What follows belongs to an exercise in optimizing a design on an open flow for small area, a short achievable clock period and few clock cycles per item; a production flow would make more cautious choices. RTL that was checked went through simulation tests only; none was proved equivalent to the original. The series may have gaps, and a smaller design here may also do less where the tests do not look. For runs 2 to 10, only the layout was checked, not whether the RTL still works.

==> design/flow/design.v <==
module CordicAccelerator(
  input         clock,
  input         reset,
  input         cmd_valid,
  output        cmd_ready,
  input  [6:0]  cmd_funct,
  input  [4:0]  cmd_rd,
  input  [63:0] cmd_rs1,
  input  [63:0] cmd_rs2,
  output        resp_valid,
  input         resp_ready,
  output [4:0]  resp_rd,
  output [63:0] resp_data,
  output        busy
);
  reg  [1:0]  state;
  reg  [31:0] x_reg;
  reg  [31:0] y_reg;
  reg  [31:0] z_reg;
  reg  [5:0]  cnt_reg;
  reg  [4:0]  rd_reg;
  reg         funct_reg;    
  reg  [16:0] atan_entry;
  always @(*) begin
    case (cnt_reg[4:0])
      5'd0:  atan_entry = 17'hC910;
      5'd1:  atan_entry = 17'h76B2;
      5'd2:  atan_entry = 17'h3EB7;
      5'd3:  atan_entry = 17'h1FD6;
      5'd4:  atan_entry = 17'hFFB;
      5'd5:  atan_entry = 17'h7FF;
      5'd6:  atan_entry = 17'h400;
      5'd7:  atan_entry = 17'h200;
      5'd8:  atan_entry = 17'h100;
      5'd9:  atan_entry = 17'h80;
      5'd10: atan_entry = 17'h40;
      5'd11: atan_entry = 17'h20;
      5'd12: atan_entry = 17'h10;
      5'd13: atan_entry = 17'h8;
      5'd14: atan_entry = 17'h4;
      5'd15: atan_entry = 17'h2;
      5'd16: atan_entry = 17'h1;
      default: atan_entry = 17'h0;
    endcase
  end
  wire        cmd_fire = ~(|state) & cmd_valid;
  wire        computing = state == 2'h1;
  assign resp_valid = state == 2'h2;
  wire [31:0] shamt = {26'h0, cnt_reg};
  wire [31:0] x_shift = $signed($signed(x_reg) >>> shamt);
  wire [31:0] y_shift = $signed($signed(y_reg) >>> shamt);
  wire        sign = $signed(z_reg) < 32'sh0;
  wire [31:0] atan_val = {{15{atan_entry[16]}}, atan_entry};
  always @(posedge clock) begin
    if (reset)
      state <= 2'h0;
    else begin
      if (|state) begin
        if (computing) begin
          if (cnt_reg == 6'h1F)
            state <= 2'h2;
        end
        else if (state == 2'h2 & resp_ready & resp_valid)
          state <= 2'h0;
      end
      else if (cmd_fire)
        state <= 2'h1;
    end
    if (|state) begin
      if (computing) begin
        x_reg <= sign ? x_reg + y_shift : x_reg - y_shift;
        y_reg <= sign ? y_reg - x_shift : y_reg + x_shift;
        z_reg <= sign ? z_reg + atan_val : z_reg - atan_val;
        cnt_reg <= cnt_reg + 6'h1;
      end
    end
    else if (cmd_fire) begin
      x_reg <= cmd_rs1[31:0];
      y_reg <= 32'h0;
      z_reg <= cmd_rs2[31:0];
      cnt_reg <= 6'h0;
    end
    if (cmd_fire) begin
      rd_reg <= cmd_rd;
      funct_reg <= cmd_funct[0];
    end
  end
  assign cmd_ready = ~(|state);
  assign resp_rd = rd_reg;
  assign resp_data = {32'h0, funct_reg ? y_reg : x_reg};
  assign busy = |state;
endmodule
==> design/flow/run.sh <==
#!/bin/bash
# synth_recipe.tcl (not shown) runs the flow's synth.tcl, then flattens the netlist and writes it again
# the make line also repeats each setting of config.mk as NAME=value (left out here)
make -C /OpenROAD-flow-scripts/flow DESIGN_CONFIG=/design/flow/config.mk WORK_HOME=/design/flow/orfs CLKGATE_MAP_FILE= SYNTH_SCRIPT=/design/flow/synth_recipe.tcl finish
==> design/flow/config.mk <==
export PLATFORM = sky130hd
export DESIGN_NAME = CordicAccelerator
export DESIGN_NICKNAME = CordicAccelerator
export VERILOG_FILES = /design/flow/design.v
export SDC_FILE = /design/flow/constraint.sdc
export NUM_CORES = 8
export LEC_CHECK = 0
export CAP_MARGIN = 20
export CORE_MARGIN = 2
export CORE_UTILIZATION = 40
export SLEW_MARGIN = 20
==> design/flow/constraint.sdc <==
create_clock -name core_clock -period 6.0 [get_ports {clock}]
set_input_delay 1.2000 -clock core_clock [delete_from_list [all_inputs] [get_ports {clock}]]
set_output_delay 1.2000 -clock core_clock [all_outputs]
set_load 0.01 [all_outputs]
==> results.yml, run 1 <==
floorplanning:
  io_pins: 216
  num_tap_cells: 532
setup_path:
  crit_family: "simple AND/OR/NAND/NOR gates"
  cpMaxStageDelayCell: "mux4_2"
  cp_num_cells: 28
  worstRegToRegCells: 28
  path_max_fanout: 7
timing:
  finClkSkew_ns: 0.0192
  setup_viol: 0
  fin_crit_ns: 5.81
  fin_setup_tns_ns: 0
  hold_viol: 0
  clock.fmax_mhz: 172
  worstMarginPinSlew_ns: 0.952
layout:
  nFillCells: 3938
  multiInputGateArea_um2: 12400
  utilization: 0.507
  area_delta_synth_final_pct: 24.8
synthesis:
  synthArstFlopShare: 0
  synth_top_area_share: 0.195
  ys.flop_type: "edfxtp_1"
  synth_compound_area_frac: 0.221
  yosys-top-cells-area: "edfxtp_1 (19%), mux4_2 (9.7%), ha_1 (8.3%)"
  ys_ff_latch: 126
  synth_edf_count: 108
  yosysSeqAreaShare: 0.216
  synth.cell_area_um2: 16700
route:
  wl_per_cell_um: 24.0
  postRouteAntennaNets: 0
run_status:
  status: "finished clean"
hold_path:
  min_from: "state[0]"
  whs_path_depth: 2
clocking:
  clkTransAtPathRegs_ns: 0.07
  cts_max_path_buffers: 2
  cts_made_buffers: 17
  post_cts_buffers: 0
global_route:
  grt_start_max_net_pins: 91
  antenna_found_initial: 0
Testbench counts for the RTL of run 1, summed over its fixed seeds: cycles 54,400, items 1,600.
==> run_1/registers.png <==
The bar under the picture is 50 um long. Other sequential cells in the stronger grey, the rest of the logic in the fainter grey.
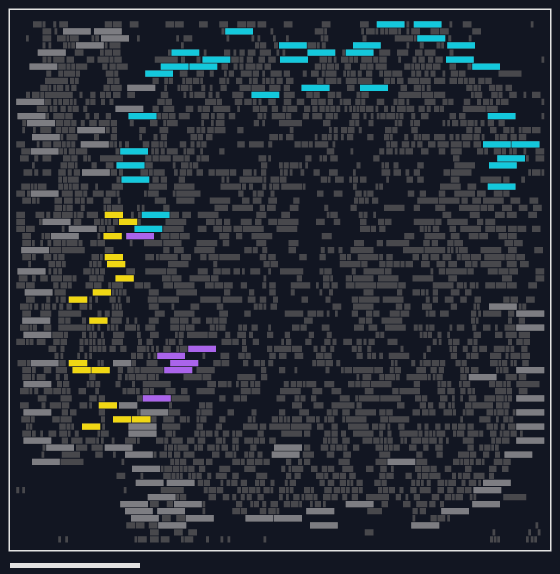
cyan -> `x_reg`  # sequential cells 32
yellow -> `atan_entry`  # sequential cells 16, where middle left
purple -> `cnt_reg`  # sequential cells 6

==> run_1/cell_classes.png <==
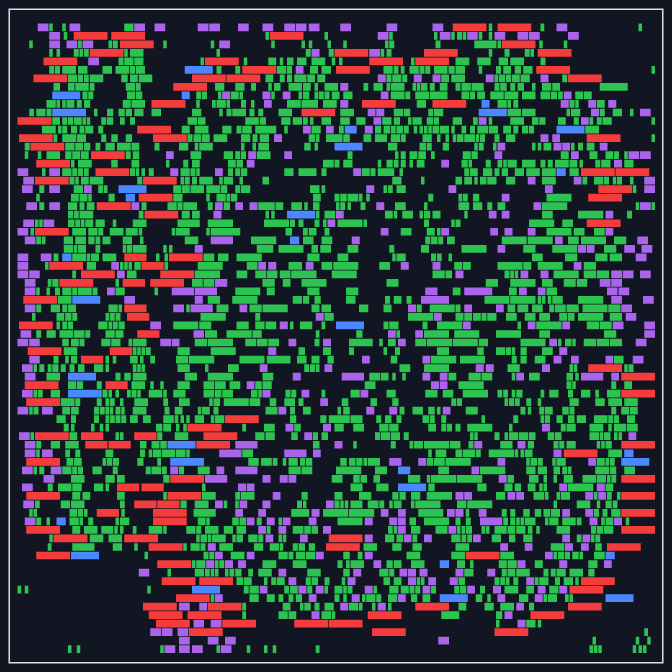
green -> all other logic  # cells 1671
purple -> other buffers and delay cells  # cells 385
blue -> clock drivers and dummy loads  # cells 32
red -> flip-flops  # cells 126

==> run_1/gate_families.png <==
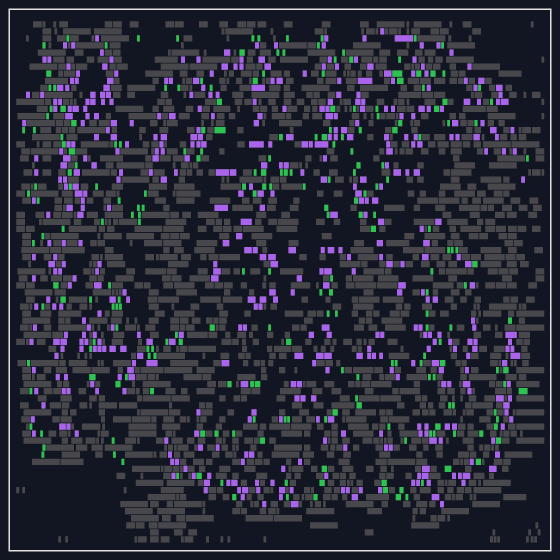
green -> NAND gates  # cells 228, where all over the die
purple -> inverting AOI/OAI gates  # cells 472, where all over the die

==> run 2: a larger rewrite; changed files in full <==
==> design/flow/design.v <==
module CordicAccelerator(
  input         clock,
  input         reset,
  input         cmd_valid,
  output        cmd_ready,
  input  [6:0]  cmd_funct,
  input  [4:0]  cmd_rd,
  input  [63:0] cmd_rs1,
  input  [63:0] cmd_rs2,
  output        resp_valid,
  input         resp_ready,
  output [4:0]  resp_rd,
  output [63:0] resp_data,
  output        busy
);
  reg adv;   
  wire accept = cmd_valid & adv;
  wire [14:0] zh = cmd_rs2[31:17];
  wire [14:0] zh_p = zh + 15'd1;
  wire [14:0] zh_m = zh - 15'd1;
  wire s0_x_valid = accept;
  wire d_1;
  assign d_1 = zh[14];
  wire [31:0] x_2 = cmd_rs1[31:0];
  wire [31:0] y_3 = d_1 ? -cmd_rs1[31:0] : cmd_rs1[31:0];
  wire [18:0] w_4 = d_1 ? {2'b00, cmd_rs2[16:0]} + 19'd51472 : {2'b00, cmd_rs2[16:0]} - 19'd51472;
  wire d_5 = w_4[18] ? zh_m[14] : (w_4[17] ? zh_p[14] : zh[14]);
  wire [31:0] ys_8 = $signed(y_3) >>> 1;
  wire [31:0] xs_9 = $signed(x_2) >>> 1;
  wire [31:0] x_6 = x_2 + (ys_8 ^ {32{~d_5}}) + {31'd0, ~d_5};
  wire [31:0] y_7 = y_3 + (xs_9 ^ {32{d_5}}) + {31'd0, d_5};
  wire [18:0] w_10 = d_5 ? w_4 + 19'd30386 : w_4 - 19'd30386;
  reg [31:0] p1_x, p1_y;
  reg [4:0] p1_rd;
  reg p1_fn, p1_v;
  reg [18:0] p1_w;
  reg p1_fm, p1_f0, p1_fp;
  always @(posedge clock) begin
    if (reset) p1_v <= 1'b0;
    else if (adv) p1_v <= accept;
    if (adv) begin
      p1_x <= x_6;
      p1_y <= y_7;
      p1_rd <= cmd_rd;
      p1_fn <= cmd_funct[0];
      p1_w <= w_10;
      p1_fm <= zh_m[14];
      p1_f0 <= zh[14];
      p1_fp <= zh_p[14];
    end
  end
  wire d_11 = p1_w[18] ? p1_fm : (p1_w[17] ? p1_fp : p1_f0);
  wire [31:0] ys_14 = $signed(p1_y) >>> 2;
  wire [31:0] xs_15 = $signed(p1_x) >>> 2;
  wire [31:0] x_12 = p1_x + (ys_14 ^ {32{~d_11}}) + {31'd0, ~d_11};
  wire [31:0] y_13 = p1_y + (xs_15 ^ {32{d_11}}) + {31'd0, d_11};
  wire [18:0] w_16 = d_11 ? p1_w + 19'd16055 : p1_w - 19'd16055;
  wire d_17 = w_16[18] ? p1_fm : (w_16[17] ? p1_fp : p1_f0);
  wire [31:0] ys_20 = $signed(y_13) >>> 3;
  wire [31:0] xs_21 = $signed(x_12) >>> 3;
  wire [31:0] x_18 = x_12 + (ys_20 ^ {32{~d_17}}) + {31'd0, ~d_17};
  wire [31:0] y_19 = y_13 + (xs_21 ^ {32{d_17}}) + {31'd0, d_17};
  wire [18:0] w_22 = d_17 ? w_16 + 19'd8150 : w_16 - 19'd8150;
  reg [31:0] p2_x, p2_y;
  reg [4:0] p2_rd;
  reg p2_fn, p2_v;
  reg [18:0] p2_w;
  reg p2_fm, p2_f0, p2_fp;
  always @(posedge clock) begin
    if (reset) p2_v <= 1'b0;
    else if (adv) p2_v <= p1_v;
    if (adv) begin
      p2_x <= x_18;
      p2_y <= y_19;
      p2_rd <= p1_rd;
      p2_fn <= p1_fn;
      p2_w <= w_22;
      p2_fm <= p1_fm;
      p2_f0 <= p1_f0;
      p2_fp <= p1_fp;
    end
  end
  wire d_23 = p2_w[18] ? p2_fm : (p2_w[17] ? p2_fp : p2_f0);
  wire [31:0] ys_26 = $signed(p2_y) >>> 4;
  wire [31:0] xs_27 = $signed(p2_x) >>> 4;
  wire [31:0] x_24 = p2_x + (ys_26 ^ {32{~d_23}}) + {31'd0, ~d_23};
  wire [31:0] y_25 = p2_y + (xs_27 ^ {32{d_23}}) + {31'd0, d_23};
  wire [18:0] w_28 = d_23 ? p2_w + 19'd4091 : p2_w - 19'd4091;
  wire d_29 = w_28[18] ? p2_fm : (w_28[17] ? p2_fp : p2_f0);
  wire [31:0] ys_32 = $signed(y_25) >>> 5;
  wire [31:0] xs_33 = $signed(x_24) >>> 5;
  wire [31:0] x_30 = x_24 + (ys_32 ^ {32{~d_29}}) + {31'd0, ~d_29};
  wire [31:0] y_31 = y_25 + (xs_33 ^ {32{d_29}}) + {31'd0, d_29};
  wire [18:0] w_34 = d_29 ? w_28 + 19'd2047 : w_28 - 19'd2047;
  reg [31:0] p3_x, p3_y;
  reg [4:0] p3_rd;
  reg p3_fn, p3_v;
  reg [18:0] p3_w;
  reg p3_fm, p3_f0, p3_fp;
  always @(posedge clock) begin
    if (reset) p3_v <= 1'b0;
    else if (adv) p3_v <= p2_v;
    if (adv) begin
      p3_x <= x_30;
      p3_y <= y_31;
      p3_rd <= p2_rd;
      p3_fn <= p2_fn;
      p3_w <= w_34;
      p3_fm <= p2_fm;
      p3_f0 <= p2_f0;
      p3_fp <= p2_fp;
    end
  end
  wire d_35 = p3_w[18] ? p3_fm : (p3_w[17] ? p3_fp : p3_f0);
  wire [31:0] ys_38 = $signed(p3_y) >>> 6;
  wire [31:0] xs_39 = $signed(p3_x) >>> 6;
  wire [31:0] x_36 = p3_x + (ys_38 ^ {32{~d_35}}) + {31'd0, ~d_35};
  wire [31:0] y_37 = p3_y + (xs_39 ^ {32{d_35}}) + {31'd0, d_35};
  wire [18:0] w_40 = d_35 ? p3_w + 19'd1024 : p3_w - 19'd1024;
  wire d_41 = w_40[18] ? p3_fm : (w_40[17] ? p3_fp : p3_f0);
  wire [31:0] ys_44 = $signed(y_37) >>> 7;
  wire [31:0] xs_45 = $signed(x_36) >>> 7;
  wire [31:0] x_42 = x_36 + (ys_44 ^ {32{~d_41}}) + {31'd0, ~d_41};
  wire [31:0] y_43 = y_37 + (xs_45 ^ {32{d_41}}) + {31'd0, d_41};
  wire [18:0] w_46 = d_41 ? w_40 + 19'd512 : w_40 - 19'd512;
  reg [31:0] p4_x, p4_y;
  reg [4:0] p4_rd;
  reg p4_fn, p4_v;
  reg [18:0] p4_w;
  reg p4_fm, p4_f0, p4_fp;
  always @(posedge clock) begin
    if (reset) p4_v <= 1'b0;
    else if (adv) p4_v <= p3_v;
    if (adv) begin
      p4_x <= x_42;
      p4_y <= y_43;
      p4_rd <= p3_rd;
      p4_fn <= p3_fn;
      p4_w <= w_46;
      p4_fm <= p3_fm;
      p4_f0 <= p3_f0;
      p4_fp <= p3_fp;
    end
  end
  wire d_47 = p4_w[18] ? p4_fm : (p4_w[17] ? p4_fp : p4_f0);
  wire [31:0] ys_50 = $signed(p4_y) >>> 8;
  wire [31:0] xs_51 = $signed(p4_x) >>> 8;
  wire [31:0] x_48 = p4_x + (ys_50 ^ {32{~d_47}}) + {31'd0, ~d_47};
  wire [31:0] y_49 = p4_y + (xs_51 ^ {32{d_47}}) + {31'd0, d_47};
  wire [18:0] w_52 = d_47 ? p4_w + 19'd256 : p4_w - 19'd256;
  wire d_53 = w_52[18] ? p4_fm : (w_52[17] ? p4_fp : p4_f0);
  wire [31:0] ys_56 = $signed(y_49) >>> 9;
  wire [31:0] xs_57 = $signed(x_48) >>> 9;
  wire [31:0] x_54 = x_48 + (ys_56 ^ {32{~d_53}}) + {31'd0, ~d_53};
  wire [31:0] y_55 = y_49 + (xs_57 ^ {32{d_53}}) + {31'd0, d_53};
  wire [18:0] w_58 = d_53 ? w_52 + 19'd128 : w_52 - 19'd128;
  reg [31:0] p5_x, p5_y;
  reg [4:0] p5_rd;
  reg p5_fn, p5_v;
  reg [18:0] p5_w;
  reg p5_fm, p5_f0, p5_fp;
  always @(posedge clock) begin
    if (reset) p5_v <= 1'b0;
    else if (adv) p5_v <= p4_v;
    if (adv) begin
      p5_x <= x_54;
      p5_y <= y_55;
      p5_rd <= p4_rd;
      p5_fn <= p4_fn;
      p5_w <= w_58;
      p5_fm <= p4_fm;
      p5_f0 <= p4_f0;
      p5_fp <= p4_fp;
    end
  end
  wire d_59 = p5_w[18] ? p5_fm : (p5_w[17] ? p5_fp : p5_f0);
  wire [31:0] ys_62 = $signed(p5_y) >>> 10;
  wire [31:0] xs_63 = $signed(p5_x) >>> 10;
  wire [31:0] x_60 = p5_x + (ys_62 ^ {32{~d_59}}) + {31'd0, ~d_59};
  wire [31:0] y_61 = p5_y + (xs_63 ^ {32{d_59}}) + {31'd0, d_59};
  wire [18:0] w_64 = d_59 ? p5_w + 19'd64 : p5_w - 19'd64;
  wire d_65 = w_64[18] ? p5_fm : (w_64[17] ? p5_fp : p5_f0);
  wire [31:0] ys_68 = $signed(y_61) >>> 11;
  wire [31:0] xs_69 = $signed(x_60) >>> 11;
  wire [31:0] x_66 = x_60 + (ys_68 ^ {32{~d_65}}) + {31'd0, ~d_65};
  wire [31:0] y_67 = y_61 + (xs_69 ^ {32{d_65}}) + {31'd0, d_65};
  wire [18:0] w_70 = d_65 ? w_64 + 19'd32 : w_64 - 19'd32;
  reg [31:0] p6_x, p6_y;
  reg [4:0] p6_rd;
  reg p6_fn, p6_v;
  reg [18:0] p6_w;
  reg p6_fm, p6_f0, p6_fp;
  always @(posedge clock) begin
    if (reset) p6_v <= 1'b0;
    else if (adv) p6_v <= p5_v;
    if (adv) begin
      p6_x <= x_66;
      p6_y <= y_67;
      p6_rd <= p5_rd;
      p6_fn <= p5_fn;
      p6_w <= w_70;
      p6_fm <= p5_fm;
      p6_f0 <= p5_f0;
      p6_fp <= p5_fp;
    end
  end
  wire d_71 = p6_w[18] ? p6_fm : (p6_w[17] ? p6_fp : p6_f0);
  wire [31:0] ys_74 = $signed(p6_y) >>> 12;
  wire [31:0] xs_75 = $signed(p6_x) >>> 12;
  wire [31:0] x_72 = p6_x + (ys_74 ^ {32{~d_71}}) + {31'd0, ~d_71};
  wire [31:0] y_73 = p6_y + (xs_75 ^ {32{d_71}}) + {31'd0, d_71};
  wire [18:0] w_76 = d_71 ? p6_w + 19'd16 : p6_w - 19'd16;
  wire d_77 = w_76[18] ? p6_fm : (w_76[17] ? p6_fp : p6_f0);
  wire [31:0] ys_80 = $signed(y_73) >>> 13;
  wire [31:0] xs_81 = $signed(x_72) >>> 13;
  wire [31:0] x_78 = x_72 + (ys_80 ^ {32{~d_77}}) + {31'd0, ~d_77};
  wire [31:0] y_79 = y_73 + (xs_81 ^ {32{d_77}}) + {31'd0, d_77};
  wire [18:0] w_82 = d_77 ? w_76 + 19'd8 : w_76 - 19'd8;
  reg [31:0] p7_x, p7_y;
  reg [4:0] p7_rd;
  reg p7_fn, p7_v;
  reg [18:0] p7_w;
  reg p7_fm, p7_f0, p7_fp;
  always @(posedge clock) begin
    if (reset) p7_v <= 1'b0;
    else if (adv) p7_v <= p6_v;
    if (adv) begin
      p7_x <= x_78;
      p7_y <= y_79;
      p7_rd <= p6_rd;
      p7_fn <= p6_fn;
      p7_w <= w_82;
      p7_fm <= p6_fm;
      p7_f0 <= p6_f0;
      p7_fp <= p6_fp;
    end
  end
  wire d_83 = p7_w[18] ? p7_fm : (p7_w[17] ? p7_fp : p7_f0);
  wire [31:0] ys_86 = $signed(p7_y) >>> 14;
  wire [31:0] xs_87 = $signed(p7_x) >>> 14;
  wire [31:0] x_84 = p7_x + (ys_86 ^ {32{~d_83}}) + {31'd0, ~d_83};
  wire [31:0] y_85 = p7_y + (xs_87 ^ {32{d_83}}) + {31'd0, d_83};
  wire [18:0] w_88 = d_83 ? p7_w + 19'd4 : p7_w - 19'd4;
  wire d_89 = w_88[18] ? p7_fm : (w_88[17] ? p7_fp : p7_f0);
  wire [31:0] ys_92 = $signed(y_85) >>> 15;
  wire [31:0] xs_93 = $signed(x_84) >>> 15;
  wire [31:0] x_90 = x_84 + (ys_92 ^ {32{~d_89}}) + {31'd0, ~d_89};
  wire [31:0] y_91 = y_85 + (xs_93 ^ {32{d_89}}) + {31'd0, d_89};
  wire [18:0] w_94 = d_89 ? w_88 + 19'd2 : w_88 - 19'd2;
  reg [31:0] p8_x, p8_y;
  reg [4:0] p8_rd;
  reg p8_fn, p8_v;
  reg [18:0] p8_w;
  reg p8_fm, p8_f0, p8_fp;
  always @(posedge clock) begin
    if (reset) p8_v <= 1'b0;
    else if (adv) p8_v <= p7_v;
    if (adv) begin
      p8_x <= x_90;
      p8_y <= y_91;
      p8_rd <= p7_rd;
      p8_fn <= p7_fn;
      p8_w <= w_94;
      p8_fm <= p7_fm;
      p8_f0 <= p7_f0;
      p8_fp <= p7_fp;
    end
  end
  wire d_95 = p8_w[18] ? p8_fm : (p8_w[17] ? p8_fp : p8_f0);
  wire [31:0] ys_98 = $signed(p8_y) >>> 16;
  wire [31:0] xs_99 = $signed(p8_x) >>> 16;
  wire [31:0] x_96 = p8_x + (ys_98 ^ {32{~d_95}}) + {31'd0, ~d_95};
  wire [31:0] y_97 = p8_y + (xs_99 ^ {32{d_95}}) + {31'd0, d_95};
  wire [18:0] w_100 = d_95 ? p8_w + 19'd1 : p8_w - 19'd1;
  wire d_101 = w_100[18] ? p8_fm : (w_100[17] ? p8_fp : p8_f0);
  wire [31:0] ys_104 = $signed(y_97) >>> 17;
  wire [31:0] xs_105 = $signed(x_96) >>> 17;
  wire [31:0] x_102 = x_96 + (ys_104 ^ {32{~d_101}}) + {31'd0, ~d_101};
  wire [31:0] y_103 = y_97 + (xs_105 ^ {32{d_101}}) + {31'd0, d_101};
  reg [31:0] p9_x, p9_y;
  reg [4:0] p9_rd;
  reg p9_fn, p9_v;
  reg p9_d;
  always @(posedge clock) begin
    if (reset) p9_v <= 1'b0;
    else if (adv) p9_v <= p8_v;
    if (adv) begin
      p9_x <= x_102;
      p9_y <= y_103;
      p9_rd <= p8_rd;
      p9_fn <= p8_fn;
      p9_d <= d_101;
    end
  end
  wire [31:0] ys_108 = $signed(p9_y) >>> 18;
  wire [31:0] xs_109 = $signed(p9_x) >>> 18;
  wire [31:0] x_106 = p9_x + (ys_108 ^ {32{~p9_d}}) + {31'd0, ~p9_d};
  wire [31:0] y_107 = p9_y + (xs_109 ^ {32{p9_d}}) + {31'd0, p9_d};
  wire [31:0] ys_112 = $signed(y_107) >>> 19;
  wire [31:0] xs_113 = $signed(x_106) >>> 19;
  wire [31:0] x_110 = x_106 + (ys_112 ^ {32{~p9_d}}) + {31'd0, ~p9_d};
  wire [31:0] y_111 = y_107 + (xs_113 ^ {32{p9_d}}) + {31'd0, p9_d};
  reg [31:0] p10_x, p10_y;
  reg [4:0] p10_rd;
  reg p10_fn, p10_v;
  reg p10_d;
  always @(posedge clock) begin
    if (reset) p10_v <= 1'b0;
    else if (adv) p10_v <= p9_v;
    if (adv) begin
      p10_x <= x_110;
      p10_y <= y_111;
      p10_rd <= p9_rd;
      p10_fn <= p9_fn;
      p10_d <= p9_d;
    end
  end
  wire [31:0] ys_116 = $signed(p10_y) >>> 20;
  wire [31:0] xs_117 = $signed(p10_x) >>> 20;
  wire [31:0] x_114 = p10_x + (ys_116 ^ {32{~p10_d}}) + {31'd0, ~p10_d};
  wire [31:0] y_115 = p10_y + (xs_117 ^ {32{p10_d}}) + {31'd0, p10_d};
  wire [31:0] ys_120 = $signed(y_115) >>> 21;
  wire [31:0] xs_121 = $signed(x_114) >>> 21;
  wire [31:0] x_118 = x_114 + (ys_120 ^ {32{~p10_d}}) + {31'd0, ~p10_d};
  wire [31:0] y_119 = y_115 + (xs_121 ^ {32{p10_d}}) + {31'd0, p10_d};
  reg [31:0] p11_x, p11_y;
  reg [4:0] p11_rd;
  reg p11_fn, p11_v;
  reg p11_d;
  always @(posedge clock) begin
    if (reset) p11_v <= 1'b0;
    else if (adv) p11_v <= p10_v;
    if (adv) begin
      p11_x <= x_118;
      p11_y <= y_119;
      p11_rd <= p10_rd;
      p11_fn <= p10_fn;
      p11_d <= p10_d;
    end
  end
  wire [31:0] ys_124 = $signed(p11_y) >>> 22;
  wire [31:0] xs_125 = $signed(p11_x) >>> 22;
  wire [31:0] x_122 = p11_x + (ys_124 ^ {32{~p11_d}}) + {31'd0, ~p11_d};
  wire [31:0] y_123 = p11_y + (xs_125 ^ {32{p11_d}}) + {31'd0, p11_d};
  wire [31:0] ys_128 = $signed(y_123) >>> 23;
  wire [31:0] xs_129 = $signed(x_122) >>> 23;
  wire [31:0] x_126 = x_122 + (ys_128 ^ {32{~p11_d}}) + {31'd0, ~p11_d};
  wire [31:0] y_127 = y_123 + (xs_129 ^ {32{p11_d}}) + {31'd0, p11_d};
  reg [31:0] p12_x, p12_y;
  reg [4:0] p12_rd;
  reg p12_fn, p12_v;
  reg p12_d;
  always @(posedge clock) begin
    if (reset) p12_v <= 1'b0;
    else if (adv) p12_v <= p11_v;
    if (adv) begin
      p12_x <= x_126;
      p12_y <= y_127;
      p12_rd <= p11_rd;
      p12_fn <= p11_fn;
      p12_d <= p11_d;
    end
  end
  wire [31:0] ys_132 = $signed(p12_y) >>> 24;
  wire [31:0] xs_133 = $signed(p12_x) >>> 24;
  wire [31:0] x_130 = p12_x + (ys_132 ^ {32{~p12_d}}) + {31'd0, ~p12_d};
  wire [31:0] y_131 = p12_y + (xs_133 ^ {32{p12_d}}) + {31'd0, p12_d};
  wire [31:0] ys_136 = $signed(y_131) >>> 25;
  wire [31:0] xs_137 = $signed(x_130) >>> 25;
  wire [31:0] x_134 = x_130 + (ys_136 ^ {32{~p12_d}}) + {31'd0, ~p12_d};
  wire [31:0] y_135 = y_131 + (xs_137 ^ {32{p12_d}}) + {31'd0, p12_d};
  reg [31:0] p13_x, p13_y;
  reg [4:0] p13_rd;
  reg p13_fn, p13_v;
  reg p13_d;
  always @(posedge clock) begin
    if (reset) p13_v <= 1'b0;
    else if (adv) p13_v <= p12_v;
    if (adv) begin
      p13_x <= x_134;
      p13_y <= y_135;
      p13_rd <= p12_rd;
      p13_fn <= p12_fn;
      p13_d <= p12_d;
    end
  end
  wire [31:0] ys_140 = $signed(p13_y) >>> 26;
  wire [31:0] xs_141 = $signed(p13_x) >>> 26;
  wire [31:0] x_138 = p13_x + (ys_140 ^ {32{~p13_d}}) + {31'd0, ~p13_d};
  wire [31:0] y_139 = p13_y + (xs_141 ^ {32{p13_d}}) + {31'd0, p13_d};
  wire [31:0] ys_144 = $signed(y_139) >>> 27;
  wire [31:0] xs_145 = $signed(x_138) >>> 27;
  wire [31:0] x_142 = x_138 + (ys_144 ^ {32{~p13_d}}) + {31'd0, ~p13_d};
  wire [31:0] y_143 = y_139 + (xs_145 ^ {32{p13_d}}) + {31'd0, p13_d};
  reg [31:0] p14_x, p14_y;
  reg [4:0] p14_rd;
  reg p14_fn, p14_v;
  reg p14_d;
  always @(posedge clock) begin
    if (reset) p14_v <= 1'b0;
    else if (adv) p14_v <= p13_v;
    if (adv) begin
      p14_x <= x_142;
      p14_y <= y_143;
      p14_rd <= p13_rd;
      p14_fn <= p13_fn;
      p14_d <= p13_d;
    end
  end
  wire [31:0] ys_148 = $signed(p14_y) >>> 28;
  wire [31:0] xs_149 = $signed(p14_x) >>> 28;
  wire [31:0] x_146 = p14_x + (ys_148 ^ {32{~p14_d}}) + {31'd0, ~p14_d};
  wire [31:0] y_147 = p14_y + (xs_149 ^ {32{p14_d}}) + {31'd0, p14_d};
  wire [31:0] ys_152 = $signed(y_147) >>> 29;
  wire [31:0] xs_153 = $signed(x_146) >>> 29;
  wire [31:0] x_150 = x_146 + (ys_152 ^ {32{~p14_d}}) + {31'd0, ~p14_d};
  wire [31:0] y_151 = y_147 + (xs_153 ^ {32{p14_d}}) + {31'd0, p14_d};
  reg [31:0] p15_x, p15_y;
  reg [4:0] p15_rd;
  reg p15_fn, p15_v;
  reg p15_d;
  always @(posedge clock) begin
    if (reset) p15_v <= 1'b0;
    else if (adv) p15_v <= p14_v;
    if (adv) begin
      p15_x <= x_150;
      p15_y <= y_151;
      p15_rd <= p14_rd;
      p15_fn <= p14_fn;
      p15_d <= p14_d;
    end
  end
  wire [31:0] ys_156 = $signed(p15_y) >>> 30;
  wire [31:0] xs_157 = $signed(p15_x) >>> 30;
  wire [31:0] x_154 = p15_x + (ys_156 ^ {32{~p15_d}}) + {31'd0, ~p15_d};
  wire [31:0] y_155 = p15_y + (xs_157 ^ {32{p15_d}}) + {31'd0, p15_d};
  wire [31:0] ys_160 = $signed(y_155) >>> 31;
  wire [31:0] xs_161 = $signed(x_154) >>> 31;
  wire [31:0] x_158 = x_154 + (ys_160 ^ {32{~p15_d}}) + {31'd0, ~p15_d};
  wire [31:0] y_159 = y_155 + (xs_161 ^ {32{p15_d}}) + {31'd0, p15_d};
  wire [31:0] res = p15_fn ? y_159 : x_158;
  wire push = adv & p15_v;
  reg [31:0] h_data, k_data;
  reg [4:0] h_rd, k_rd;
  reg hv, kv, busy_r;
  wire pop = hv & resp_ready;
  wire h_load = ~hv | pop;
  wire hv_n = h_load ? (kv | push) : 1'b1;
  wire kv_n = h_load ? (kv & push) : (kv | push);
  wire inflight_n = hv_n | kv_n | (adv ? accept : p1_v) | (adv ? p1_v : p2_v) | (adv ? p2_v : p3_v) | (adv ? p3_v : p4_v) | (adv ? p4_v : p5_v) | (adv ? p5_v : p6_v) | (adv ? p6_v : p7_v) | (adv ? p7_v : p8_v) | (adv ? p8_v : p9_v) | (adv ? p9_v : p10_v) | (adv ? p10_v : p11_v) | (adv ? p11_v : p12_v) | (adv ? p12_v : p13_v) | (adv ? p13_v : p14_v) | (adv ? p14_v : p15_v);
  always @(posedge clock) begin
    if (reset) begin
      hv <= 1'b0;
      kv <= 1'b0;
      adv <= 1'b1;
      busy_r <= 1'b0;
    end else begin
      hv <= hv_n;
      kv <= kv_n;
      adv <= ~(hv_n & kv_n);
      busy_r <= inflight_n;
    end
    if (h_load) begin
      h_data <= kv ? k_data : res;
      h_rd <= kv ? k_rd : p15_rd;
    end
    if (h_load ? kv : ~kv) begin
      k_data <= res;
      k_rd <= p15_rd;
    end
  end
  assign cmd_ready = adv;
  assign resp_valid = hv;
  assign resp_rd = h_rd;
  assign resp_data = {32'h0, h_data};
  assign busy = busy_r;
endmodule
==> run_2/zoom.png <==
Region (436, 129) to (486, 179) um. Cells in grey, sequential cells in the stronger grey; small squares are vias.
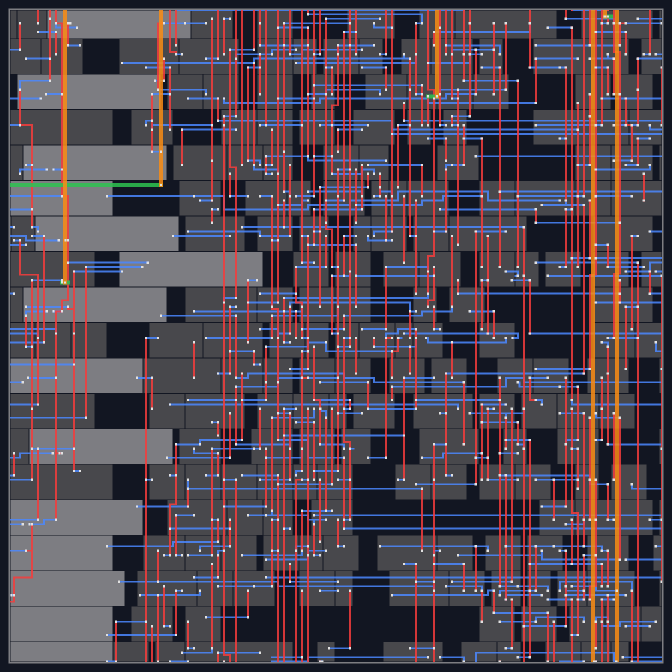
blue -> met1
red -> met2
green -> met3
orange -> met4
sequential cells in the window = 14
most frequent = buf_4 (63), ha_1 (17), a21o_1 (16)
netlist names of flops here include = `p8_y` (8), `p8_x` (6)
cells with their middle in the window = 204

==> run_2/pins.png <==
Pins as bars across the die edge, other pins in grey.
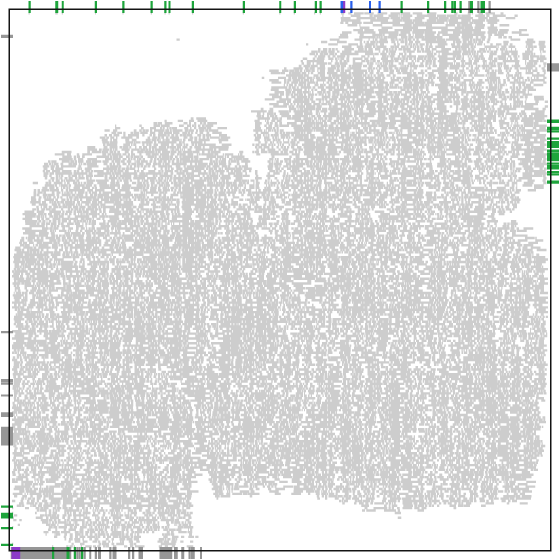
green -> `resp_data`  # pins 64, direction output, edge 27 top, 26 right, 6 left, 5 bottom
blue -> `cmd_rd`  # pins 5, direction input, edge top
purple -> `cmd_funct`  # pins 7, direction input, edge 6 bottom, 1 top

==> run_2/cell_classes.png <==
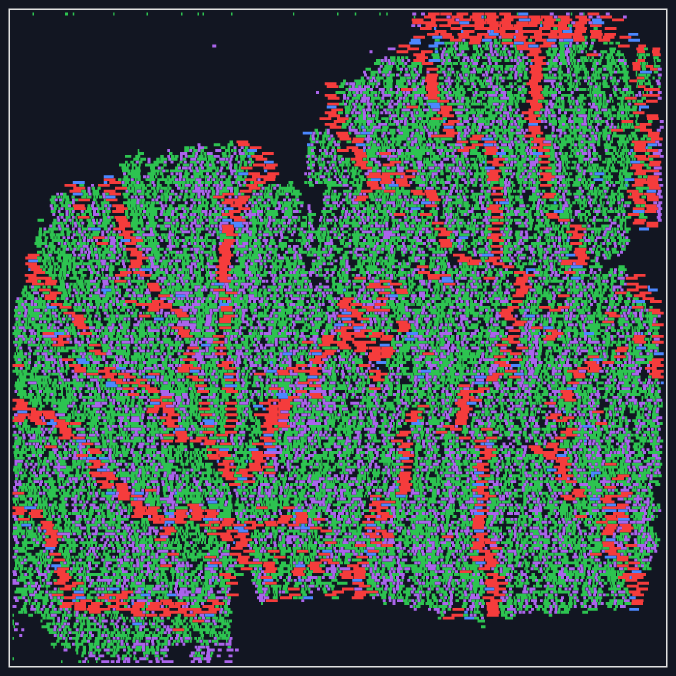
purple -> other buffers and delay cells  # cells 6785
green -> all other logic  # cells 14886
red -> flip-flops  # cells 1326
blue -> clock drivers and dummy loads  # cells 289

==> results.yml, run 2 <==
timing:
  hold_viol: 0
  fin_setup_tns_ns: -238.66
  clock.fmax_mhz: 138
  setup_viol: 532
  setup_ws_ns: -1.22
  worstMarginPinSlew_ns: 0.964
route:
  wl_per_cell_um: 16.2
hold_path:
  min_from: "p10_rd[3]"
synthesis:
  yosys-top-cells-area: "edfxtp_1 (26%), ha_1 (17%), xnor2_1 (12%)"
  synth_top_area_share: 0.263
  synth.cell_area_um2: 149000
  synth_edf_count: 1307
  yosysSeqAreaShare: 0.266
  ys_ff_latch: 1326
  ys.flop_type: "edfxtp_1"
global_route:
  antenna_found_initial: 12
layout:
  nFillCells: 31108
  utilization: 0.602
run_status:
  status: "complete, but fails checks"
  check.faults: "negative setup slack"
floorplanning:
  num_tap_cells: 4972
  io_pins: 216
setup_path:
  crit_family: "compound AO/OA/AOI/OAI gates"
  worstRegToRegCells: 36
  cp_num_cells: 36
clocking:
  post_cts_buffers: 650
  cts_max_path_buffers: 4
  clkTransAtPathRegs_ns: 0.06
  cts_made_buffers: 164
==> run 3: a larger rewrite; changed files in full <==
==> design/flow/design.v <==
module CordicAccelerator(
  input         clock,
  input         reset,
  input         cmd_valid,
  output        cmd_ready,
  input  [6:0]  cmd_funct,
  input  [4:0]  cmd_rd,
  input  [63:0] cmd_rs1,
  input  [63:0] cmd_rs2,
  output        resp_valid,
  input         resp_ready,
  output [4:0]  resp_rd,
  output [63:0] resp_data,
  output        busy
);
  reg adv;   
  wire accept = cmd_valid & adv;
  wire [14:0] zh = cmd_rs2[31:17];
  wire [14:0] zh_p = zh + 15'd1;
  wire [14:0] zh_m = zh - 15'd1;
  wire s0_x_valid = accept;
  wire d_1;
  assign d_1 = zh[14];
  wire [31:0] x_2 = cmd_rs1[31:0];
  wire [31:0] y_3 = d_1 ? -cmd_rs1[31:0] : cmd_rs1[31:0];
  wire [18:0] w_4 = d_1 ? {2'b00, cmd_rs2[16:0]} + 19'd51472 : {2'b00, cmd_rs2[16:0]} - 19'd51472;
  reg [31:0] p1_x, p1_y;
  reg [4:0] p1_rd;
  reg p1_fn, p1_v;
  reg [18:0] p1_w;
  reg p1_fm, p1_f0, p1_fp;
  always @(posedge clock) begin
    if (reset) p1_v <= 1'b0;
    else if (adv) p1_v <= accept;
    if (adv) begin
      p1_x <= x_2;
      p1_y <= y_3;
      p1_rd <= cmd_rd;
      p1_fn <= cmd_funct[0];
      p1_w <= w_4;
      p1_fm <= zh_m[14];
      p1_f0 <= zh[14];
      p1_fp <= zh_p[14];
    end
  end
  wire d_5 = p1_w[18] ? p1_fm : (p1_w[17] ? p1_fp : p1_f0);
  wire [31:0] ys_8 = $signed(p1_y) >>> 1;
  wire [31:0] xs_9 = $signed(p1_x) >>> 1;
  wire [31:0] x_6 = p1_x + (ys_8 ^ {32{~d_5}}) + {31'd0, ~d_5};
  wire [31:0] y_7 = p1_y + (xs_9 ^ {32{d_5}}) + {31'd0, d_5};
  wire [18:0] w_10 = d_5 ? p1_w + 19'd30386 : p1_w - 19'd30386;
  reg [31:0] p2_x, p2_y;
  reg [4:0] p2_rd;
  reg p2_fn, p2_v;
  reg [18:0] p2_w;
  reg p2_fm, p2_f0, p2_fp;
  always @(posedge clock) begin
    if (reset) p2_v <= 1'b0;
    else if (adv) p2_v <= p1_v;
    if (adv) begin
      p2_x <= x_6;
      p2_y <= y_7;
      p2_rd <= p1_rd;
      p2_fn <= p1_fn;
      p2_w <= w_10;
      p2_fm <= p1_fm;
      p2_f0 <= p1_f0;
      p2_fp <= p1_fp;
    end
  end
  wire d_11 = p2_w[18] ? p2_fm : (p2_w[17] ? p2_fp : p2_f0);
  wire [31:0] ys_14 = $signed(p2_y) >>> 2;
  wire [31:0] xs_15 = $signed(p2_x) >>> 2;
  wire [31:0] x_12 = p2_x + (ys_14 ^ {32{~d_11}}) + {31'd0, ~d_11};
  wire [31:0] y_13 = p2_y + (xs_15 ^ {32{d_11}}) + {31'd0, d_11};
  wire [18:0] w_16 = d_11 ? p2_w + 19'd16055 : p2_w - 19'd16055;
  reg [31:0] p3_x, p3_y;
  reg [4:0] p3_rd;
  reg p3_fn, p3_v;
  reg [18:0] p3_w;
  reg p3_fm, p3_f0, p3_fp;
  always @(posedge clock) begin
    if (reset) p3_v <= 1'b0;
    else if (adv) p3_v <= p2_v;
    if (adv) begin
      p3_x <= x_12;
      p3_y <= y_13;
      p3_rd <= p2_rd;
      p3_fn <= p2_fn;
      p3_w <= w_16;
      p3_fm <= p2_fm;
      p3_f0 <= p2_f0;
      p3_fp <= p2_fp;
    end
  end
  wire d_17 = p3_w[18] ? p3_fm : (p3_w[17] ? p3_fp : p3_f0);
  wire [31:0] ys_20 = $signed(p3_y) >>> 3;
  wire [31:0] xs_21 = $signed(p3_x) >>> 3;
  wire [31:0] x_18 = p3_x + (ys_20 ^ {32{~d_17}}) + {31'd0, ~d_17};
  wire [31:0] y_19 = p3_y + (xs_21 ^ {32{d_17}}) + {31'd0, d_17};
  wire [18:0] w_22 = d_17 ? p3_w + 19'd8150 : p3_w - 19'd8150;
  reg [31:0] p4_x, p4_y;
  reg [4:0] p4_rd;
  reg p4_fn, p4_v;
  reg [18:0] p4_w;
  reg p4_fm, p4_f0, p4_fp;
  always @(posedge clock) begin
    if (reset) p4_v <= 1'b0;
    else if (adv) p4_v <= p3_v;
    if (adv) begin
      p4_x <= x_18;
      p4_y <= y_19;
      p4_rd <= p3_rd;
      p4_fn <= p3_fn;
      p4_w <= w_22;
      p4_fm <= p3_fm;
      p4_f0 <= p3_f0;
      p4_fp <= p3_fp;
    end
  end
  wire d_23 = p4_w[18] ? p4_fm : (p4_w[17] ? p4_fp : p4_f0);
  wire [31:0] ys_26 = $signed(p4_y) >>> 4;
  wire [31:0] xs_27 = $signed(p4_x) >>> 4;
  wire [31:0] x_24 = p4_x + (ys_26 ^ {32{~d_23}}) + {31'd0, ~d_23};
  wire [31:0] y_25 = p4_y + (xs_27 ^ {32{d_23}}) + {31'd0, d_23};
  wire [18:0] w_28 = d_23 ? p4_w + 19'd4091 : p4_w - 19'd4091;
  reg [31:0] p5_x, p5_y;
  reg [4:0] p5_rd;
  reg p5_fn, p5_v;
  reg [18:0] p5_w;
  reg p5_fm, p5_f0, p5_fp;
  always @(posedge clock) begin
    if (reset) p5_v <= 1'b0;
    else if (adv) p5_v <= p4_v;
    if (adv) begin
      p5_x <= x_24;
      p5_y <= y_25;
      p5_rd <= p4_rd;
      p5_fn <= p4_fn;
      p5_w <= w_28;
      p5_fm <= p4_fm;
      p5_f0 <= p4_f0;
      p5_fp <= p4_fp;
    end
  end
  wire d_29 = p5_w[18] ? p5_fm : (p5_w[17] ? p5_fp : p5_f0);
  wire [31:0] ys_32 = $signed(p5_y) >>> 5;
  wire [31:0] xs_33 = $signed(p5_x) >>> 5;
  wire [31:0] x_30 = p5_x + (ys_32 ^ {32{~d_29}}) + {31'd0, ~d_29};
  wire [31:0] y_31 = p5_y + (xs_33 ^ {32{d_29}}) + {31'd0, d_29};
  wire [18:0] w_34 = d_29 ? p5_w + 19'd2047 : p5_w - 19'd2047;
  reg [31:0] p6_x, p6_y;
  reg [4:0] p6_rd;
  reg p6_fn, p6_v;
  reg [18:0] p6_w;
  reg p6_fm, p6_f0, p6_fp;
  always @(posedge clock) begin
    if (reset) p6_v <= 1'b0;
    else if (adv) p6_v <= p5_v;
    if (adv) begin
      p6_x <= x_30;
      p6_y <= y_31;
      p6_rd <= p5_rd;
      p6_fn <= p5_fn;
      p6_w <= w_34;
      p6_fm <= p5_fm;
      p6_f0 <= p5_f0;
      p6_fp <= p5_fp;
    end
  end
  wire d_35 = p6_w[18] ? p6_fm : (p6_w[17] ? p6_fp : p6_f0);
  wire [31:0] ys_38 = $signed(p6_y) >>> 6;
  wire [31:0] xs_39 = $signed(p6_x) >>> 6;
  wire [31:0] x_36 = p6_x + (ys_38 ^ {32{~d_35}}) + {31'd0, ~d_35};
  wire [31:0] y_37 = p6_y + (xs_39 ^ {32{d_35}}) + {31'd0, d_35};
  wire [18:0] w_40 = d_35 ? p6_w + 19'd1024 : p6_w - 19'd1024;
  reg [31:0] p7_x, p7_y;
  reg [4:0] p7_rd;
  reg p7_fn, p7_v;
  reg [18:0] p7_w;
  reg p7_fm, p7_f0, p7_fp;
  always @(posedge clock) begin
    if (reset) p7_v <= 1'b0;
    else if (adv) p7_v <= p6_v;
    if (adv) begin
      p7_x <= x_36;
      p7_y <= y_37;
      p7_rd <= p6_rd;
      p7_fn <= p6_fn;
      p7_w <= w_40;
      p7_fm <= p6_fm;
      p7_f0 <= p6_f0;
      p7_fp <= p6_fp;
    end
  end
  wire d_41 = p7_w[18] ? p7_fm : (p7_w[17] ? p7_fp : p7_f0);
  wire [31:0] ys_44 = $signed(p7_y) >>> 7;
  wire [31:0] xs_45 = $signed(p7_x) >>> 7;
  wire [31:0] x_42 = p7_x + (ys_44 ^ {32{~d_41}}) + {31'd0, ~d_41};
  wire [31:0] y_43 = p7_y + (xs_45 ^ {32{d_41}}) + {31'd0, d_41};
  wire [18:0] w_46 = d_41 ? p7_w + 19'd512 : p7_w - 19'd512;
  reg [31:0] p8_x, p8_y;
  reg [4:0] p8_rd;
  reg p8_fn, p8_v;
  reg [18:0] p8_w;
  reg p8_fm, p8_f0, p8_fp;
  always @(posedge clock) begin
    if (reset) p8_v <= 1'b0;
    else if (adv) p8_v <= p7_v;
    if (adv) begin
      p8_x <= x_42;
      p8_y <= y_43;
      p8_rd <= p7_rd;
      p8_fn <= p7_fn;
      p8_w <= w_46;
      p8_fm <= p7_fm;
      p8_f0 <= p7_f0;
      p8_fp <= p7_fp;
    end
  end
  wire d_47 = p8_w[18] ? p8_fm : (p8_w[17] ? p8_fp : p8_f0);
  wire [31:0] ys_50 = $signed(p8_y) >>> 8;
  wire [31:0] xs_51 = $signed(p8_x) >>> 8;
  wire [31:0] x_48 = p8_x + (ys_50 ^ {32{~d_47}}) + {31'd0, ~d_47};
  wire [31:0] y_49 = p8_y + (xs_51 ^ {32{d_47}}) + {31'd0, d_47};
  wire [18:0] w_52 = d_47 ? p8_w + 19'd256 : p8_w - 19'd256;
  reg [31:0] p9_x, p9_y;
  reg [4:0] p9_rd;
  reg p9_fn, p9_v;
  reg [18:0] p9_w;
  reg p9_fm, p9_f0, p9_fp;
  always @(posedge clock) begin
    if (reset) p9_v <= 1'b0;
    else if (adv) p9_v <= p8_v;
    if (adv) begin
      p9_x <= x_48;
      p9_y <= y_49;
      p9_rd <= p8_rd;
      p9_fn <= p8_fn;
      p9_w <= w_52;
      p9_fm <= p8_fm;
      p9_f0 <= p8_f0;
      p9_fp <= p8_fp;
    end
  end
  wire d_53 = p9_w[18] ? p9_fm : (p9_w[17] ? p9_fp : p9_f0);
  wire [31:0] ys_56 = $signed(p9_y) >>> 9;
  wire [31:0] xs_57 = $signed(p9_x) >>> 9;
  wire [31:0] x_54 = p9_x + (ys_56 ^ {32{~d_53}}) + {31'd0, ~d_53};
  wire [31:0] y_55 = p9_y + (xs_57 ^ {32{d_53}}) + {31'd0, d_53};
  wire [18:0] w_58 = d_53 ? p9_w + 19'd128 : p9_w - 19'd128;
  reg [31:0] p10_x, p10_y;
  reg [4:0] p10_rd;
  reg p10_fn, p10_v;
  reg [18:0] p10_w;
  reg p10_fm, p10_f0, p10_fp;
  always @(posedge clock) begin
    if (reset) p10_v <= 1'b0;
    else if (adv) p10_v <= p9_v;
    if (adv) begin
      p10_x <= x_54;
      p10_y <= y_55;
      p10_rd <= p9_rd;
      p10_fn <= p9_fn;
      p10_w <= w_58;
      p10_fm <= p9_fm;
      p10_f0 <= p9_f0;
      p10_fp <= p9_fp;
    end
  end
  wire d_59 = p10_w[18] ? p10_fm : (p10_w[17] ? p10_fp : p10_f0);
  wire [31:0] ys_62 = $signed(p10_y) >>> 10;
  wire [31:0] xs_63 = $signed(p10_x) >>> 10;
  wire [31:0] x_60 = p10_x + (ys_62 ^ {32{~d_59}}) + {31'd0, ~d_59};
  wire [31:0] y_61 = p10_y + (xs_63 ^ {32{d_59}}) + {31'd0, d_59};
  wire [18:0] w_64 = d_59 ? p10_w + 19'd64 : p10_w - 19'd64;
  reg [31:0] p11_x, p11_y;
  reg [4:0] p11_rd;
  reg p11_fn, p11_v;
  reg [18:0] p11_w;
  reg p11_fm, p11_f0, p11_fp;
  always @(posedge clock) begin
    if (reset) p11_v <= 1'b0;
    else if (adv) p11_v <= p10_v;
    if (adv) begin
      p11_x <= x_60;
      p11_y <= y_61;
      p11_rd <= p10_rd;
      p11_fn <= p10_fn;
      p11_w <= w_64;
      p11_fm <= p10_fm;
      p11_f0 <= p10_f0;
      p11_fp <= p10_fp;
    end
  end
  wire d_65 = p11_w[18] ? p11_fm : (p11_w[17] ? p11_fp : p11_f0);
  wire [31:0] ys_68 = $signed(p11_y) >>> 11;
  wire [31:0] xs_69 = $signed(p11_x) >>> 11;
  wire [31:0] x_66 = p11_x + (ys_68 ^ {32{~d_65}}) + {31'd0, ~d_65};
  wire [31:0] y_67 = p11_y + (xs_69 ^ {32{d_65}}) + {31'd0, d_65};
  wire [18:0] w_70 = d_65 ? p11_w + 19'd32 : p11_w - 19'd32;
  reg [31:0] p12_x, p12_y;
  reg [4:0] p12_rd;
  reg p12_fn, p12_v;
  reg [18:0] p12_w;
  reg p12_fm, p12_f0, p12_fp;
  always @(posedge clock) begin
    if (reset) p12_v <= 1'b0;
    else if (adv) p12_v <= p11_v;
    if (adv) begin
      p12_x <= x_66;
      p12_y <= y_67;
      p12_rd <= p11_rd;
      p12_fn <= p11_fn;
      p12_w <= w_70;
      p12_fm <= p11_fm;
      p12_f0 <= p11_f0;
      p12_fp <= p11_fp;
    end
  end
  wire d_71 = p12_w[18] ? p12_fm : (p12_w[17] ? p12_fp : p12_f0);
  wire [31:0] ys_74 = $signed(p12_y) >>> 12;
  wire [31:0] xs_75 = $signed(p12_x) >>> 12;
  wire [31:0] x_72 = p12_x + (ys_74 ^ {32{~d_71}}) + {31'd0, ~d_71};
  wire [31:0] y_73 = p12_y + (xs_75 ^ {32{d_71}}) + {31'd0, d_71};
  wire [18:0] w_76 = d_71 ? p12_w + 19'd16 : p12_w - 19'd16;
  reg [31:0] p13_x, p13_y;
  reg [4:0] p13_rd;
  reg p13_fn, p13_v;
  reg [18:0] p13_w;
  reg p13_fm, p13_f0, p13_fp;
  always @(posedge clock) begin
    if (reset) p13_v <= 1'b0;
    else if (adv) p13_v <= p12_v;
    if (adv) begin
      p13_x <= x_72;
      p13_y <= y_73;
      p13_rd <= p12_rd;
      p13_fn <= p12_fn;
      p13_w <= w_76;
      p13_fm <= p12_fm;
      p13_f0 <= p12_f0;
      p13_fp <= p12_fp;
    end
  end
  wire d_77 = p13_w[18] ? p13_fm : (p13_w[17] ? p13_fp : p13_f0);
  wire [31:0] ys_80 = $signed(p13_y) >>> 13;
  wire [31:0] xs_81 = $signed(p13_x) >>> 13;
  wire [31:0] x_78 = p13_x + (ys_80 ^ {32{~d_77}}) + {31'd0, ~d_77};
  wire [31:0] y_79 = p13_y + (xs_81 ^ {32{d_77}}) + {31'd0, d_77};
  wire [18:0] w_82 = d_77 ? p13_w + 19'd8 : p13_w - 19'd8;
  reg [31:0] p14_x, p14_y;
  reg [4:0] p14_rd;
  reg p14_fn, p14_v;
  reg [18:0] p14_w;
  reg p14_fm, p14_f0, p14_fp;
  always @(posedge clock) begin
    if (reset) p14_v <= 1'b0;
    else if (adv) p14_v <= p13_v;
    if (adv) begin
      p14_x <= x_78;
      p14_y <= y_79;
      p14_rd <= p13_rd;
      p14_fn <= p13_fn;
      p14_w <= w_82;
      p14_fm <= p13_fm;
      p14_f0 <= p13_f0;
      p14_fp <= p13_fp;
    end
  end
  wire d_83 = p14_w[18] ? p14_fm : (p14_w[17] ? p14_fp : p14_f0);
  wire [31:0] ys_86 = $signed(p14_y) >>> 14;
  wire [31:0] xs_87 = $signed(p14_x) >>> 14;
  wire [31:0] x_84 = p14_x + (ys_86 ^ {32{~d_83}}) + {31'd0, ~d_83};
  wire [31:0] y_85 = p14_y + (xs_87 ^ {32{d_83}}) + {31'd0, d_83};
  wire [18:0] w_88 = d_83 ? p14_w + 19'd4 : p14_w - 19'd4;
  reg [31:0] p15_x, p15_y;
  reg [4:0] p15_rd;
  reg p15_fn, p15_v;
  reg [18:0] p15_w;
  reg p15_fm, p15_f0, p15_fp;
  always @(posedge clock) begin
    if (reset) p15_v <= 1'b0;
    else if (adv) p15_v <= p14_v;
    if (adv) begin
      p15_x <= x_84;
      p15_y <= y_85;
      p15_rd <= p14_rd;
      p15_fn <= p14_fn;
      p15_w <= w_88;
      p15_fm <= p14_fm;
      p15_f0 <= p14_f0;
      p15_fp <= p14_fp;
    end
  end
  wire d_89 = p15_w[18] ? p15_fm : (p15_w[17] ? p15_fp : p15_f0);
  wire [31:0] ys_92 = $signed(p15_y) >>> 15;
  wire [31:0] xs_93 = $signed(p15_x) >>> 15;
  wire [31:0] x_90 = p15_x + (ys_92 ^ {32{~d_89}}) + {31'd0, ~d_89};
  wire [31:0] y_91 = p15_y + (xs_93 ^ {32{d_89}}) + {31'd0, d_89};
  wire [18:0] w_94 = d_89 ? p15_w + 19'd2 : p15_w - 19'd2;
  reg [31:0] p16_x, p16_y;
  reg [4:0] p16_rd;
  reg p16_fn, p16_v;
  reg [18:0] p16_w;
  reg p16_fm, p16_f0, p16_fp;
  always @(posedge clock) begin
    if (reset) p16_v <= 1'b0;
    else if (adv) p16_v <= p15_v;
    if (adv) begin
      p16_x <= x_90;
      p16_y <= y_91;
      p16_rd <= p15_rd;
      p16_fn <= p15_fn;
      p16_w <= w_94;
      p16_fm <= p15_fm;
      p16_f0 <= p15_f0;
      p16_fp <= p15_fp;
    end
  end
  wire d_95 = p16_w[18] ? p16_fm : (p16_w[17] ? p16_fp : p16_f0);
  wire [31:0] ys_98 = $signed(p16_y) >>> 16;
  wire [31:0] xs_99 = $signed(p16_x) >>> 16;
  wire [31:0] x_96 = p16_x + (ys_98 ^ {32{~d_95}}) + {31'd0, ~d_95};
  wire [31:0] y_97 = p16_y + (xs_99 ^ {32{d_95}}) + {31'd0, d_95};
  wire [18:0] w_100 = d_95 ? p16_w + 19'd1 : p16_w - 19'd1;
  reg [31:0] p17_x, p17_y;
  reg [4:0] p17_rd;
  reg p17_fn, p17_v;
  reg [18:0] p17_w;
  reg p17_fm, p17_f0, p17_fp;
  always @(posedge clock) begin
    if (reset) p17_v <= 1'b0;
    else if (adv) p17_v <= p16_v;
    if (adv) begin
      p17_x <= x_96;
      p17_y <= y_97;
      p17_rd <= p16_rd;
      p17_fn <= p16_fn;
      p17_w <= w_100;
      p17_fm <= p16_fm;
      p17_f0 <= p16_f0;
      p17_fp <= p16_fp;
    end
  end
  wire d_101 = p17_w[18] ? p17_fm : (p17_w[17] ? p17_fp : p17_f0);
  wire [31:0] ys_104 = $signed(p17_y) >>> 17;
  wire [31:0] xs_105 = $signed(p17_x) >>> 17;
  wire [31:0] x_102 = p17_x + (ys_104 ^ {32{~d_101}}) + {31'd0, ~d_101};
  wire [31:0] y_103 = p17_y + (xs_105 ^ {32{d_101}}) + {31'd0, d_101};
  reg [31:0] p18_x, p18_y;
  reg [4:0] p18_rd;
  reg p18_fn, p18_v;
  reg p18_d;
  always @(posedge clock) begin
    if (reset) p18_v <= 1'b0;
    else if (adv) p18_v <= p17_v;
    if (adv) begin
      p18_x <= x_102;
      p18_y <= y_103;
      p18_rd <= p17_rd;
      p18_fn <= p17_fn;
      p18_d <= d_101;
    end
  end
  wire [31:0] ys_108 = $signed(p18_y) >>> 18;
  wire [31:0] xs_109 = $signed(p18_x) >>> 18;
  wire [31:0] x_106 = p18_x + (ys_108 ^ {32{~p18_d}}) + {31'd0, ~p18_d};
  wire [31:0] y_107 = p18_y + (xs_109 ^ {32{p18_d}}) + {31'd0, p18_d};
  reg [31:0] p19_x, p19_y;
  reg [4:0] p19_rd;
  reg p19_fn, p19_v;
  reg p19_d;
  always @(posedge clock) begin
    if (reset) p19_v <= 1'b0;
    else if (adv) p19_v <= p18_v;
    if (adv) begin
      p19_x <= x_106;
      p19_y <= y_107;
      p19_rd <= p18_rd;
      p19_fn <= p18_fn;
      p19_d <= p18_d;
    end
  end
  wire [31:0] ys_112 = $signed(p19_y) >>> 19;
  wire [31:0] xs_113 = $signed(p19_x) >>> 19;
  wire [31:0] x_110 = p19_x + (ys_112 ^ {32{~p19_d}}) + {31'd0, ~p19_d};
  wire [31:0] y_111 = p19_y + (xs_113 ^ {32{p19_d}}) + {31'd0, p19_d};
  reg [31:0] p20_x, p20_y;
  reg [4:0] p20_rd;
  reg p20_fn, p20_v;
  reg p20_d;
  always @(posedge clock) begin
    if (reset) p20_v <= 1'b0;
    else if (adv) p20_v <= p19_v;
    if (adv) begin
      p20_x <= x_110;
      p20_y <= y_111;
      p20_rd <= p19_rd;
      p20_fn <= p19_fn;
      p20_d <= p19_d;
    end
  end
  wire [31:0] ys_116 = $signed(p20_y) >>> 20;
  wire [31:0] xs_117 = $signed(p20_x) >>> 20;
  wire [31:0] x_114 = p20_x + (ys_116 ^ {32{~p20_d}}) + {31'd0, ~p20_d};
  wire [31:0] y_115 = p20_y + (xs_117 ^ {32{p20_d}}) + {31'd0, p20_d};
  reg [31:0] p21_x, p21_y;
  reg [4:0] p21_rd;
  reg p21_fn, p21_v;
  reg p21_d;
  always @(posedge clock) begin
    if (reset) p21_v <= 1'b0;
    else if (adv) p21_v <= p20_v;
    if (adv) begin
      p21_x <= x_114;
      p21_y <= y_115;
      p21_rd <= p20_rd;
      p21_fn <= p20_fn;
      p21_d <= p20_d;
    end
  end
  wire [31:0] ys_120 = $signed(p21_y) >>> 21;
  wire [31:0] xs_121 = $signed(p21_x) >>> 21;
  wire [31:0] x_118 = p21_x + (ys_120 ^ {32{~p21_d}}) + {31'd0, ~p21_d};
  wire [31:0] y_119 = p21_y + (xs_121 ^ {32{p21_d}}) + {31'd0, p21_d};
  reg [31:0] p22_x, p22_y;
  reg [4:0] p22_rd;
  reg p22_fn, p22_v;
  reg p22_d;
  always @(posedge clock) begin
    if (reset) p22_v <= 1'b0;
    else if (adv) p22_v <= p21_v;
    if (adv) begin
      p22_x <= x_118;
      p22_y <= y_119;
      p22_rd <= p21_rd;
      p22_fn <= p21_fn;
      p22_d <= p21_d;
    end
  end
  wire [31:0] ys_124 = $signed(p22_y) >>> 22;
  wire [31:0] xs_125 = $signed(p22_x) >>> 22;
  wire [31:0] x_122 = p22_x + (ys_124 ^ {32{~p22_d}}) + {31'd0, ~p22_d};
  wire [31:0] y_123 = p22_y + (xs_125 ^ {32{p22_d}}) + {31'd0, p22_d};
  reg [31:0] p23_x, p23_y;
  reg [4:0] p23_rd;
  reg p23_fn, p23_v;
  reg p23_d;
  always @(posedge clock) begin
    if (reset) p23_v <= 1'b0;
    else if (adv) p23_v <= p22_v;
    if (adv) begin
      p23_x <= x_122;
      p23_y <= y_123;
      p23_rd <= p22_rd;
      p23_fn <= p22_fn;
      p23_d <= p22_d;
    end
  end
  wire [31:0] ys_128 = $signed(p23_y) >>> 23;
  wire [31:0] xs_129 = $signed(p23_x) >>> 23;
  wire [31:0] x_126 = p23_x + (ys_128 ^ {32{~p23_d}}) + {31'd0, ~p23_d};
  wire [31:0] y_127 = p23_y + (xs_129 ^ {32{p23_d}}) + {31'd0, p23_d};
  reg [31:0] p24_x, p24_y;
  reg [4:0] p24_rd;
  reg p24_fn, p24_v;
  reg p24_d;
  always @(posedge clock) begin
    if (reset) p24_v <= 1'b0;
    else if (adv) p24_v <= p23_v;
    if (adv) begin
      p24_x <= x_126;
      p24_y <= y_127;
      p24_rd <= p23_rd;
      p24_fn <= p23_fn;
      p24_d <= p23_d;
    end
  end
  wire [31:0] ys_132 = $signed(p24_y) >>> 24;
  wire [31:0] xs_133 = $signed(p24_x) >>> 24;
  wire [31:0] x_130 = p24_x + (ys_132 ^ {32{~p24_d}}) + {31'd0, ~p24_d};
  wire [31:0] y_131 = p24_y + (xs_133 ^ {32{p24_d}}) + {31'd0, p24_d};
  reg [31:0] p25_x, p25_y;
  reg [4:0] p25_rd;
  reg p25_fn, p25_v;
  reg p25_d;
  always @(posedge clock) begin
    if (reset) p25_v <= 1'b0;
    else if (adv) p25_v <= p24_v;
    if (adv) begin
      p25_x <= x_130;
      p25_y <= y_131;
      p25_rd <= p24_rd;
      p25_fn <= p24_fn;
      p25_d <= p24_d;
    end
  end
  wire [31:0] ys_136 = $signed(p25_y) >>> 25;
  wire [31:0] xs_137 = $signed(p25_x) >>> 25;
  wire [31:0] x_134 = p25_x + (ys_136 ^ {32{~p25_d}}) + {31'd0, ~p25_d};
  wire [31:0] y_135 = p25_y + (xs_137 ^ {32{p25_d}}) + {31'd0, p25_d};
  reg [31:0] p26_x, p26_y;
  reg [4:0] p26_rd;
  reg p26_fn, p26_v;
  reg p26_d;
  always @(posedge clock) begin
    if (reset) p26_v <= 1'b0;
    else if (adv) p26_v <= p25_v;
    if (adv) begin
      p26_x <= x_134;
      p26_y <= y_135;
      p26_rd <= p25_rd;
      p26_fn <= p25_fn;
      p26_d <= p25_d;
    end
  end
  wire [31:0] ys_140 = $signed(p26_y) >>> 26;
  wire [31:0] xs_141 = $signed(p26_x) >>> 26;
  wire [31:0] x_138 = p26_x + (ys_140 ^ {32{~p26_d}}) + {31'd0, ~p26_d};
  wire [31:0] y_139 = p26_y + (xs_141 ^ {32{p26_d}}) + {31'd0, p26_d};
  reg [31:0] p27_x, p27_y;
  reg [4:0] p27_rd;
  reg p27_fn, p27_v;
  reg p27_d;
  always @(posedge clock) begin
    if (reset) p27_v <= 1'b0;
    else if (adv) p27_v <= p26_v;
    if (adv) begin
      p27_x <= x_138;
      p27_y <= y_139;
      p27_rd <= p26_rd;
      p27_fn <= p26_fn;
      p27_d <= p26_d;
    end
  end
  wire [31:0] ys_144 = $signed(p27_y) >>> 27;
  wire [31:0] xs_145 = $signed(p27_x) >>> 27;
  wire [31:0] x_142 = p27_x + (ys_144 ^ {32{~p27_d}}) + {31'd0, ~p27_d};
  wire [31:0] y_143 = p27_y + (xs_145 ^ {32{p27_d}}) + {31'd0, p27_d};
  reg [31:0] p28_x, p28_y;
  reg [4:0] p28_rd;
  reg p28_fn, p28_v;
  reg p28_d;
  always @(posedge clock) begin
    if (reset) p28_v <= 1'b0;
    else if (adv) p28_v <= p27_v;
    if (adv) begin
      p28_x <= x_142;
      p28_y <= y_143;
      p28_rd <= p27_rd;
      p28_fn <= p27_fn;
      p28_d <= p27_d;
    end
  end
  wire [31:0] ys_148 = $signed(p28_y) >>> 28;
  wire [31:0] xs_149 = $signed(p28_x) >>> 28;
  wire [31:0] x_146 = p28_x + (ys_148 ^ {32{~p28_d}}) + {31'd0, ~p28_d};
  wire [31:0] y_147 = p28_y + (xs_149 ^ {32{p28_d}}) + {31'd0, p28_d};
  reg [31:0] p29_x, p29_y;
  reg [4:0] p29_rd;
  reg p29_fn, p29_v;
  reg p29_d;
  always @(posedge clock) begin
    if (reset) p29_v <= 1'b0;
    else if (adv) p29_v <= p28_v;
    if (adv) begin
      p29_x <= x_146;
      p29_y <= y_147;
      p29_rd <= p28_rd;
      p29_fn <= p28_fn;
      p29_d <= p28_d;
    end
  end
  wire [31:0] ys_152 = $signed(p29_y) >>> 29;
  wire [31:0] xs_153 = $signed(p29_x) >>> 29;
  wire [31:0] x_150 = p29_x + (ys_152 ^ {32{~p29_d}}) + {31'd0, ~p29_d};
  wire [31:0] y_151 = p29_y + (xs_153 ^ {32{p29_d}}) + {31'd0, p29_d};
  reg [31:0] p30_x, p30_y;
  reg [4:0] p30_rd;
  reg p30_fn, p30_v;
  reg p30_d;
  always @(posedge clock) begin
    if (reset) p30_v <= 1'b0;
    else if (adv) p30_v <= p29_v;
    if (adv) begin
      p30_x <= x_150;
      p30_y <= y_151;
      p30_rd <= p29_rd;
      p30_fn <= p29_fn;
      p30_d <= p29_d;
    end
  end
  wire [31:0] ys_156 = $signed(p30_y) >>> 30;
  wire [31:0] xs_157 = $signed(p30_x) >>> 30;
  wire [31:0] x_154 = p30_x + (ys_156 ^ {32{~p30_d}}) + {31'd0, ~p30_d};
  wire [31:0] y_155 = p30_y + (xs_157 ^ {32{p30_d}}) + {31'd0, p30_d};
  reg [31:0] p31_x, p31_y;
  reg [4:0] p31_rd;
  reg p31_fn, p31_v;
  reg p31_d;
  always @(posedge clock) begin
    if (reset) p31_v <= 1'b0;
    else if (adv) p31_v <= p30_v;
    if (adv) begin
      p31_x <= x_154;
      p31_y <= y_155;
      p31_rd <= p30_rd;
      p31_fn <= p30_fn;
      p31_d <= p30_d;
    end
  end
  wire [31:0] ys_160 = $signed(p31_y) >>> 31;
  wire [31:0] xs_161 = $signed(p31_x) >>> 31;
  wire [31:0] x_158 = p31_x + (ys_160 ^ {32{~p31_d}}) + {31'd0, ~p31_d};
  wire [31:0] y_159 = p31_y + (xs_161 ^ {32{p31_d}}) + {31'd0, p31_d};
  wire [31:0] res = p31_fn ? y_159 : x_158;
  wire push = adv & p31_v;
  reg [31:0] h_data, k_data;
  reg [4:0] h_rd, k_rd;
  reg hv, kv, busy_r;
  wire pop = hv & resp_ready;
  wire h_load = ~hv | pop;
  wire hv_n = h_load ? (kv | push) : 1'b1;
  wire kv_n = h_load ? (kv & push) : (kv | push);
  wire inflight_n = hv_n | kv_n | (adv ? accept : p1_v) | (adv ? p1_v : p2_v) | (adv ? p2_v : p3_v) | (adv ? p3_v : p4_v) | (adv ? p4_v : p5_v) | (adv ? p5_v : p6_v) | (adv ? p6_v : p7_v) | (adv ? p7_v : p8_v) | (adv ? p8_v : p9_v) | (adv ? p9_v : p10_v) | (adv ? p10_v : p11_v) | (adv ? p11_v : p12_v) | (adv ? p12_v : p13_v) | (adv ? p13_v : p14_v) | (adv ? p14_v : p15_v) | (adv ? p15_v : p16_v) | (adv ? p16_v : p17_v) | (adv ? p17_v : p18_v) | (adv ? p18_v : p19_v) | (adv ? p19_v : p20_v) | (adv ? p20_v : p21_v) | (adv ? p21_v : p22_v) | (adv ? p22_v : p23_v) | (adv ? p23_v : p24_v) | (adv ? p24_v : p25_v) | (adv ? p25_v : p26_v) | (adv ? p26_v : p27_v) | (adv ? p27_v : p28_v) | (adv ? p28_v : p29_v) | (adv ? p29_v : p30_v) | (adv ? p30_v : p31_v);
  always @(posedge clock) begin
    if (reset) begin
      hv <= 1'b0;
      kv <= 1'b0;
      adv <= 1'b1;
      busy_r <= 1'b0;
    end else begin
      hv <= hv_n;
      kv <= kv_n;
      adv <= ~(hv_n & kv_n);
      busy_r <= inflight_n;
    end
    if (h_load) begin
      h_data <= kv ? k_data : res;
      h_rd <= kv ? k_rd : p31_rd;
    end
    if (h_load ? kv : ~kv) begin
      k_data <= res;
      k_rd <= p31_rd;
    end
  end
  assign cmd_ready = adv;
  assign resp_valid = hv;
  assign resp_rd = h_rd;
  assign resp_data = {32'h0, h_data};
  assign busy = busy_r;
endmodule
==> run_3/cell_classes.png <==
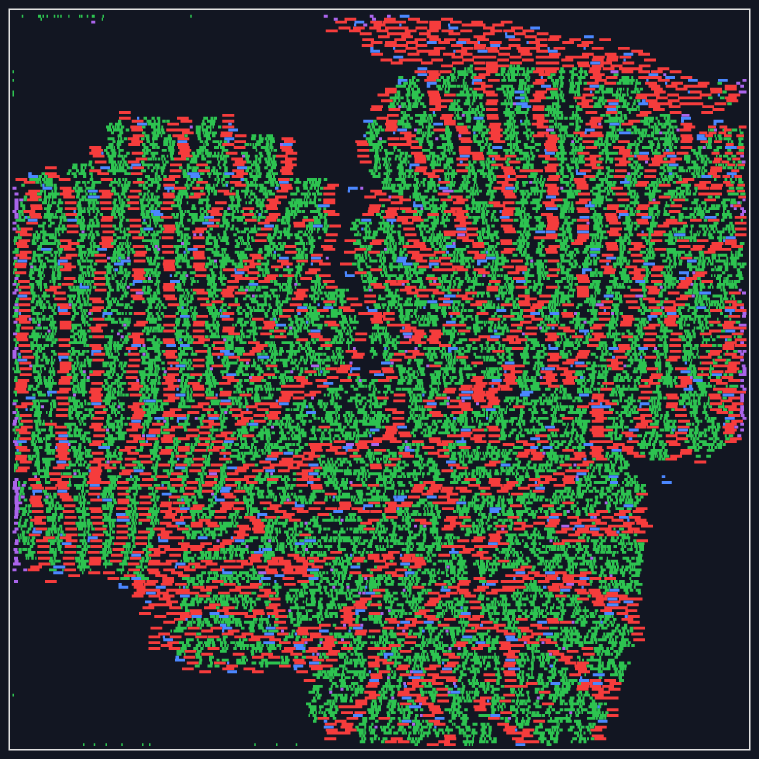
green -> all other logic  # cells 14638
purple -> other buffers and delay cells  # cells 315
blue -> clock drivers and dummy loads  # cells 606
red -> flip-flops  # cells 2649

==> run_3/pins.png <==
Pins as bars across the die edge, other pins in grey.
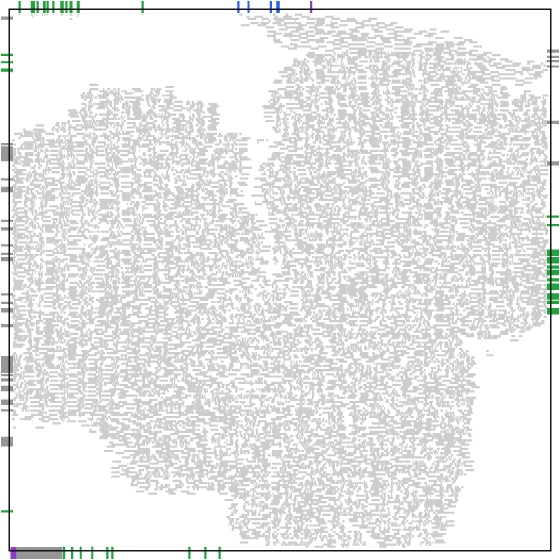
purple -> `cmd_funct`  # pins 7, direction input, edge 6 bottom, 1 top
green -> `resp_data`  # pins 64, direction output, edge 32 right, 18 top, 9 bottom, 5 left
blue -> `cmd_rd`  # pins 5, direction input, edge top

==> run_3/final_routing.png <==
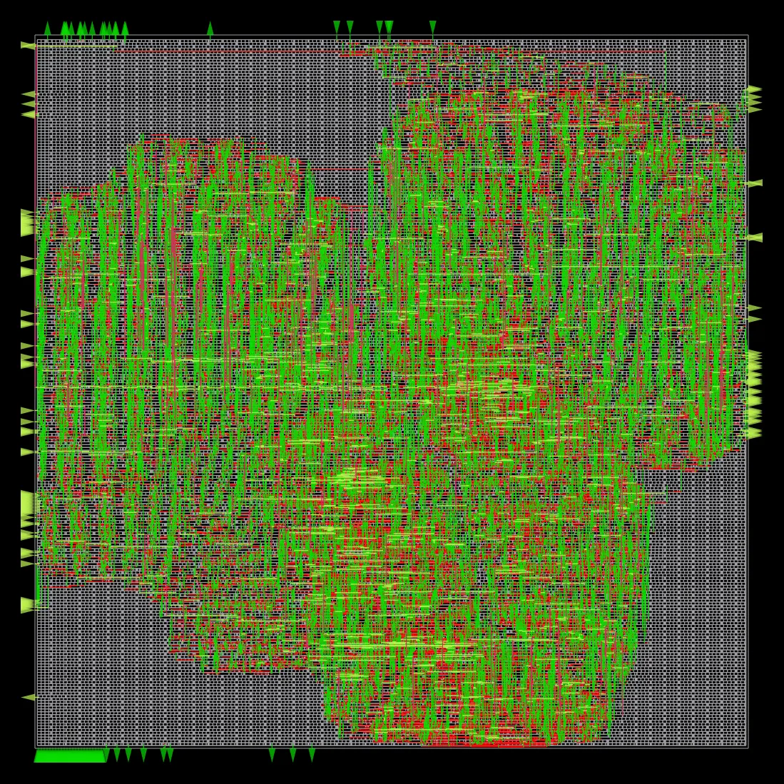
DR WL/cell: 18.0 um
met3 WL: 15200 um
top routing layer used: met4

==> results.yml, run 3 <==
setup_path:
  crit_family: "compound AO/OA/AOI/OAI gates"
  worstRegToRegCells: 15
  reg2reg_from: "p6_w[17]"
  regToRegEndpoint: "p7_y[30]"
  rrSetupSlack_ns: 0.70
  cp_num_cells: 15
synthesis:
  synth_top_area_share: 0.417
  synth.cell_area_um2: 188000
  synth_edf_count: 2614
  yosysSeqAreaShare: 0.421
  ys.flop_type: "edfxtp_1"
  synth.avg_cell_area_um2: 10.8
  synthArstFlopShare: 0
  ys_ff_latch: 2649
  yosys-top-cells-area: "edfxtp_1 (42%), ha_1 (14%), xnor2_1 (8.6%)"
  synth_commonest_cells: "edfxtp_1 (2614), ha_1 (2078), xnor2_1 (1844)"
layout:
  utilization: 0.446
  nFillCells: 43904
  final_cell_mix: "edfxtp_1 (2614), ha_1 (2078), xnor2_1 (1832)"
  insertedDiodeCount: 3
  multiInputGateArea_um2: 106000
  drive_gt1_frac: 0.0511
  multi_input_area_share: 0.510
global_route:
  grt_start_max_net_pins: 187
  antenna_found_initial: 4
  grt_use_total: 0.179
  grt_pass1_vias: 127686
route:
  drt-initial-drc-count: 7528
clocking:
  clkTransAtPathRegs_ns: 0.06
  postCtsHoldBufs: 0
  cts_max_path_buffers: 4
  cts_made_buffers: 329
  post_cts_buffers: 0
floorplanning:
  num_tap_cells: 6198
  die_h_um: 690
  io_pins: 216
  fp.dieW_um: 690
placed_design:
  place_ws_ns: 0.696
timing:
  maxSlewHeadroom: 0.241
  worstMarginPinSlew_ns: 1.13
  setup_ws_ns: 0.701
  post-route-period-util: 0.883
  hold_viol: 0
  clock.fmax_mhz: 189
hold_path:
  whs_path_depth: 0
  min_from: "p11_rd[1]"
run_status:
  status: "finished clean"
job:
  cap_violations: 0
## Run 4: large edit since run 3, in outline
design/flow/design.v: 753 -> 746 lines; modules unchanged: 0
  CordicAccelerator: edited, 753 -> 746 lines
--- a/design/flow/config.mk
+++ b/design/flow/config.mk
@@ -6,6 +6,8 @@
 export NUM_CORES = 8
 export LEC_CHECK = 0
+export ABC_CLOCK_PERIOD_IN_PS = 3000
 export CAP_MARGIN = 20
 export CORE_MARGIN = 2
 export CORE_UTILIZATION = 40
+export SETUP_SLACK_MARGIN = 3.0
 export SLEW_MARGIN = 20
==> run_4/zoom.png <==
Region (477, 142) to (527, 192) um. Cells in grey, sequential cells in the stronger grey; small squares are vias.
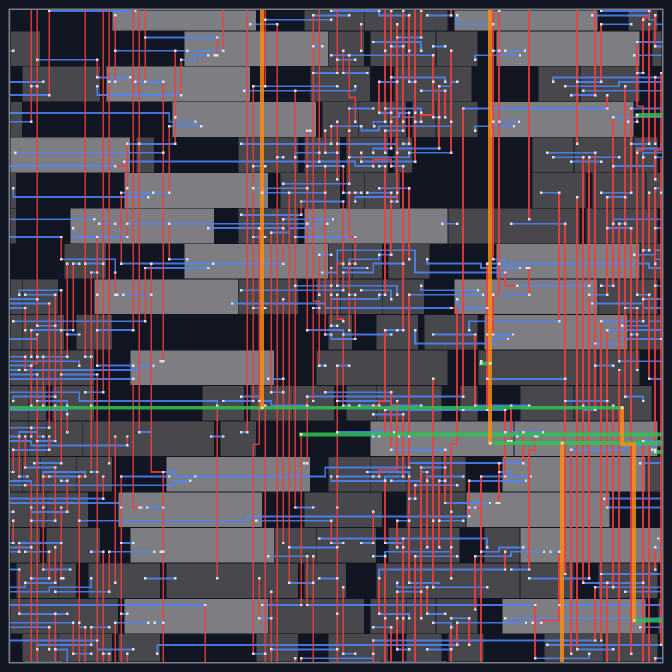
orange -> met4
green -> met3
red -> met2
blue -> met1
sequential cells in the window = 27
netlist names of flops here include = `p26_y` (12), `p25_y` (7), `p26_x` (4)
most frequent = edfxtp_1 (27), ha_1 (15), buf_4 (13)
cells with their middle in the window = 140

==> run_4/final_routing.png <==
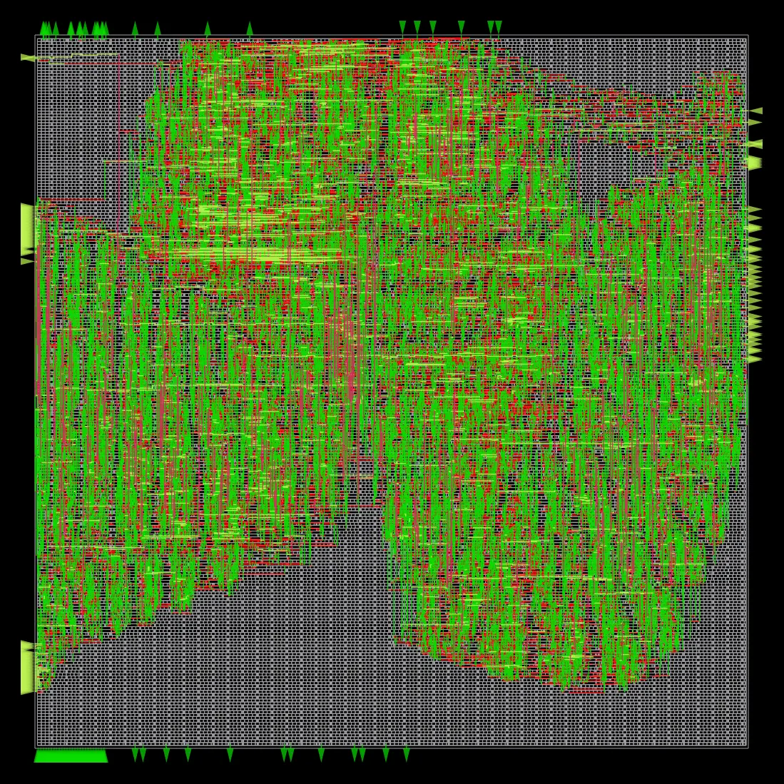
Post-Route M1 WL: 205000 um
DR WL/cell: 19.6 um
metal2 WL: 262000 um
via total after detailed routing: 142k
WL final: 510000 um

==> run_4/cell_classes.png <==
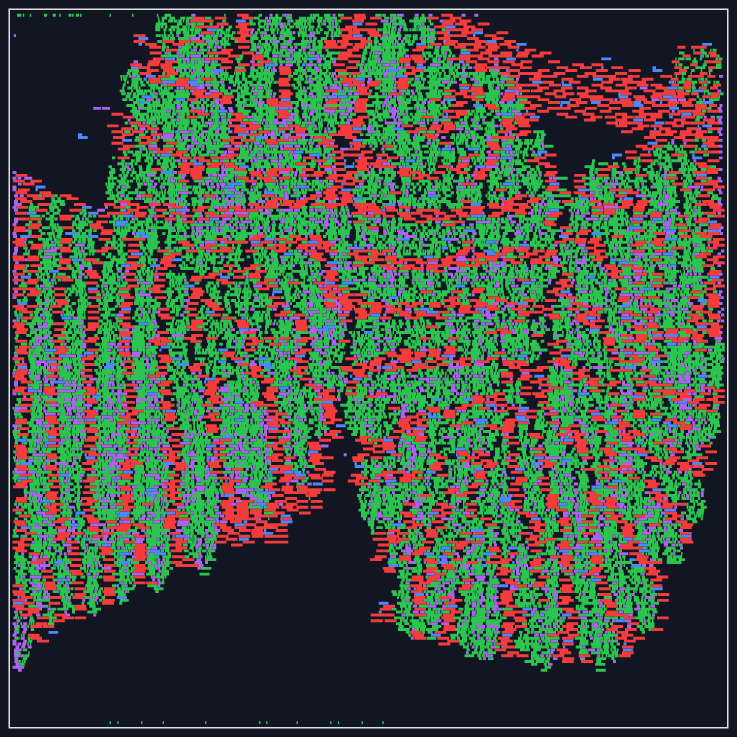
red -> flip-flops  # cells 2502
blue -> clock drivers and dummy loads  # cells 537
green -> all other logic  # cells 13802
purple -> other buffers and delay cells  # cells 3309

==> results.yml, run 4 <==
layout:
  utilization: 0.572
  multiInputGateArea_um2: 127000
  insertedDiodeCount: 9
  nFillCells: 34660
clocking:
  clkTransAtPathRegs_ns: 0.06
  post_cts_buffers: 2048
setup_path:
  rrSetupSlack_ns: 2.02
  reg2reg_from: "p32_d"
  crit_family: "compound AO/OA/AOI/OAI gates"
run_status:
  status: "finished clean"
timing:
  worstMarginPinSlew_ns: 1.05
  hold_viol: 0
global_route:
  grt_pass1_vias: 138791
  grt_use_total: 0.204
synthesis:
  yosysSeqAreaShare: 0.422
  ys.flop_type: "edfxtp_1"
  synth_edf_count: 2466
  synth.avg_cell_area_um2: 10.7
floorplanning:
  num_tap_cells: 5904
  die_h_um: 670
==> inputs of run 5 (changes only) <==
--- a/design/flow/config.mk
+++ b/design/flow/config.mk
@@ -5,7 +5,6 @@
 export SDC_FILE = /design/flow/constraint.sdc
 export NUM_CORES = 8
 export LEC_CHECK = 0
-export ABC_CLOCK_PERIOD_IN_PS = 3000
 export CAP_MARGIN = 20
 export CORE_MARGIN = 2
 export CORE_UTILIZATION = 40
==> run_5/pins.png <==
Pins as bars across the die edge, other pins in grey.
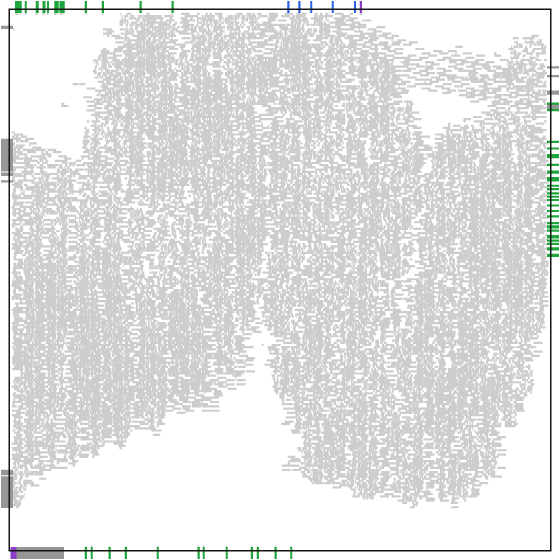
blue -> `cmd_rd`  # pins 5, direction input, edge top
green -> `resp_data`  # pins 64, direction output, edge 32 right, 20 top, 12 bottom
purple -> `cmd_funct`  # pins 7, direction input, edge 6 bottom, 1 top
all pins by edge = 82 bottom, 66 left, 42 right, 26 top

==> results.yml, run 5 <==
global_route:
  grt_use_total: 0.204
  grt_pass1_vias: 138791
layout:
  multiInputGateArea_um2: 127000
  instances_no_fill: 26063
  utilization: 0.572
  insertedDiodeCount: 9
  nFillCells: 34660
floorplanning:
  die-area_um2: 449000
  num_tap_cells: 5904
  die_h_um: 670
placed_design:
  place_ws_ns: 1.30
setup_path:
  cp_num_cells: 15
  rrSetupSlack_ns: 2.02
  crit_family: "compound AO/OA/AOI/OAI gates"
  reg2reg_from: "p32_d"
  critPathCaptureType: "flop"
  crit_arrival_ns: 4.65
  path_buf_inv: 2
clocking:
  clkTransAtPathRegs_ns: 0.06
  h-tree-depth: 5
  cts_tree: "yes"
  post_cts_buffers: 2048
run_status:
  status: "finished clean"
synthesis:
  synth.avg_cell_area_um2: 10.7
  synth.cell_area_um2: 177000
  synthArstFlopShare: 0
  synth_xor_area_frac: 0.138
  synth_compound_area_frac: 0.180
  synth_edf_count: 2466
route:
  vias: 142484
  wl_per_cell_um: 19.6
  met2_wirelength_um: 262000
  met1_length_um: 205000
  routed_wl_um: 510000
hold_path:
  min-delay-path-class: "flop to flop"
  min_to: "p15_rd[3]"
timing:
  maxSlewHeadroom: 0.300
  post-route-period-util: 0.663
  hold_viol: 0
  worstMarginPinSlew_ns: 1.05
==> run 6: too many edits to list; what changed since run 5 <==
design/flow/design.v: 746 -> 770 lines; modules unchanged: 0
  CordicAccelerator: edited, 746 -> 770 lines
--- a/design/flow/config.mk
+++ b/design/flow/config.mk
@@ -8,5 +8,4 @@
 export CAP_MARGIN = 20
 export CORE_MARGIN = 2
-export CORE_UTILIZATION = 40
-export SETUP_SLACK_MARGIN = 3.0
+export CORE_UTILIZATION = 60
 export SLEW_MARGIN = 20
==> run_6/pins.png <==
Pins as bars across the die edge, other pins in grey.
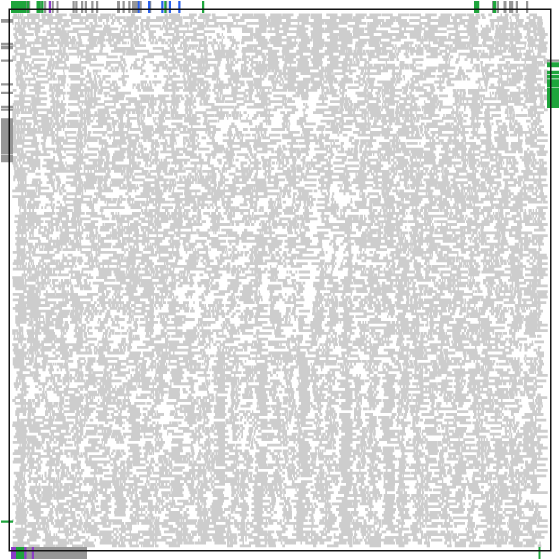
blue -> `cmd_rd`  # pins 5, direction input, edge top
green -> `resp_data`  # pins 64, direction output, edge 27 top, 26 right, 10 bottom, 1 left
purple -> `cmd_funct`  # pins 7, direction input, edge 6 bottom, 1 top

==> run_6/cell_classes.png <==
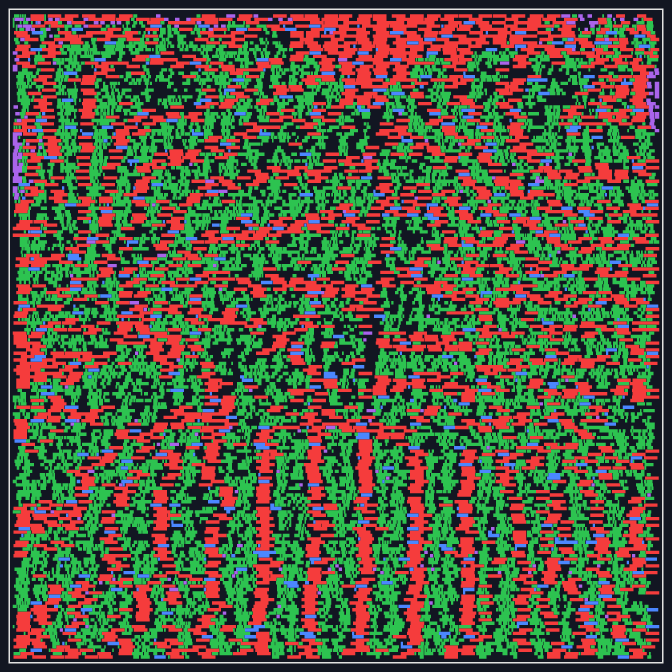
purple -> other buffers and delay cells  # cells 239
blue -> clock drivers and dummy loads  # cells 518
red -> flip-flops  # cells 2502
green -> all other logic  # cells 11220

==> run_6/final_routing.png <==
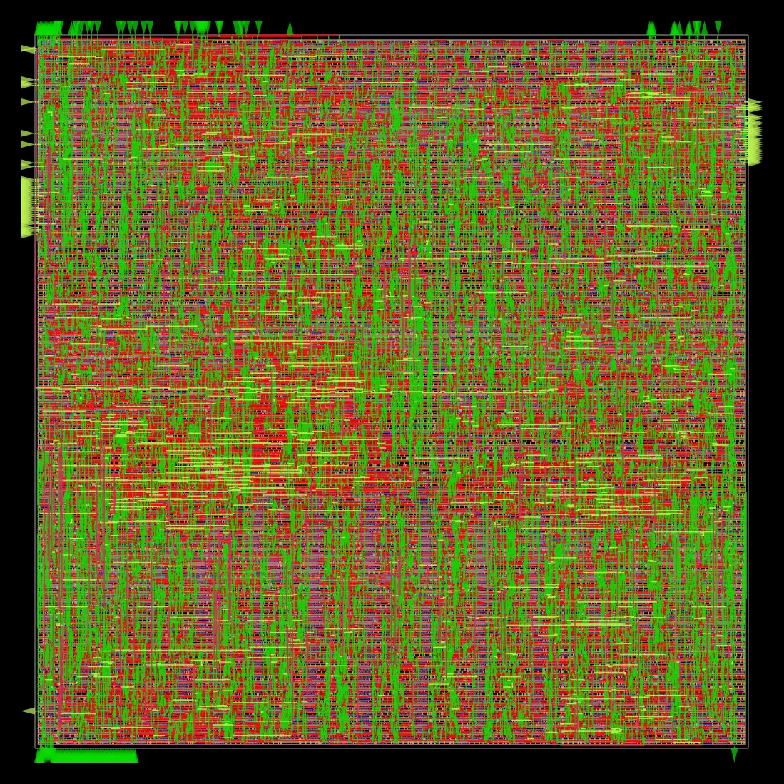
via total after detailed routing: 104k
met3 WL: 14000 um
metal2 WL: 164000 um
Post-Route M1 WL: 158000 um
WL final: 346000 um

==> results.yml, run 6 <==
setup_path:
  path_buf_inv: 1
  crit_family: "compound AO/OA/AOI/OAI gates"
  cp_num_cells: 13
  crit_arrival_ns: 5.75
hold_path:
  min-delay-path-class: "flop to flop"
  min_to: "p6_rd[0]"
layout:
  insertedDiodeCount: 7
  instances_no_fill: 18056
  multiInputGateArea_um2: 84100
synthesis:
  synth_compound_area_frac: 0.114
  synth_edf_count: 2466
  synthArstFlopShare: 0
timing:
  maxSlewHeadroom: 0.224
  post-route-period-util: 0.851
  hold_viol: 0
run_status:
  status: "finished clean"
floorplanning:
  num_tap_cells: 3570
  die-area_um2: 276000
route:
  wl_per_cell_um: 19.2
clocking:
  cts_tree: "yes"
  h-tree-depth: 5
placed_design:
  place_ws_ns: 0.771
global_route:
  grt_pass1_vias: 105478
==> inputs of run 7 (changes only) <==
--- a/design/flow/config.mk
+++ b/design/flow/config.mk
@@ -8,4 +8,5 @@
 export CAP_MARGIN = 20
 export CORE_MARGIN = 2
 export CORE_UTILIZATION = 60
+export SETUP_SLACK_MARGIN = 2.0
 export SLEW_MARGIN = 20
==> run_7/cell_classes.png <==
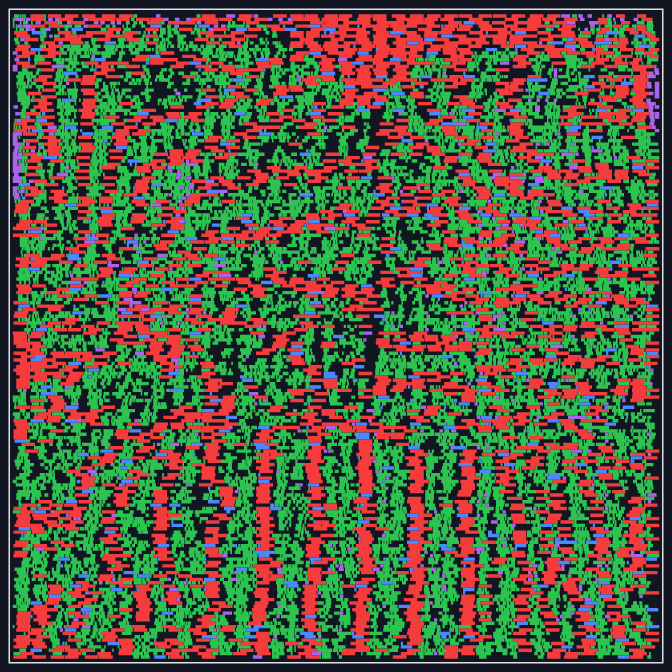
red -> flip-flops  # cells 2502
purple -> other buffers and delay cells  # cells 480
green -> all other logic  # cells 11223
blue -> clock drivers and dummy loads  # cells 518

==> run_7/pins.png <==
Pins as bars across the die edge, other pins in grey.
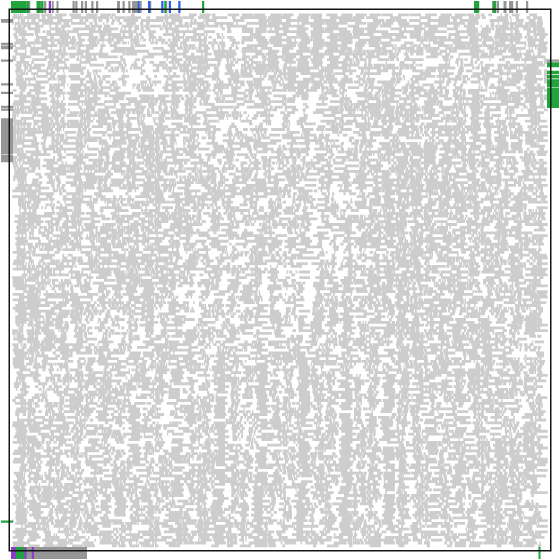
blue -> `cmd_rd`  # pins 5, direction input, edge top
purple -> `cmd_funct`  # pins 7, direction input, edge 6 bottom, 1 top
green -> `resp_data`  # pins 64, direction output, edge 27 top, 26 right, 10 bottom, 1 left
all pins by edge = 80 bottom, 68 top, 41 left, 27 right

==> run_7/final_routing.png <==
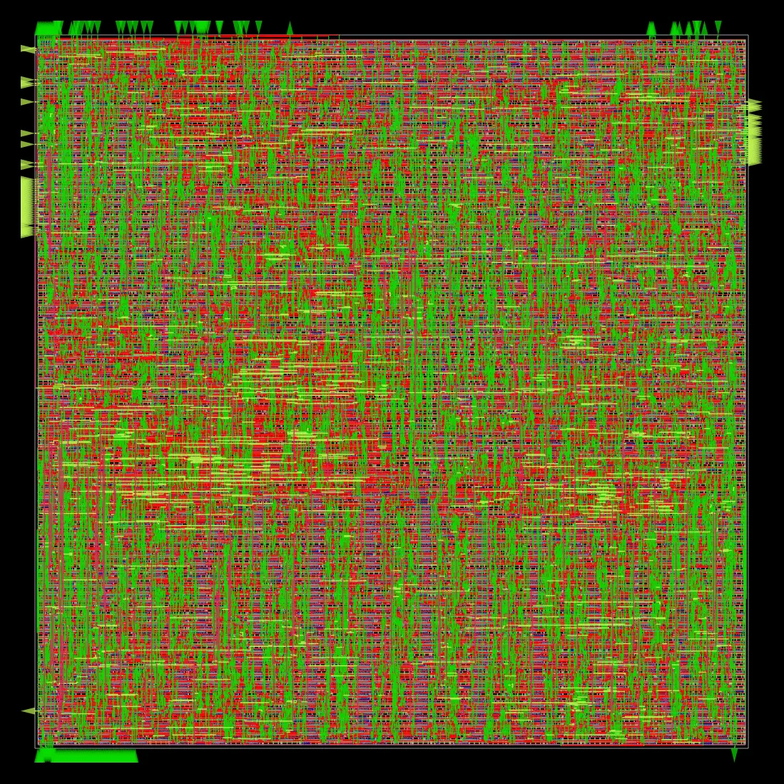
Post-Route M1 WL: 161000 um
GR Util All Layers: 0.250
met3 WL: 14400 um
metal2 WL: 169000 um
via total after detailed routing: 106k

==> results.yml, run 7 <==
timing:
  fin_crit_ns: 4.01
  maxSlewHeadroom: 0.207
  hold_viol: 0
  slew_viol_final: 0
  post-route-period-util: 0.668
  rsz0062_at_grt: "yes"
  setup_ws_ns: 1.99
route:
  top_layer: "met4"
  routed_wl_um: 356000
  drc: 0
  wl_per_cell_um: 19.4
  drt-initial-drc-count: 6559
  viasPerCell: 5.77
synthesis:
  yosysMostFrequentCell: "edfxtp_1"
  synthSimpleGateAreaFrac: 0.0743
  synth_compound_area_frac: 0.114
  ys.warnings.count: 1
  ys_ff_latch: 2502
  yosys.area_share.adder: 0.183
  synth_top_area_share: 0.454
  synth_edf_count: 2466
  synth_commonest_cells: "edfxtp_1 (2466), ha_1 (1874), xnor2_1 (1389)"
  synthArstFlopShare: 0
hold_path:
  min_to: "p8_rd[4]"
  min-delay-path-class: "flop to flop"
  min_from: "p7_rd[4]"
layout:
  nFillCells: 19861
  nets: 16830
  insertedDiodeCount: 5
  final_cell_mix: "edfxtp_1 (2466), ha_1 (1858), xnor2_1 (1362)"
  instances_no_fill: 18298
  multiInputGateArea_um2: 86400
placed_design:
  place_ws_ns: 0.771
  placed_cell_area_um2: 170000
global_route:
  grt_use_met2: 0.418
  grt_pass1_vias: 106325
setup_path:
  path_buf_inv: 3
  cp_slowest_stage_delay_ns: 0.49
  crit_arrival_ns: 4.63
  crit_family: "compound AO/OA/AOI/OAI gates"
  path_max_fanout: 12
  cp_num_cells: 16
floorplanning:
  die-area_um2: 276000
  coreArea_um2: 271000
  num_tap_cells: 3570
clocking:
  clk_latency_ns: 0.89
  cts_tree: "yes"
  h-tree-depth: 5
run_status:
  status: "finished clean"
job:
  cap_violations: 0
==> inputs of run 8 (changes only) <==
--- a/design/flow/config.mk
+++ b/design/flow/config.mk
@@ -8,5 +8,5 @@
 export CAP_MARGIN = 20
 export CORE_MARGIN = 2
 export CORE_UTILIZATION = 60
-export SETUP_SLACK_MARGIN = 2.0
+export SETUP_SLACK_MARGIN = 3.0
 export SLEW_MARGIN = 20
==> run_8/pins.png <==
Pins as bars across the die edge, other pins in grey.
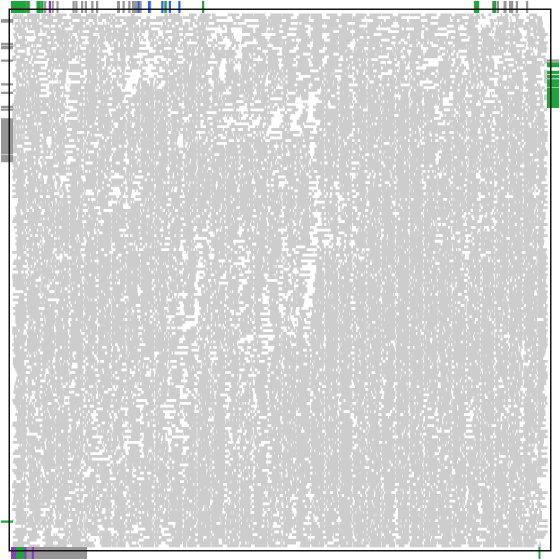
purple -> `cmd_funct`  # pins 7, direction input, edge 6 bottom, 1 top
green -> `resp_data`  # pins 64, direction output, edge 27 top, 26 right, 10 bottom, 1 left
blue -> `cmd_rd`  # pins 5, direction input, edge top
all pins by edge = 80 bottom, 68 top, 41 left, 27 right

==> run_8/final_routing.png <==
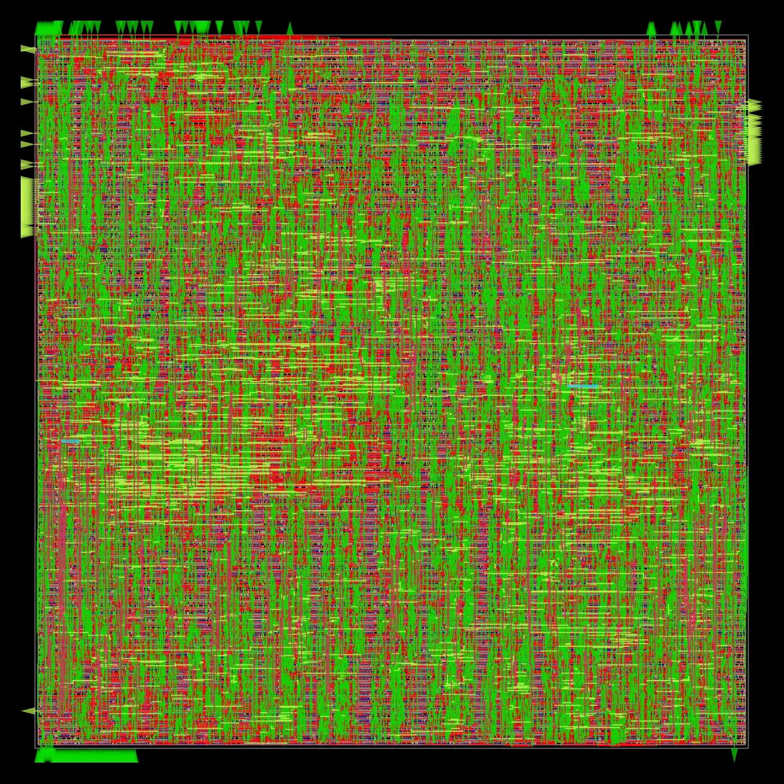
WL final: 465000 um
via total after detailed routing: 122k

==> run_8/cell_classes.png <==
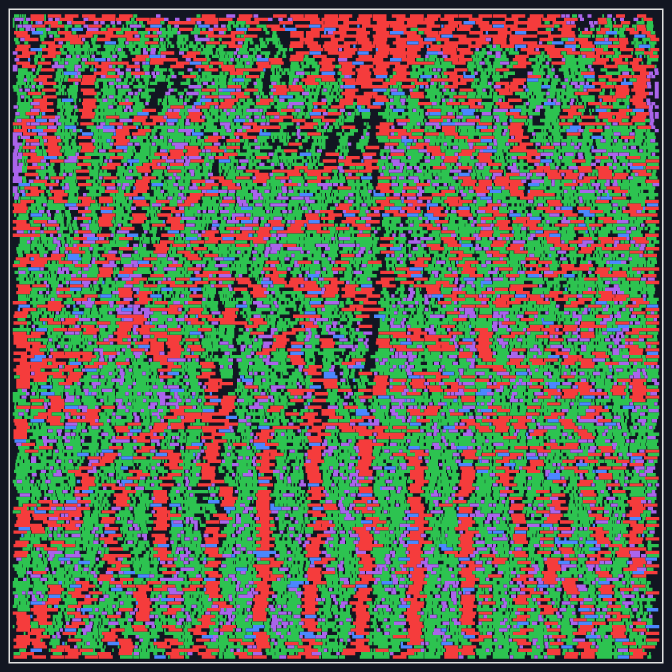
green -> all other logic  # cells 11226
red -> flip-flops  # cells 2502
purple -> other buffers and delay cells  # cells 2791
blue -> clock drivers and dummy loads  # cells 518

==> results.yml, run 8 <==
layout:
  nFillCells: 13308
  insertedDiodeCount: 5
  multiInputGateArea_um2: 107000
setup_path:
  crit_arrival_ns: 4.60
  path_max_fanout: 6
  cp_slowest_stage_delay_ns: 0.51
synthesis:
  ys_ff_latch: 2502
  synth_edf_count: 2466
  ys.warnings.count: 1
  synth_top_area_share: 0.454
  synth_commonest_cells: "edfxtp_1 (2466), ha_1 (1874), xnor2_1 (1389)"
  synthArstFlopShare: 0
timing:
  fin_crit_ns: 3.94
  maxSlewHeadroom: 0.265
  post-route-period-util: 0.657
  hold_viol: 0
  rsz0062_at_grt: "yes"
floorplanning:
  coreArea_um2: 271000
  num_tap_cells: 3570
hold_path:
  min_from: "p7_rd[4]"
  min-delay-path-class: "flop to flop"
  min_to: "p8_rd[4]"
job:
  cap_violations: 0
placed_design:
  placed_cell_area_um2: 170000
route:
  drt-initial-drc-count: 8754
  wl_per_cell_um: 22.6
  top_layer: "met5"
global_route:
  grt_pass1_vias: 121938
run_status:
  status: "finished clean"
--- run 9: outline of the changes from run 8 ---
design/flow/design.v: 770 -> 773 lines; modules unchanged: 0
  CordicAccelerator: edited, 770 -> 773 lines
--- a/design/flow/config.mk
+++ b/design/flow/config.mk
@@ -9,4 +9,4 @@
 export CORE_MARGIN = 2
 export CORE_UTILIZATION = 60
-export SETUP_SLACK_MARGIN = 3.0
+export SETUP_SLACK_MARGIN = 2.0
 export SLEW_MARGIN = 20
==> run_9/cell_classes.png <==
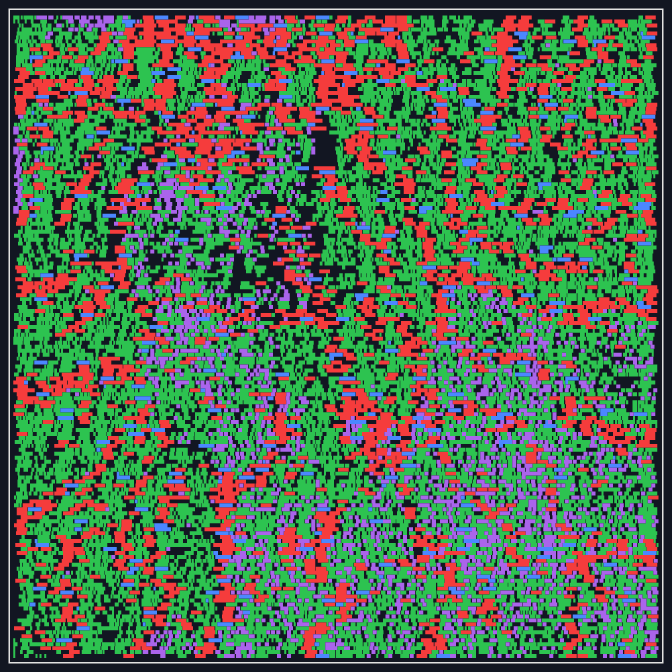
blue -> clock drivers and dummy loads  # cells 373
green -> all other logic  # cells 10229
red -> flip-flops  # cells 1926
purple -> other buffers and delay cells  # cells 2313

==> run_9/pins.png <==
Pins as bars across the die edge, other pins in grey.
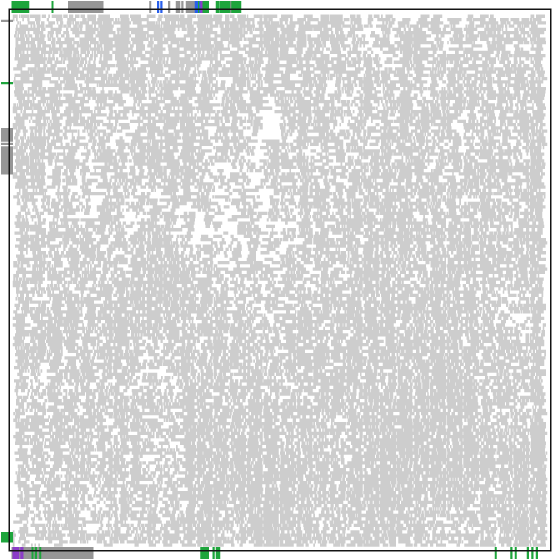
purple -> `cmd_funct`  # pins 7, direction input, edge 6 bottom, 1 top
green -> `resp_data`  # pins 64, direction output, edge 39 top, 18 bottom, 7 left
blue -> `cmd_rd`  # pins 5, direction input, edge top
all pins by edge = 94 top, 88 bottom, 34 left

==> run_9/final_routing.png <==
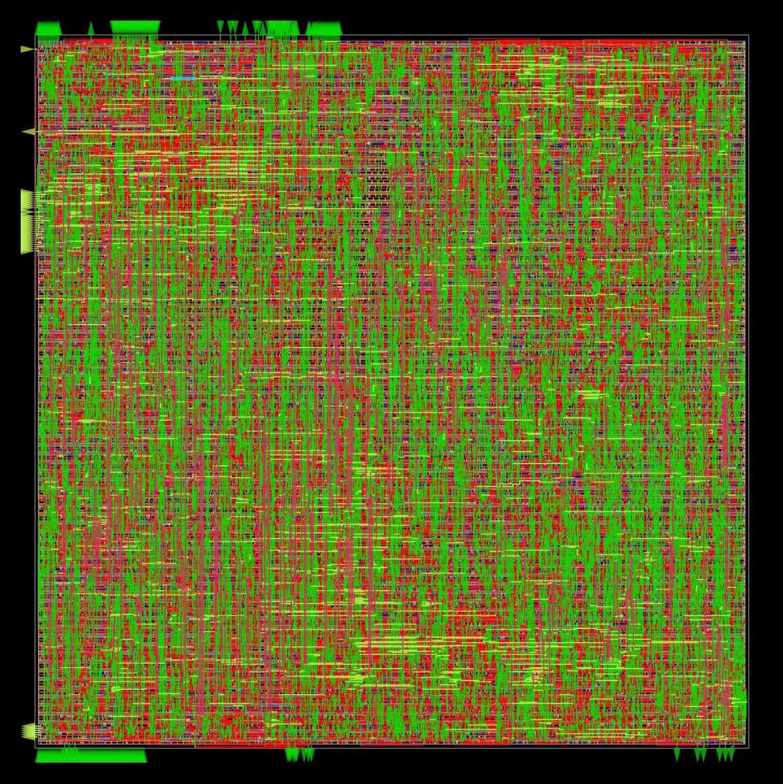
top routing layer used: met5
met3 WL: 14600 um
WL final: 349000 um

==> results.yml, run 9 <==
route:
  vias: 96581
  met2_wirelength_um: 173000
  wl_per_cell_um: 20.0
  drt-initial-drc-count: 5389
run_status:
  check.faults: "negative setup slack"
  status: "complete, but fails checks"
timing:
  rsz0062_at_grt: "yes"
  post-route-period-util: 1.92
  fin_crit_ns: 11.53
  hold_viol: 0
  setup_ws_ns: -5.53
  slew_viol_final: 0
  maxSlewHeadroom: 0.337
  fin_setup_tns_ns: -673.78
  setup_viol: 318
floorplanning:
  num_tap_cells: 2624
  start_util: 0.604
  coreArea_um2: 195000
synthesis:
  synth.cell_area_um2: 118000
  synth_xor_area_frac: 0.163
  ys.warnings.count: 1
  synthArstFlopShare: 0
  synth_edf_count: 74
  synth_top_area_share: 0.315
  ys_ff_latch: 1926
  yosysSeqAreaShare: 0.333
layout:
  nets: 16576
  insertedDiodeCount: 3
  multiInputGateArea_um2: 78700
  nFillCells: 13307
  final_cell_mix: "buf_4 (2040), dfxtp_1 (1776), xnor2_1 (1525)"
hold_path:
  min_from: "p9_z[2]"
  min-delay-path-class: "flop to flop"
  min_to: "p10_z[2]"
placed_design:
  placed_cell_area_um2: 136000
clocking:
  cts_tree: "yes"
  clkTransAtPathRegs_ns: 0.06
job:
  cap_violations: 0
setup_path:
  setup.worst_path.class: "flop to flop"
  path_max_fanout: 4
  reg2reg_from: "p23_hx[2]"
  crit_arrival_ns: 12.17
global_route:
  grt_pass1_vias: 98271
==> run 10: too many edits to list; what changed since run 9 <==
design/flow/design.v: 773 -> 949 lines; modules unchanged: 0
  CordicAccelerator: edited, 773 -> 949 lines
==> run_10/pins.png <==
Pins as bars across the die edge, other pins in grey.
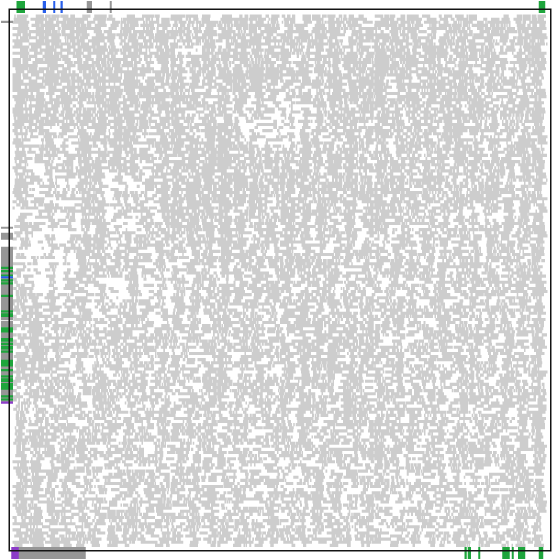
green -> `resp_data`  # pins 64, direction output, edge 32 left, 20 bottom, 12 top
blue -> `cmd_rd`  # pins 5, direction input, edge 4 top, 1 left
purple -> `cmd_funct`  # pins 7, direction input, edge 6 bottom, 1 left
all pins by edge = 106 left, 90 bottom, 20 top

==> run_10/cell_classes.png <==
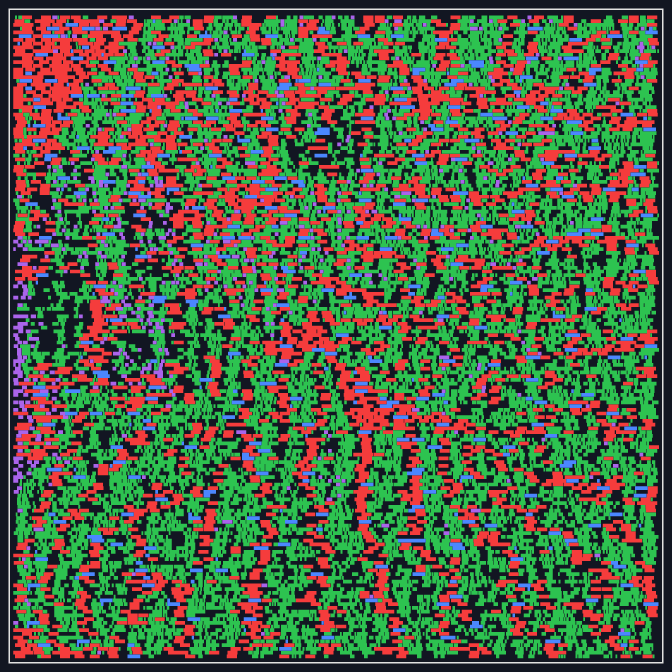
red -> flip-flops  # cells 2542
purple -> other buffers and delay cells  # cells 632
green -> all other logic  # cells 10679
blue -> clock drivers and dummy loads  # cells 480

==> run_10/zoom.png <==
Region (331, 94) to (381, 144) um. Cells in grey, sequential cells in the stronger grey; small squares are vias.
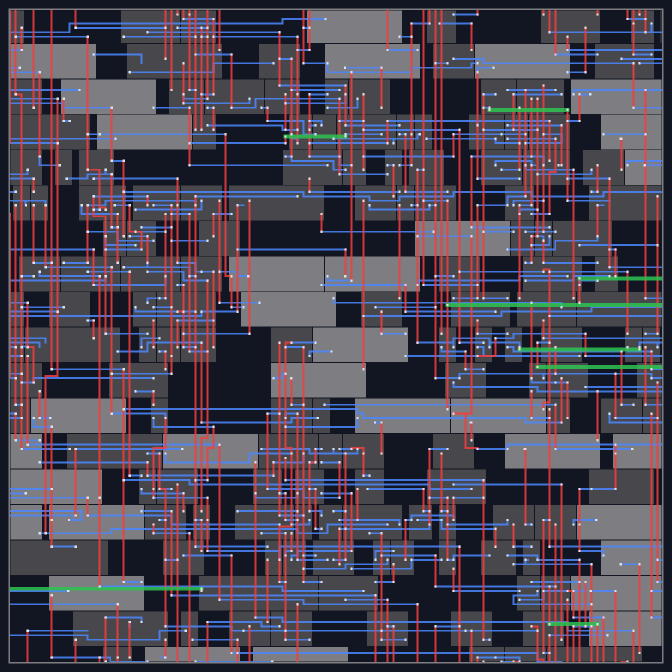
green -> met3
blue -> met1
red -> met2
netlist names of flops here include = `p10_x` (11), `p10_y` (7), `p11_y` (4)
most frequent = dfxtp_1 (27), xnor2_1 (22), ha_1 (20)
sequential cells in the window = 27
cells with their middle in the window = 163

==> results.yml, run 10 <==
layout:
  final_cell_mix: "dfxtp_1 (2316), xnor2_1 (1666), ha_1 (1390)"
  nets: 16048
  insertedDiodeCount: 4
  nFillCells: 16673
  multiInputGateArea_um2: 81400
timing:
  hold_viol: 0
  setup_ws_ns: -0.766
  setup_viol: 29
  slew_viol_final: 0
  post-route-period-util: 1.13
  rsz0062_at_grt: "yes"
  maxSlewHeadroom: 0.299
  fin_crit_ns: 6.77
  fin_setup_tns_ns: -16.13
floorplanning:
  coreArea_um2: 220000
  start_util: 0.604
  num_tap_cells: 2958
hold_path:
  min-delay-path-class: "flop to flop"
  min_from: "p4_rd[4]"
setup_path:
  path_max_fanout: 8
  crit_arrival_ns: 7.42
synthesis:
  synth_edf_count: 74
  ys_ff_latch: 2542
  synth_xor_area_frac: 0.151
  synthArstFlopShare: 0
  synth.cell_area_um2: 133000
  synth_top_area_share: 0.372
  yosysSeqAreaShare: 0.389
  ys.warnings.count: 1
route:
  vias: 95724
  drt-initial-drc-count: 5175
  routed_wl_um: 328000
  met2_wirelength_um: 155000
  wl_met3_um: 11800
  top_layer: "met5"
clocking:
  cts_max_path_buffers: 4
  clkTransAtPathRegs_ns: 0.06
job:
  cap_violations: 0
run_status:
  check.faults: "negative setup slack"
  status: "complete, but fails checks"
placed_design:
  placed_cell_area_um2: 139000

==> gallery <==
Close-up of the layout.
panel A
Region (369, 106) to (419, 156) um. Cells in grey, sequential cells in the stronger grey; small squares are vias.
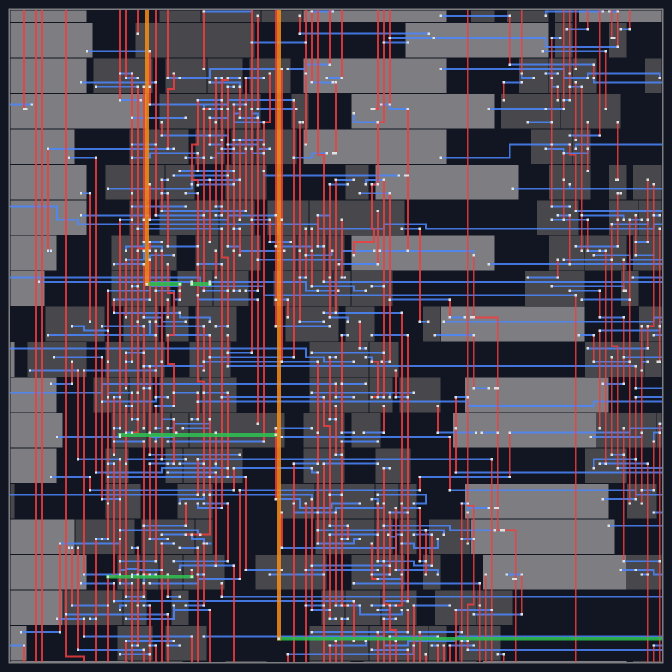
panel B
Region (131, 27) to (181, 77) um. Cells in grey, sequential cells in the stronger grey; small squares are vias.
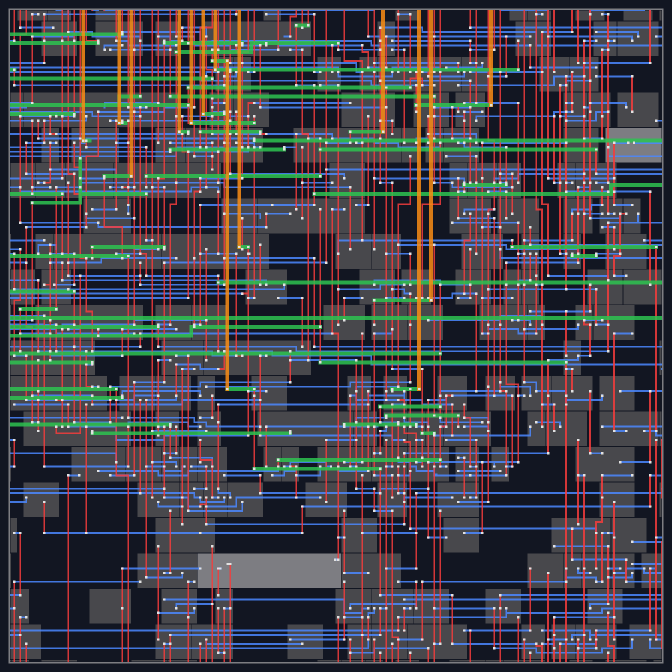
panel C
Region (310, 87) to (360, 137) um. Cells in grey, sequential cells in the stronger grey; small squares are vias.
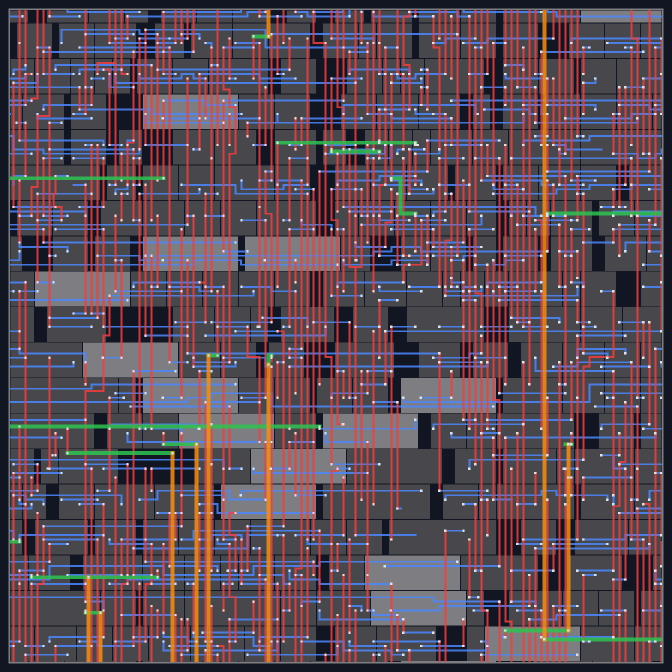
panel D
Region (492, 147) to (542, 197) um. Cells in grey, sequential cells in the stronger grey; small squares are vias.
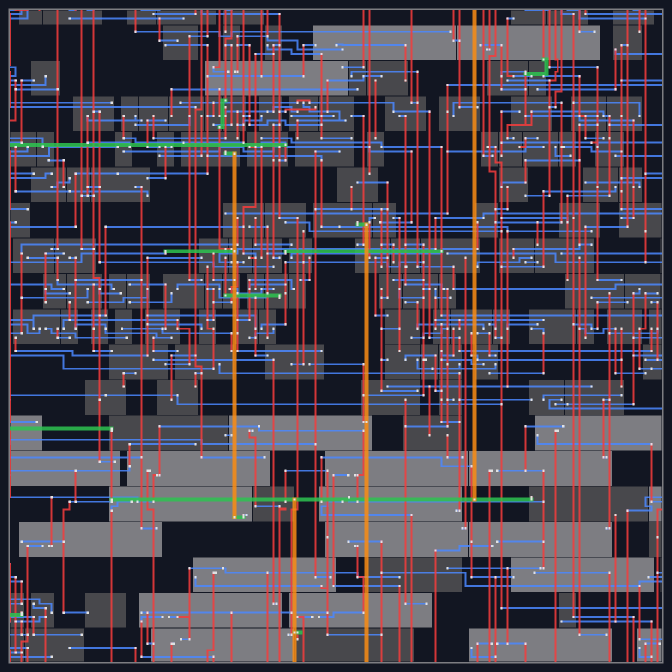
For run 3, see panel D.
For run 7, see panel A.
For run 1, see panel B.
For run 9, see panel C.

Key to panel B:
red -> met2
blue -> met1
orange -> met4
green -> met3
sequential cells in the window = 1
most frequent = buf_4 (30), a21oi_1 (16), nand2_1 (15)
netlist names of flops here include = `y_reg` (1)
cells with their middle in the window = 165


==> layout pictures side by side <==
Routing view.
(a)
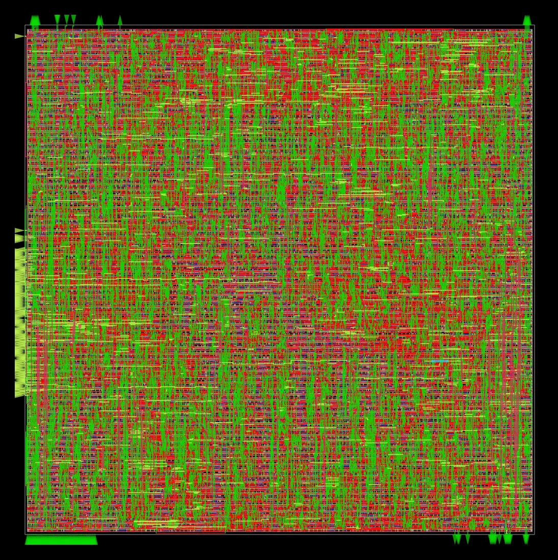
(b)
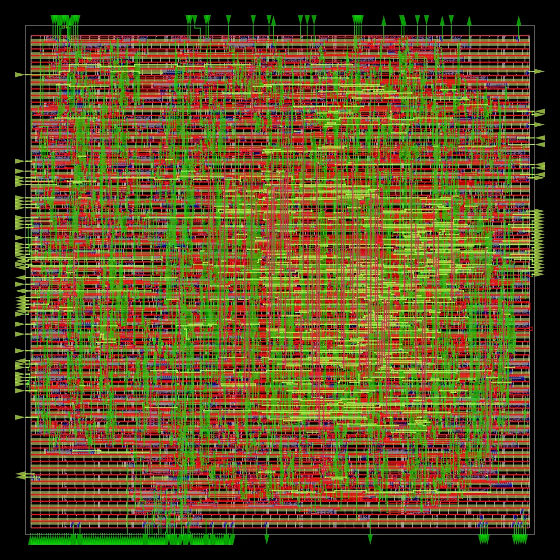
(c)
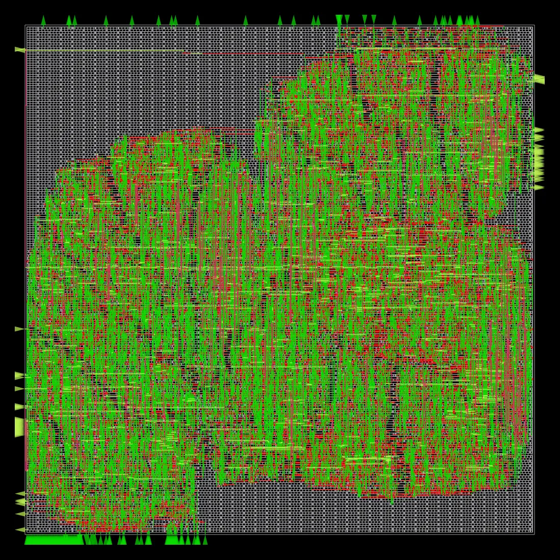
| picture | from |
|---|---|
| (c) | run 2 |
| (a) | run 10 |
| (b) | run 1 |

==> separate check: timing with driven ports <==
How much do the figures lean on ideal ports? The routed layouts below were timed once more, with nothing changed but the port constraints.
Step 1 sets driving cells, clkbuf_16 on the clock port and buf_2 on the other inputs (assumed; they add their load-dependent delay and slew).
Step 2 also shifts input and output timing later by t, the mid clock arrival at the registers, as if the neighbouring blocks saw the same clock.
Three values: ideal ports, drivers, drivers and shift; two values: the first two.
run | t, ns | setup slack, ns | pins driven straight from the clock port
run 1 | 0.552 | 0.185 / 0.185 / 0.185 | 1
run 2 | 0.960 | -1.222 / -1.222 / -1.233 | 1
run 3 | 1.052 | 0.701 / 0.701 / 0.701 | 1
run 4 | 1.042 | 2.019 / 2.019 / 2.019 | 1
run 5 | 1.042 | 2.019 / 2.019 / 2.019 | 1
run 6 | 0.984 | 0.896 / 0.896 / 0.896 | 1
run 7 | 0.982 | 1.994 / 1.994 / 1.994 | 1
run 8 | 1.013 | 2.060 / 2.060 / 2.060 | 1
run 9 | 0.956 | -5.534 / -5.534 / -5.534 | 1
run 10 | 0.995 | -0.766 / -0.766 / -0.766 | 1
For run 2, which loses most, drivers alone change the setup slack by 0.000 ns; drivers and shift together by -0.011 ns.
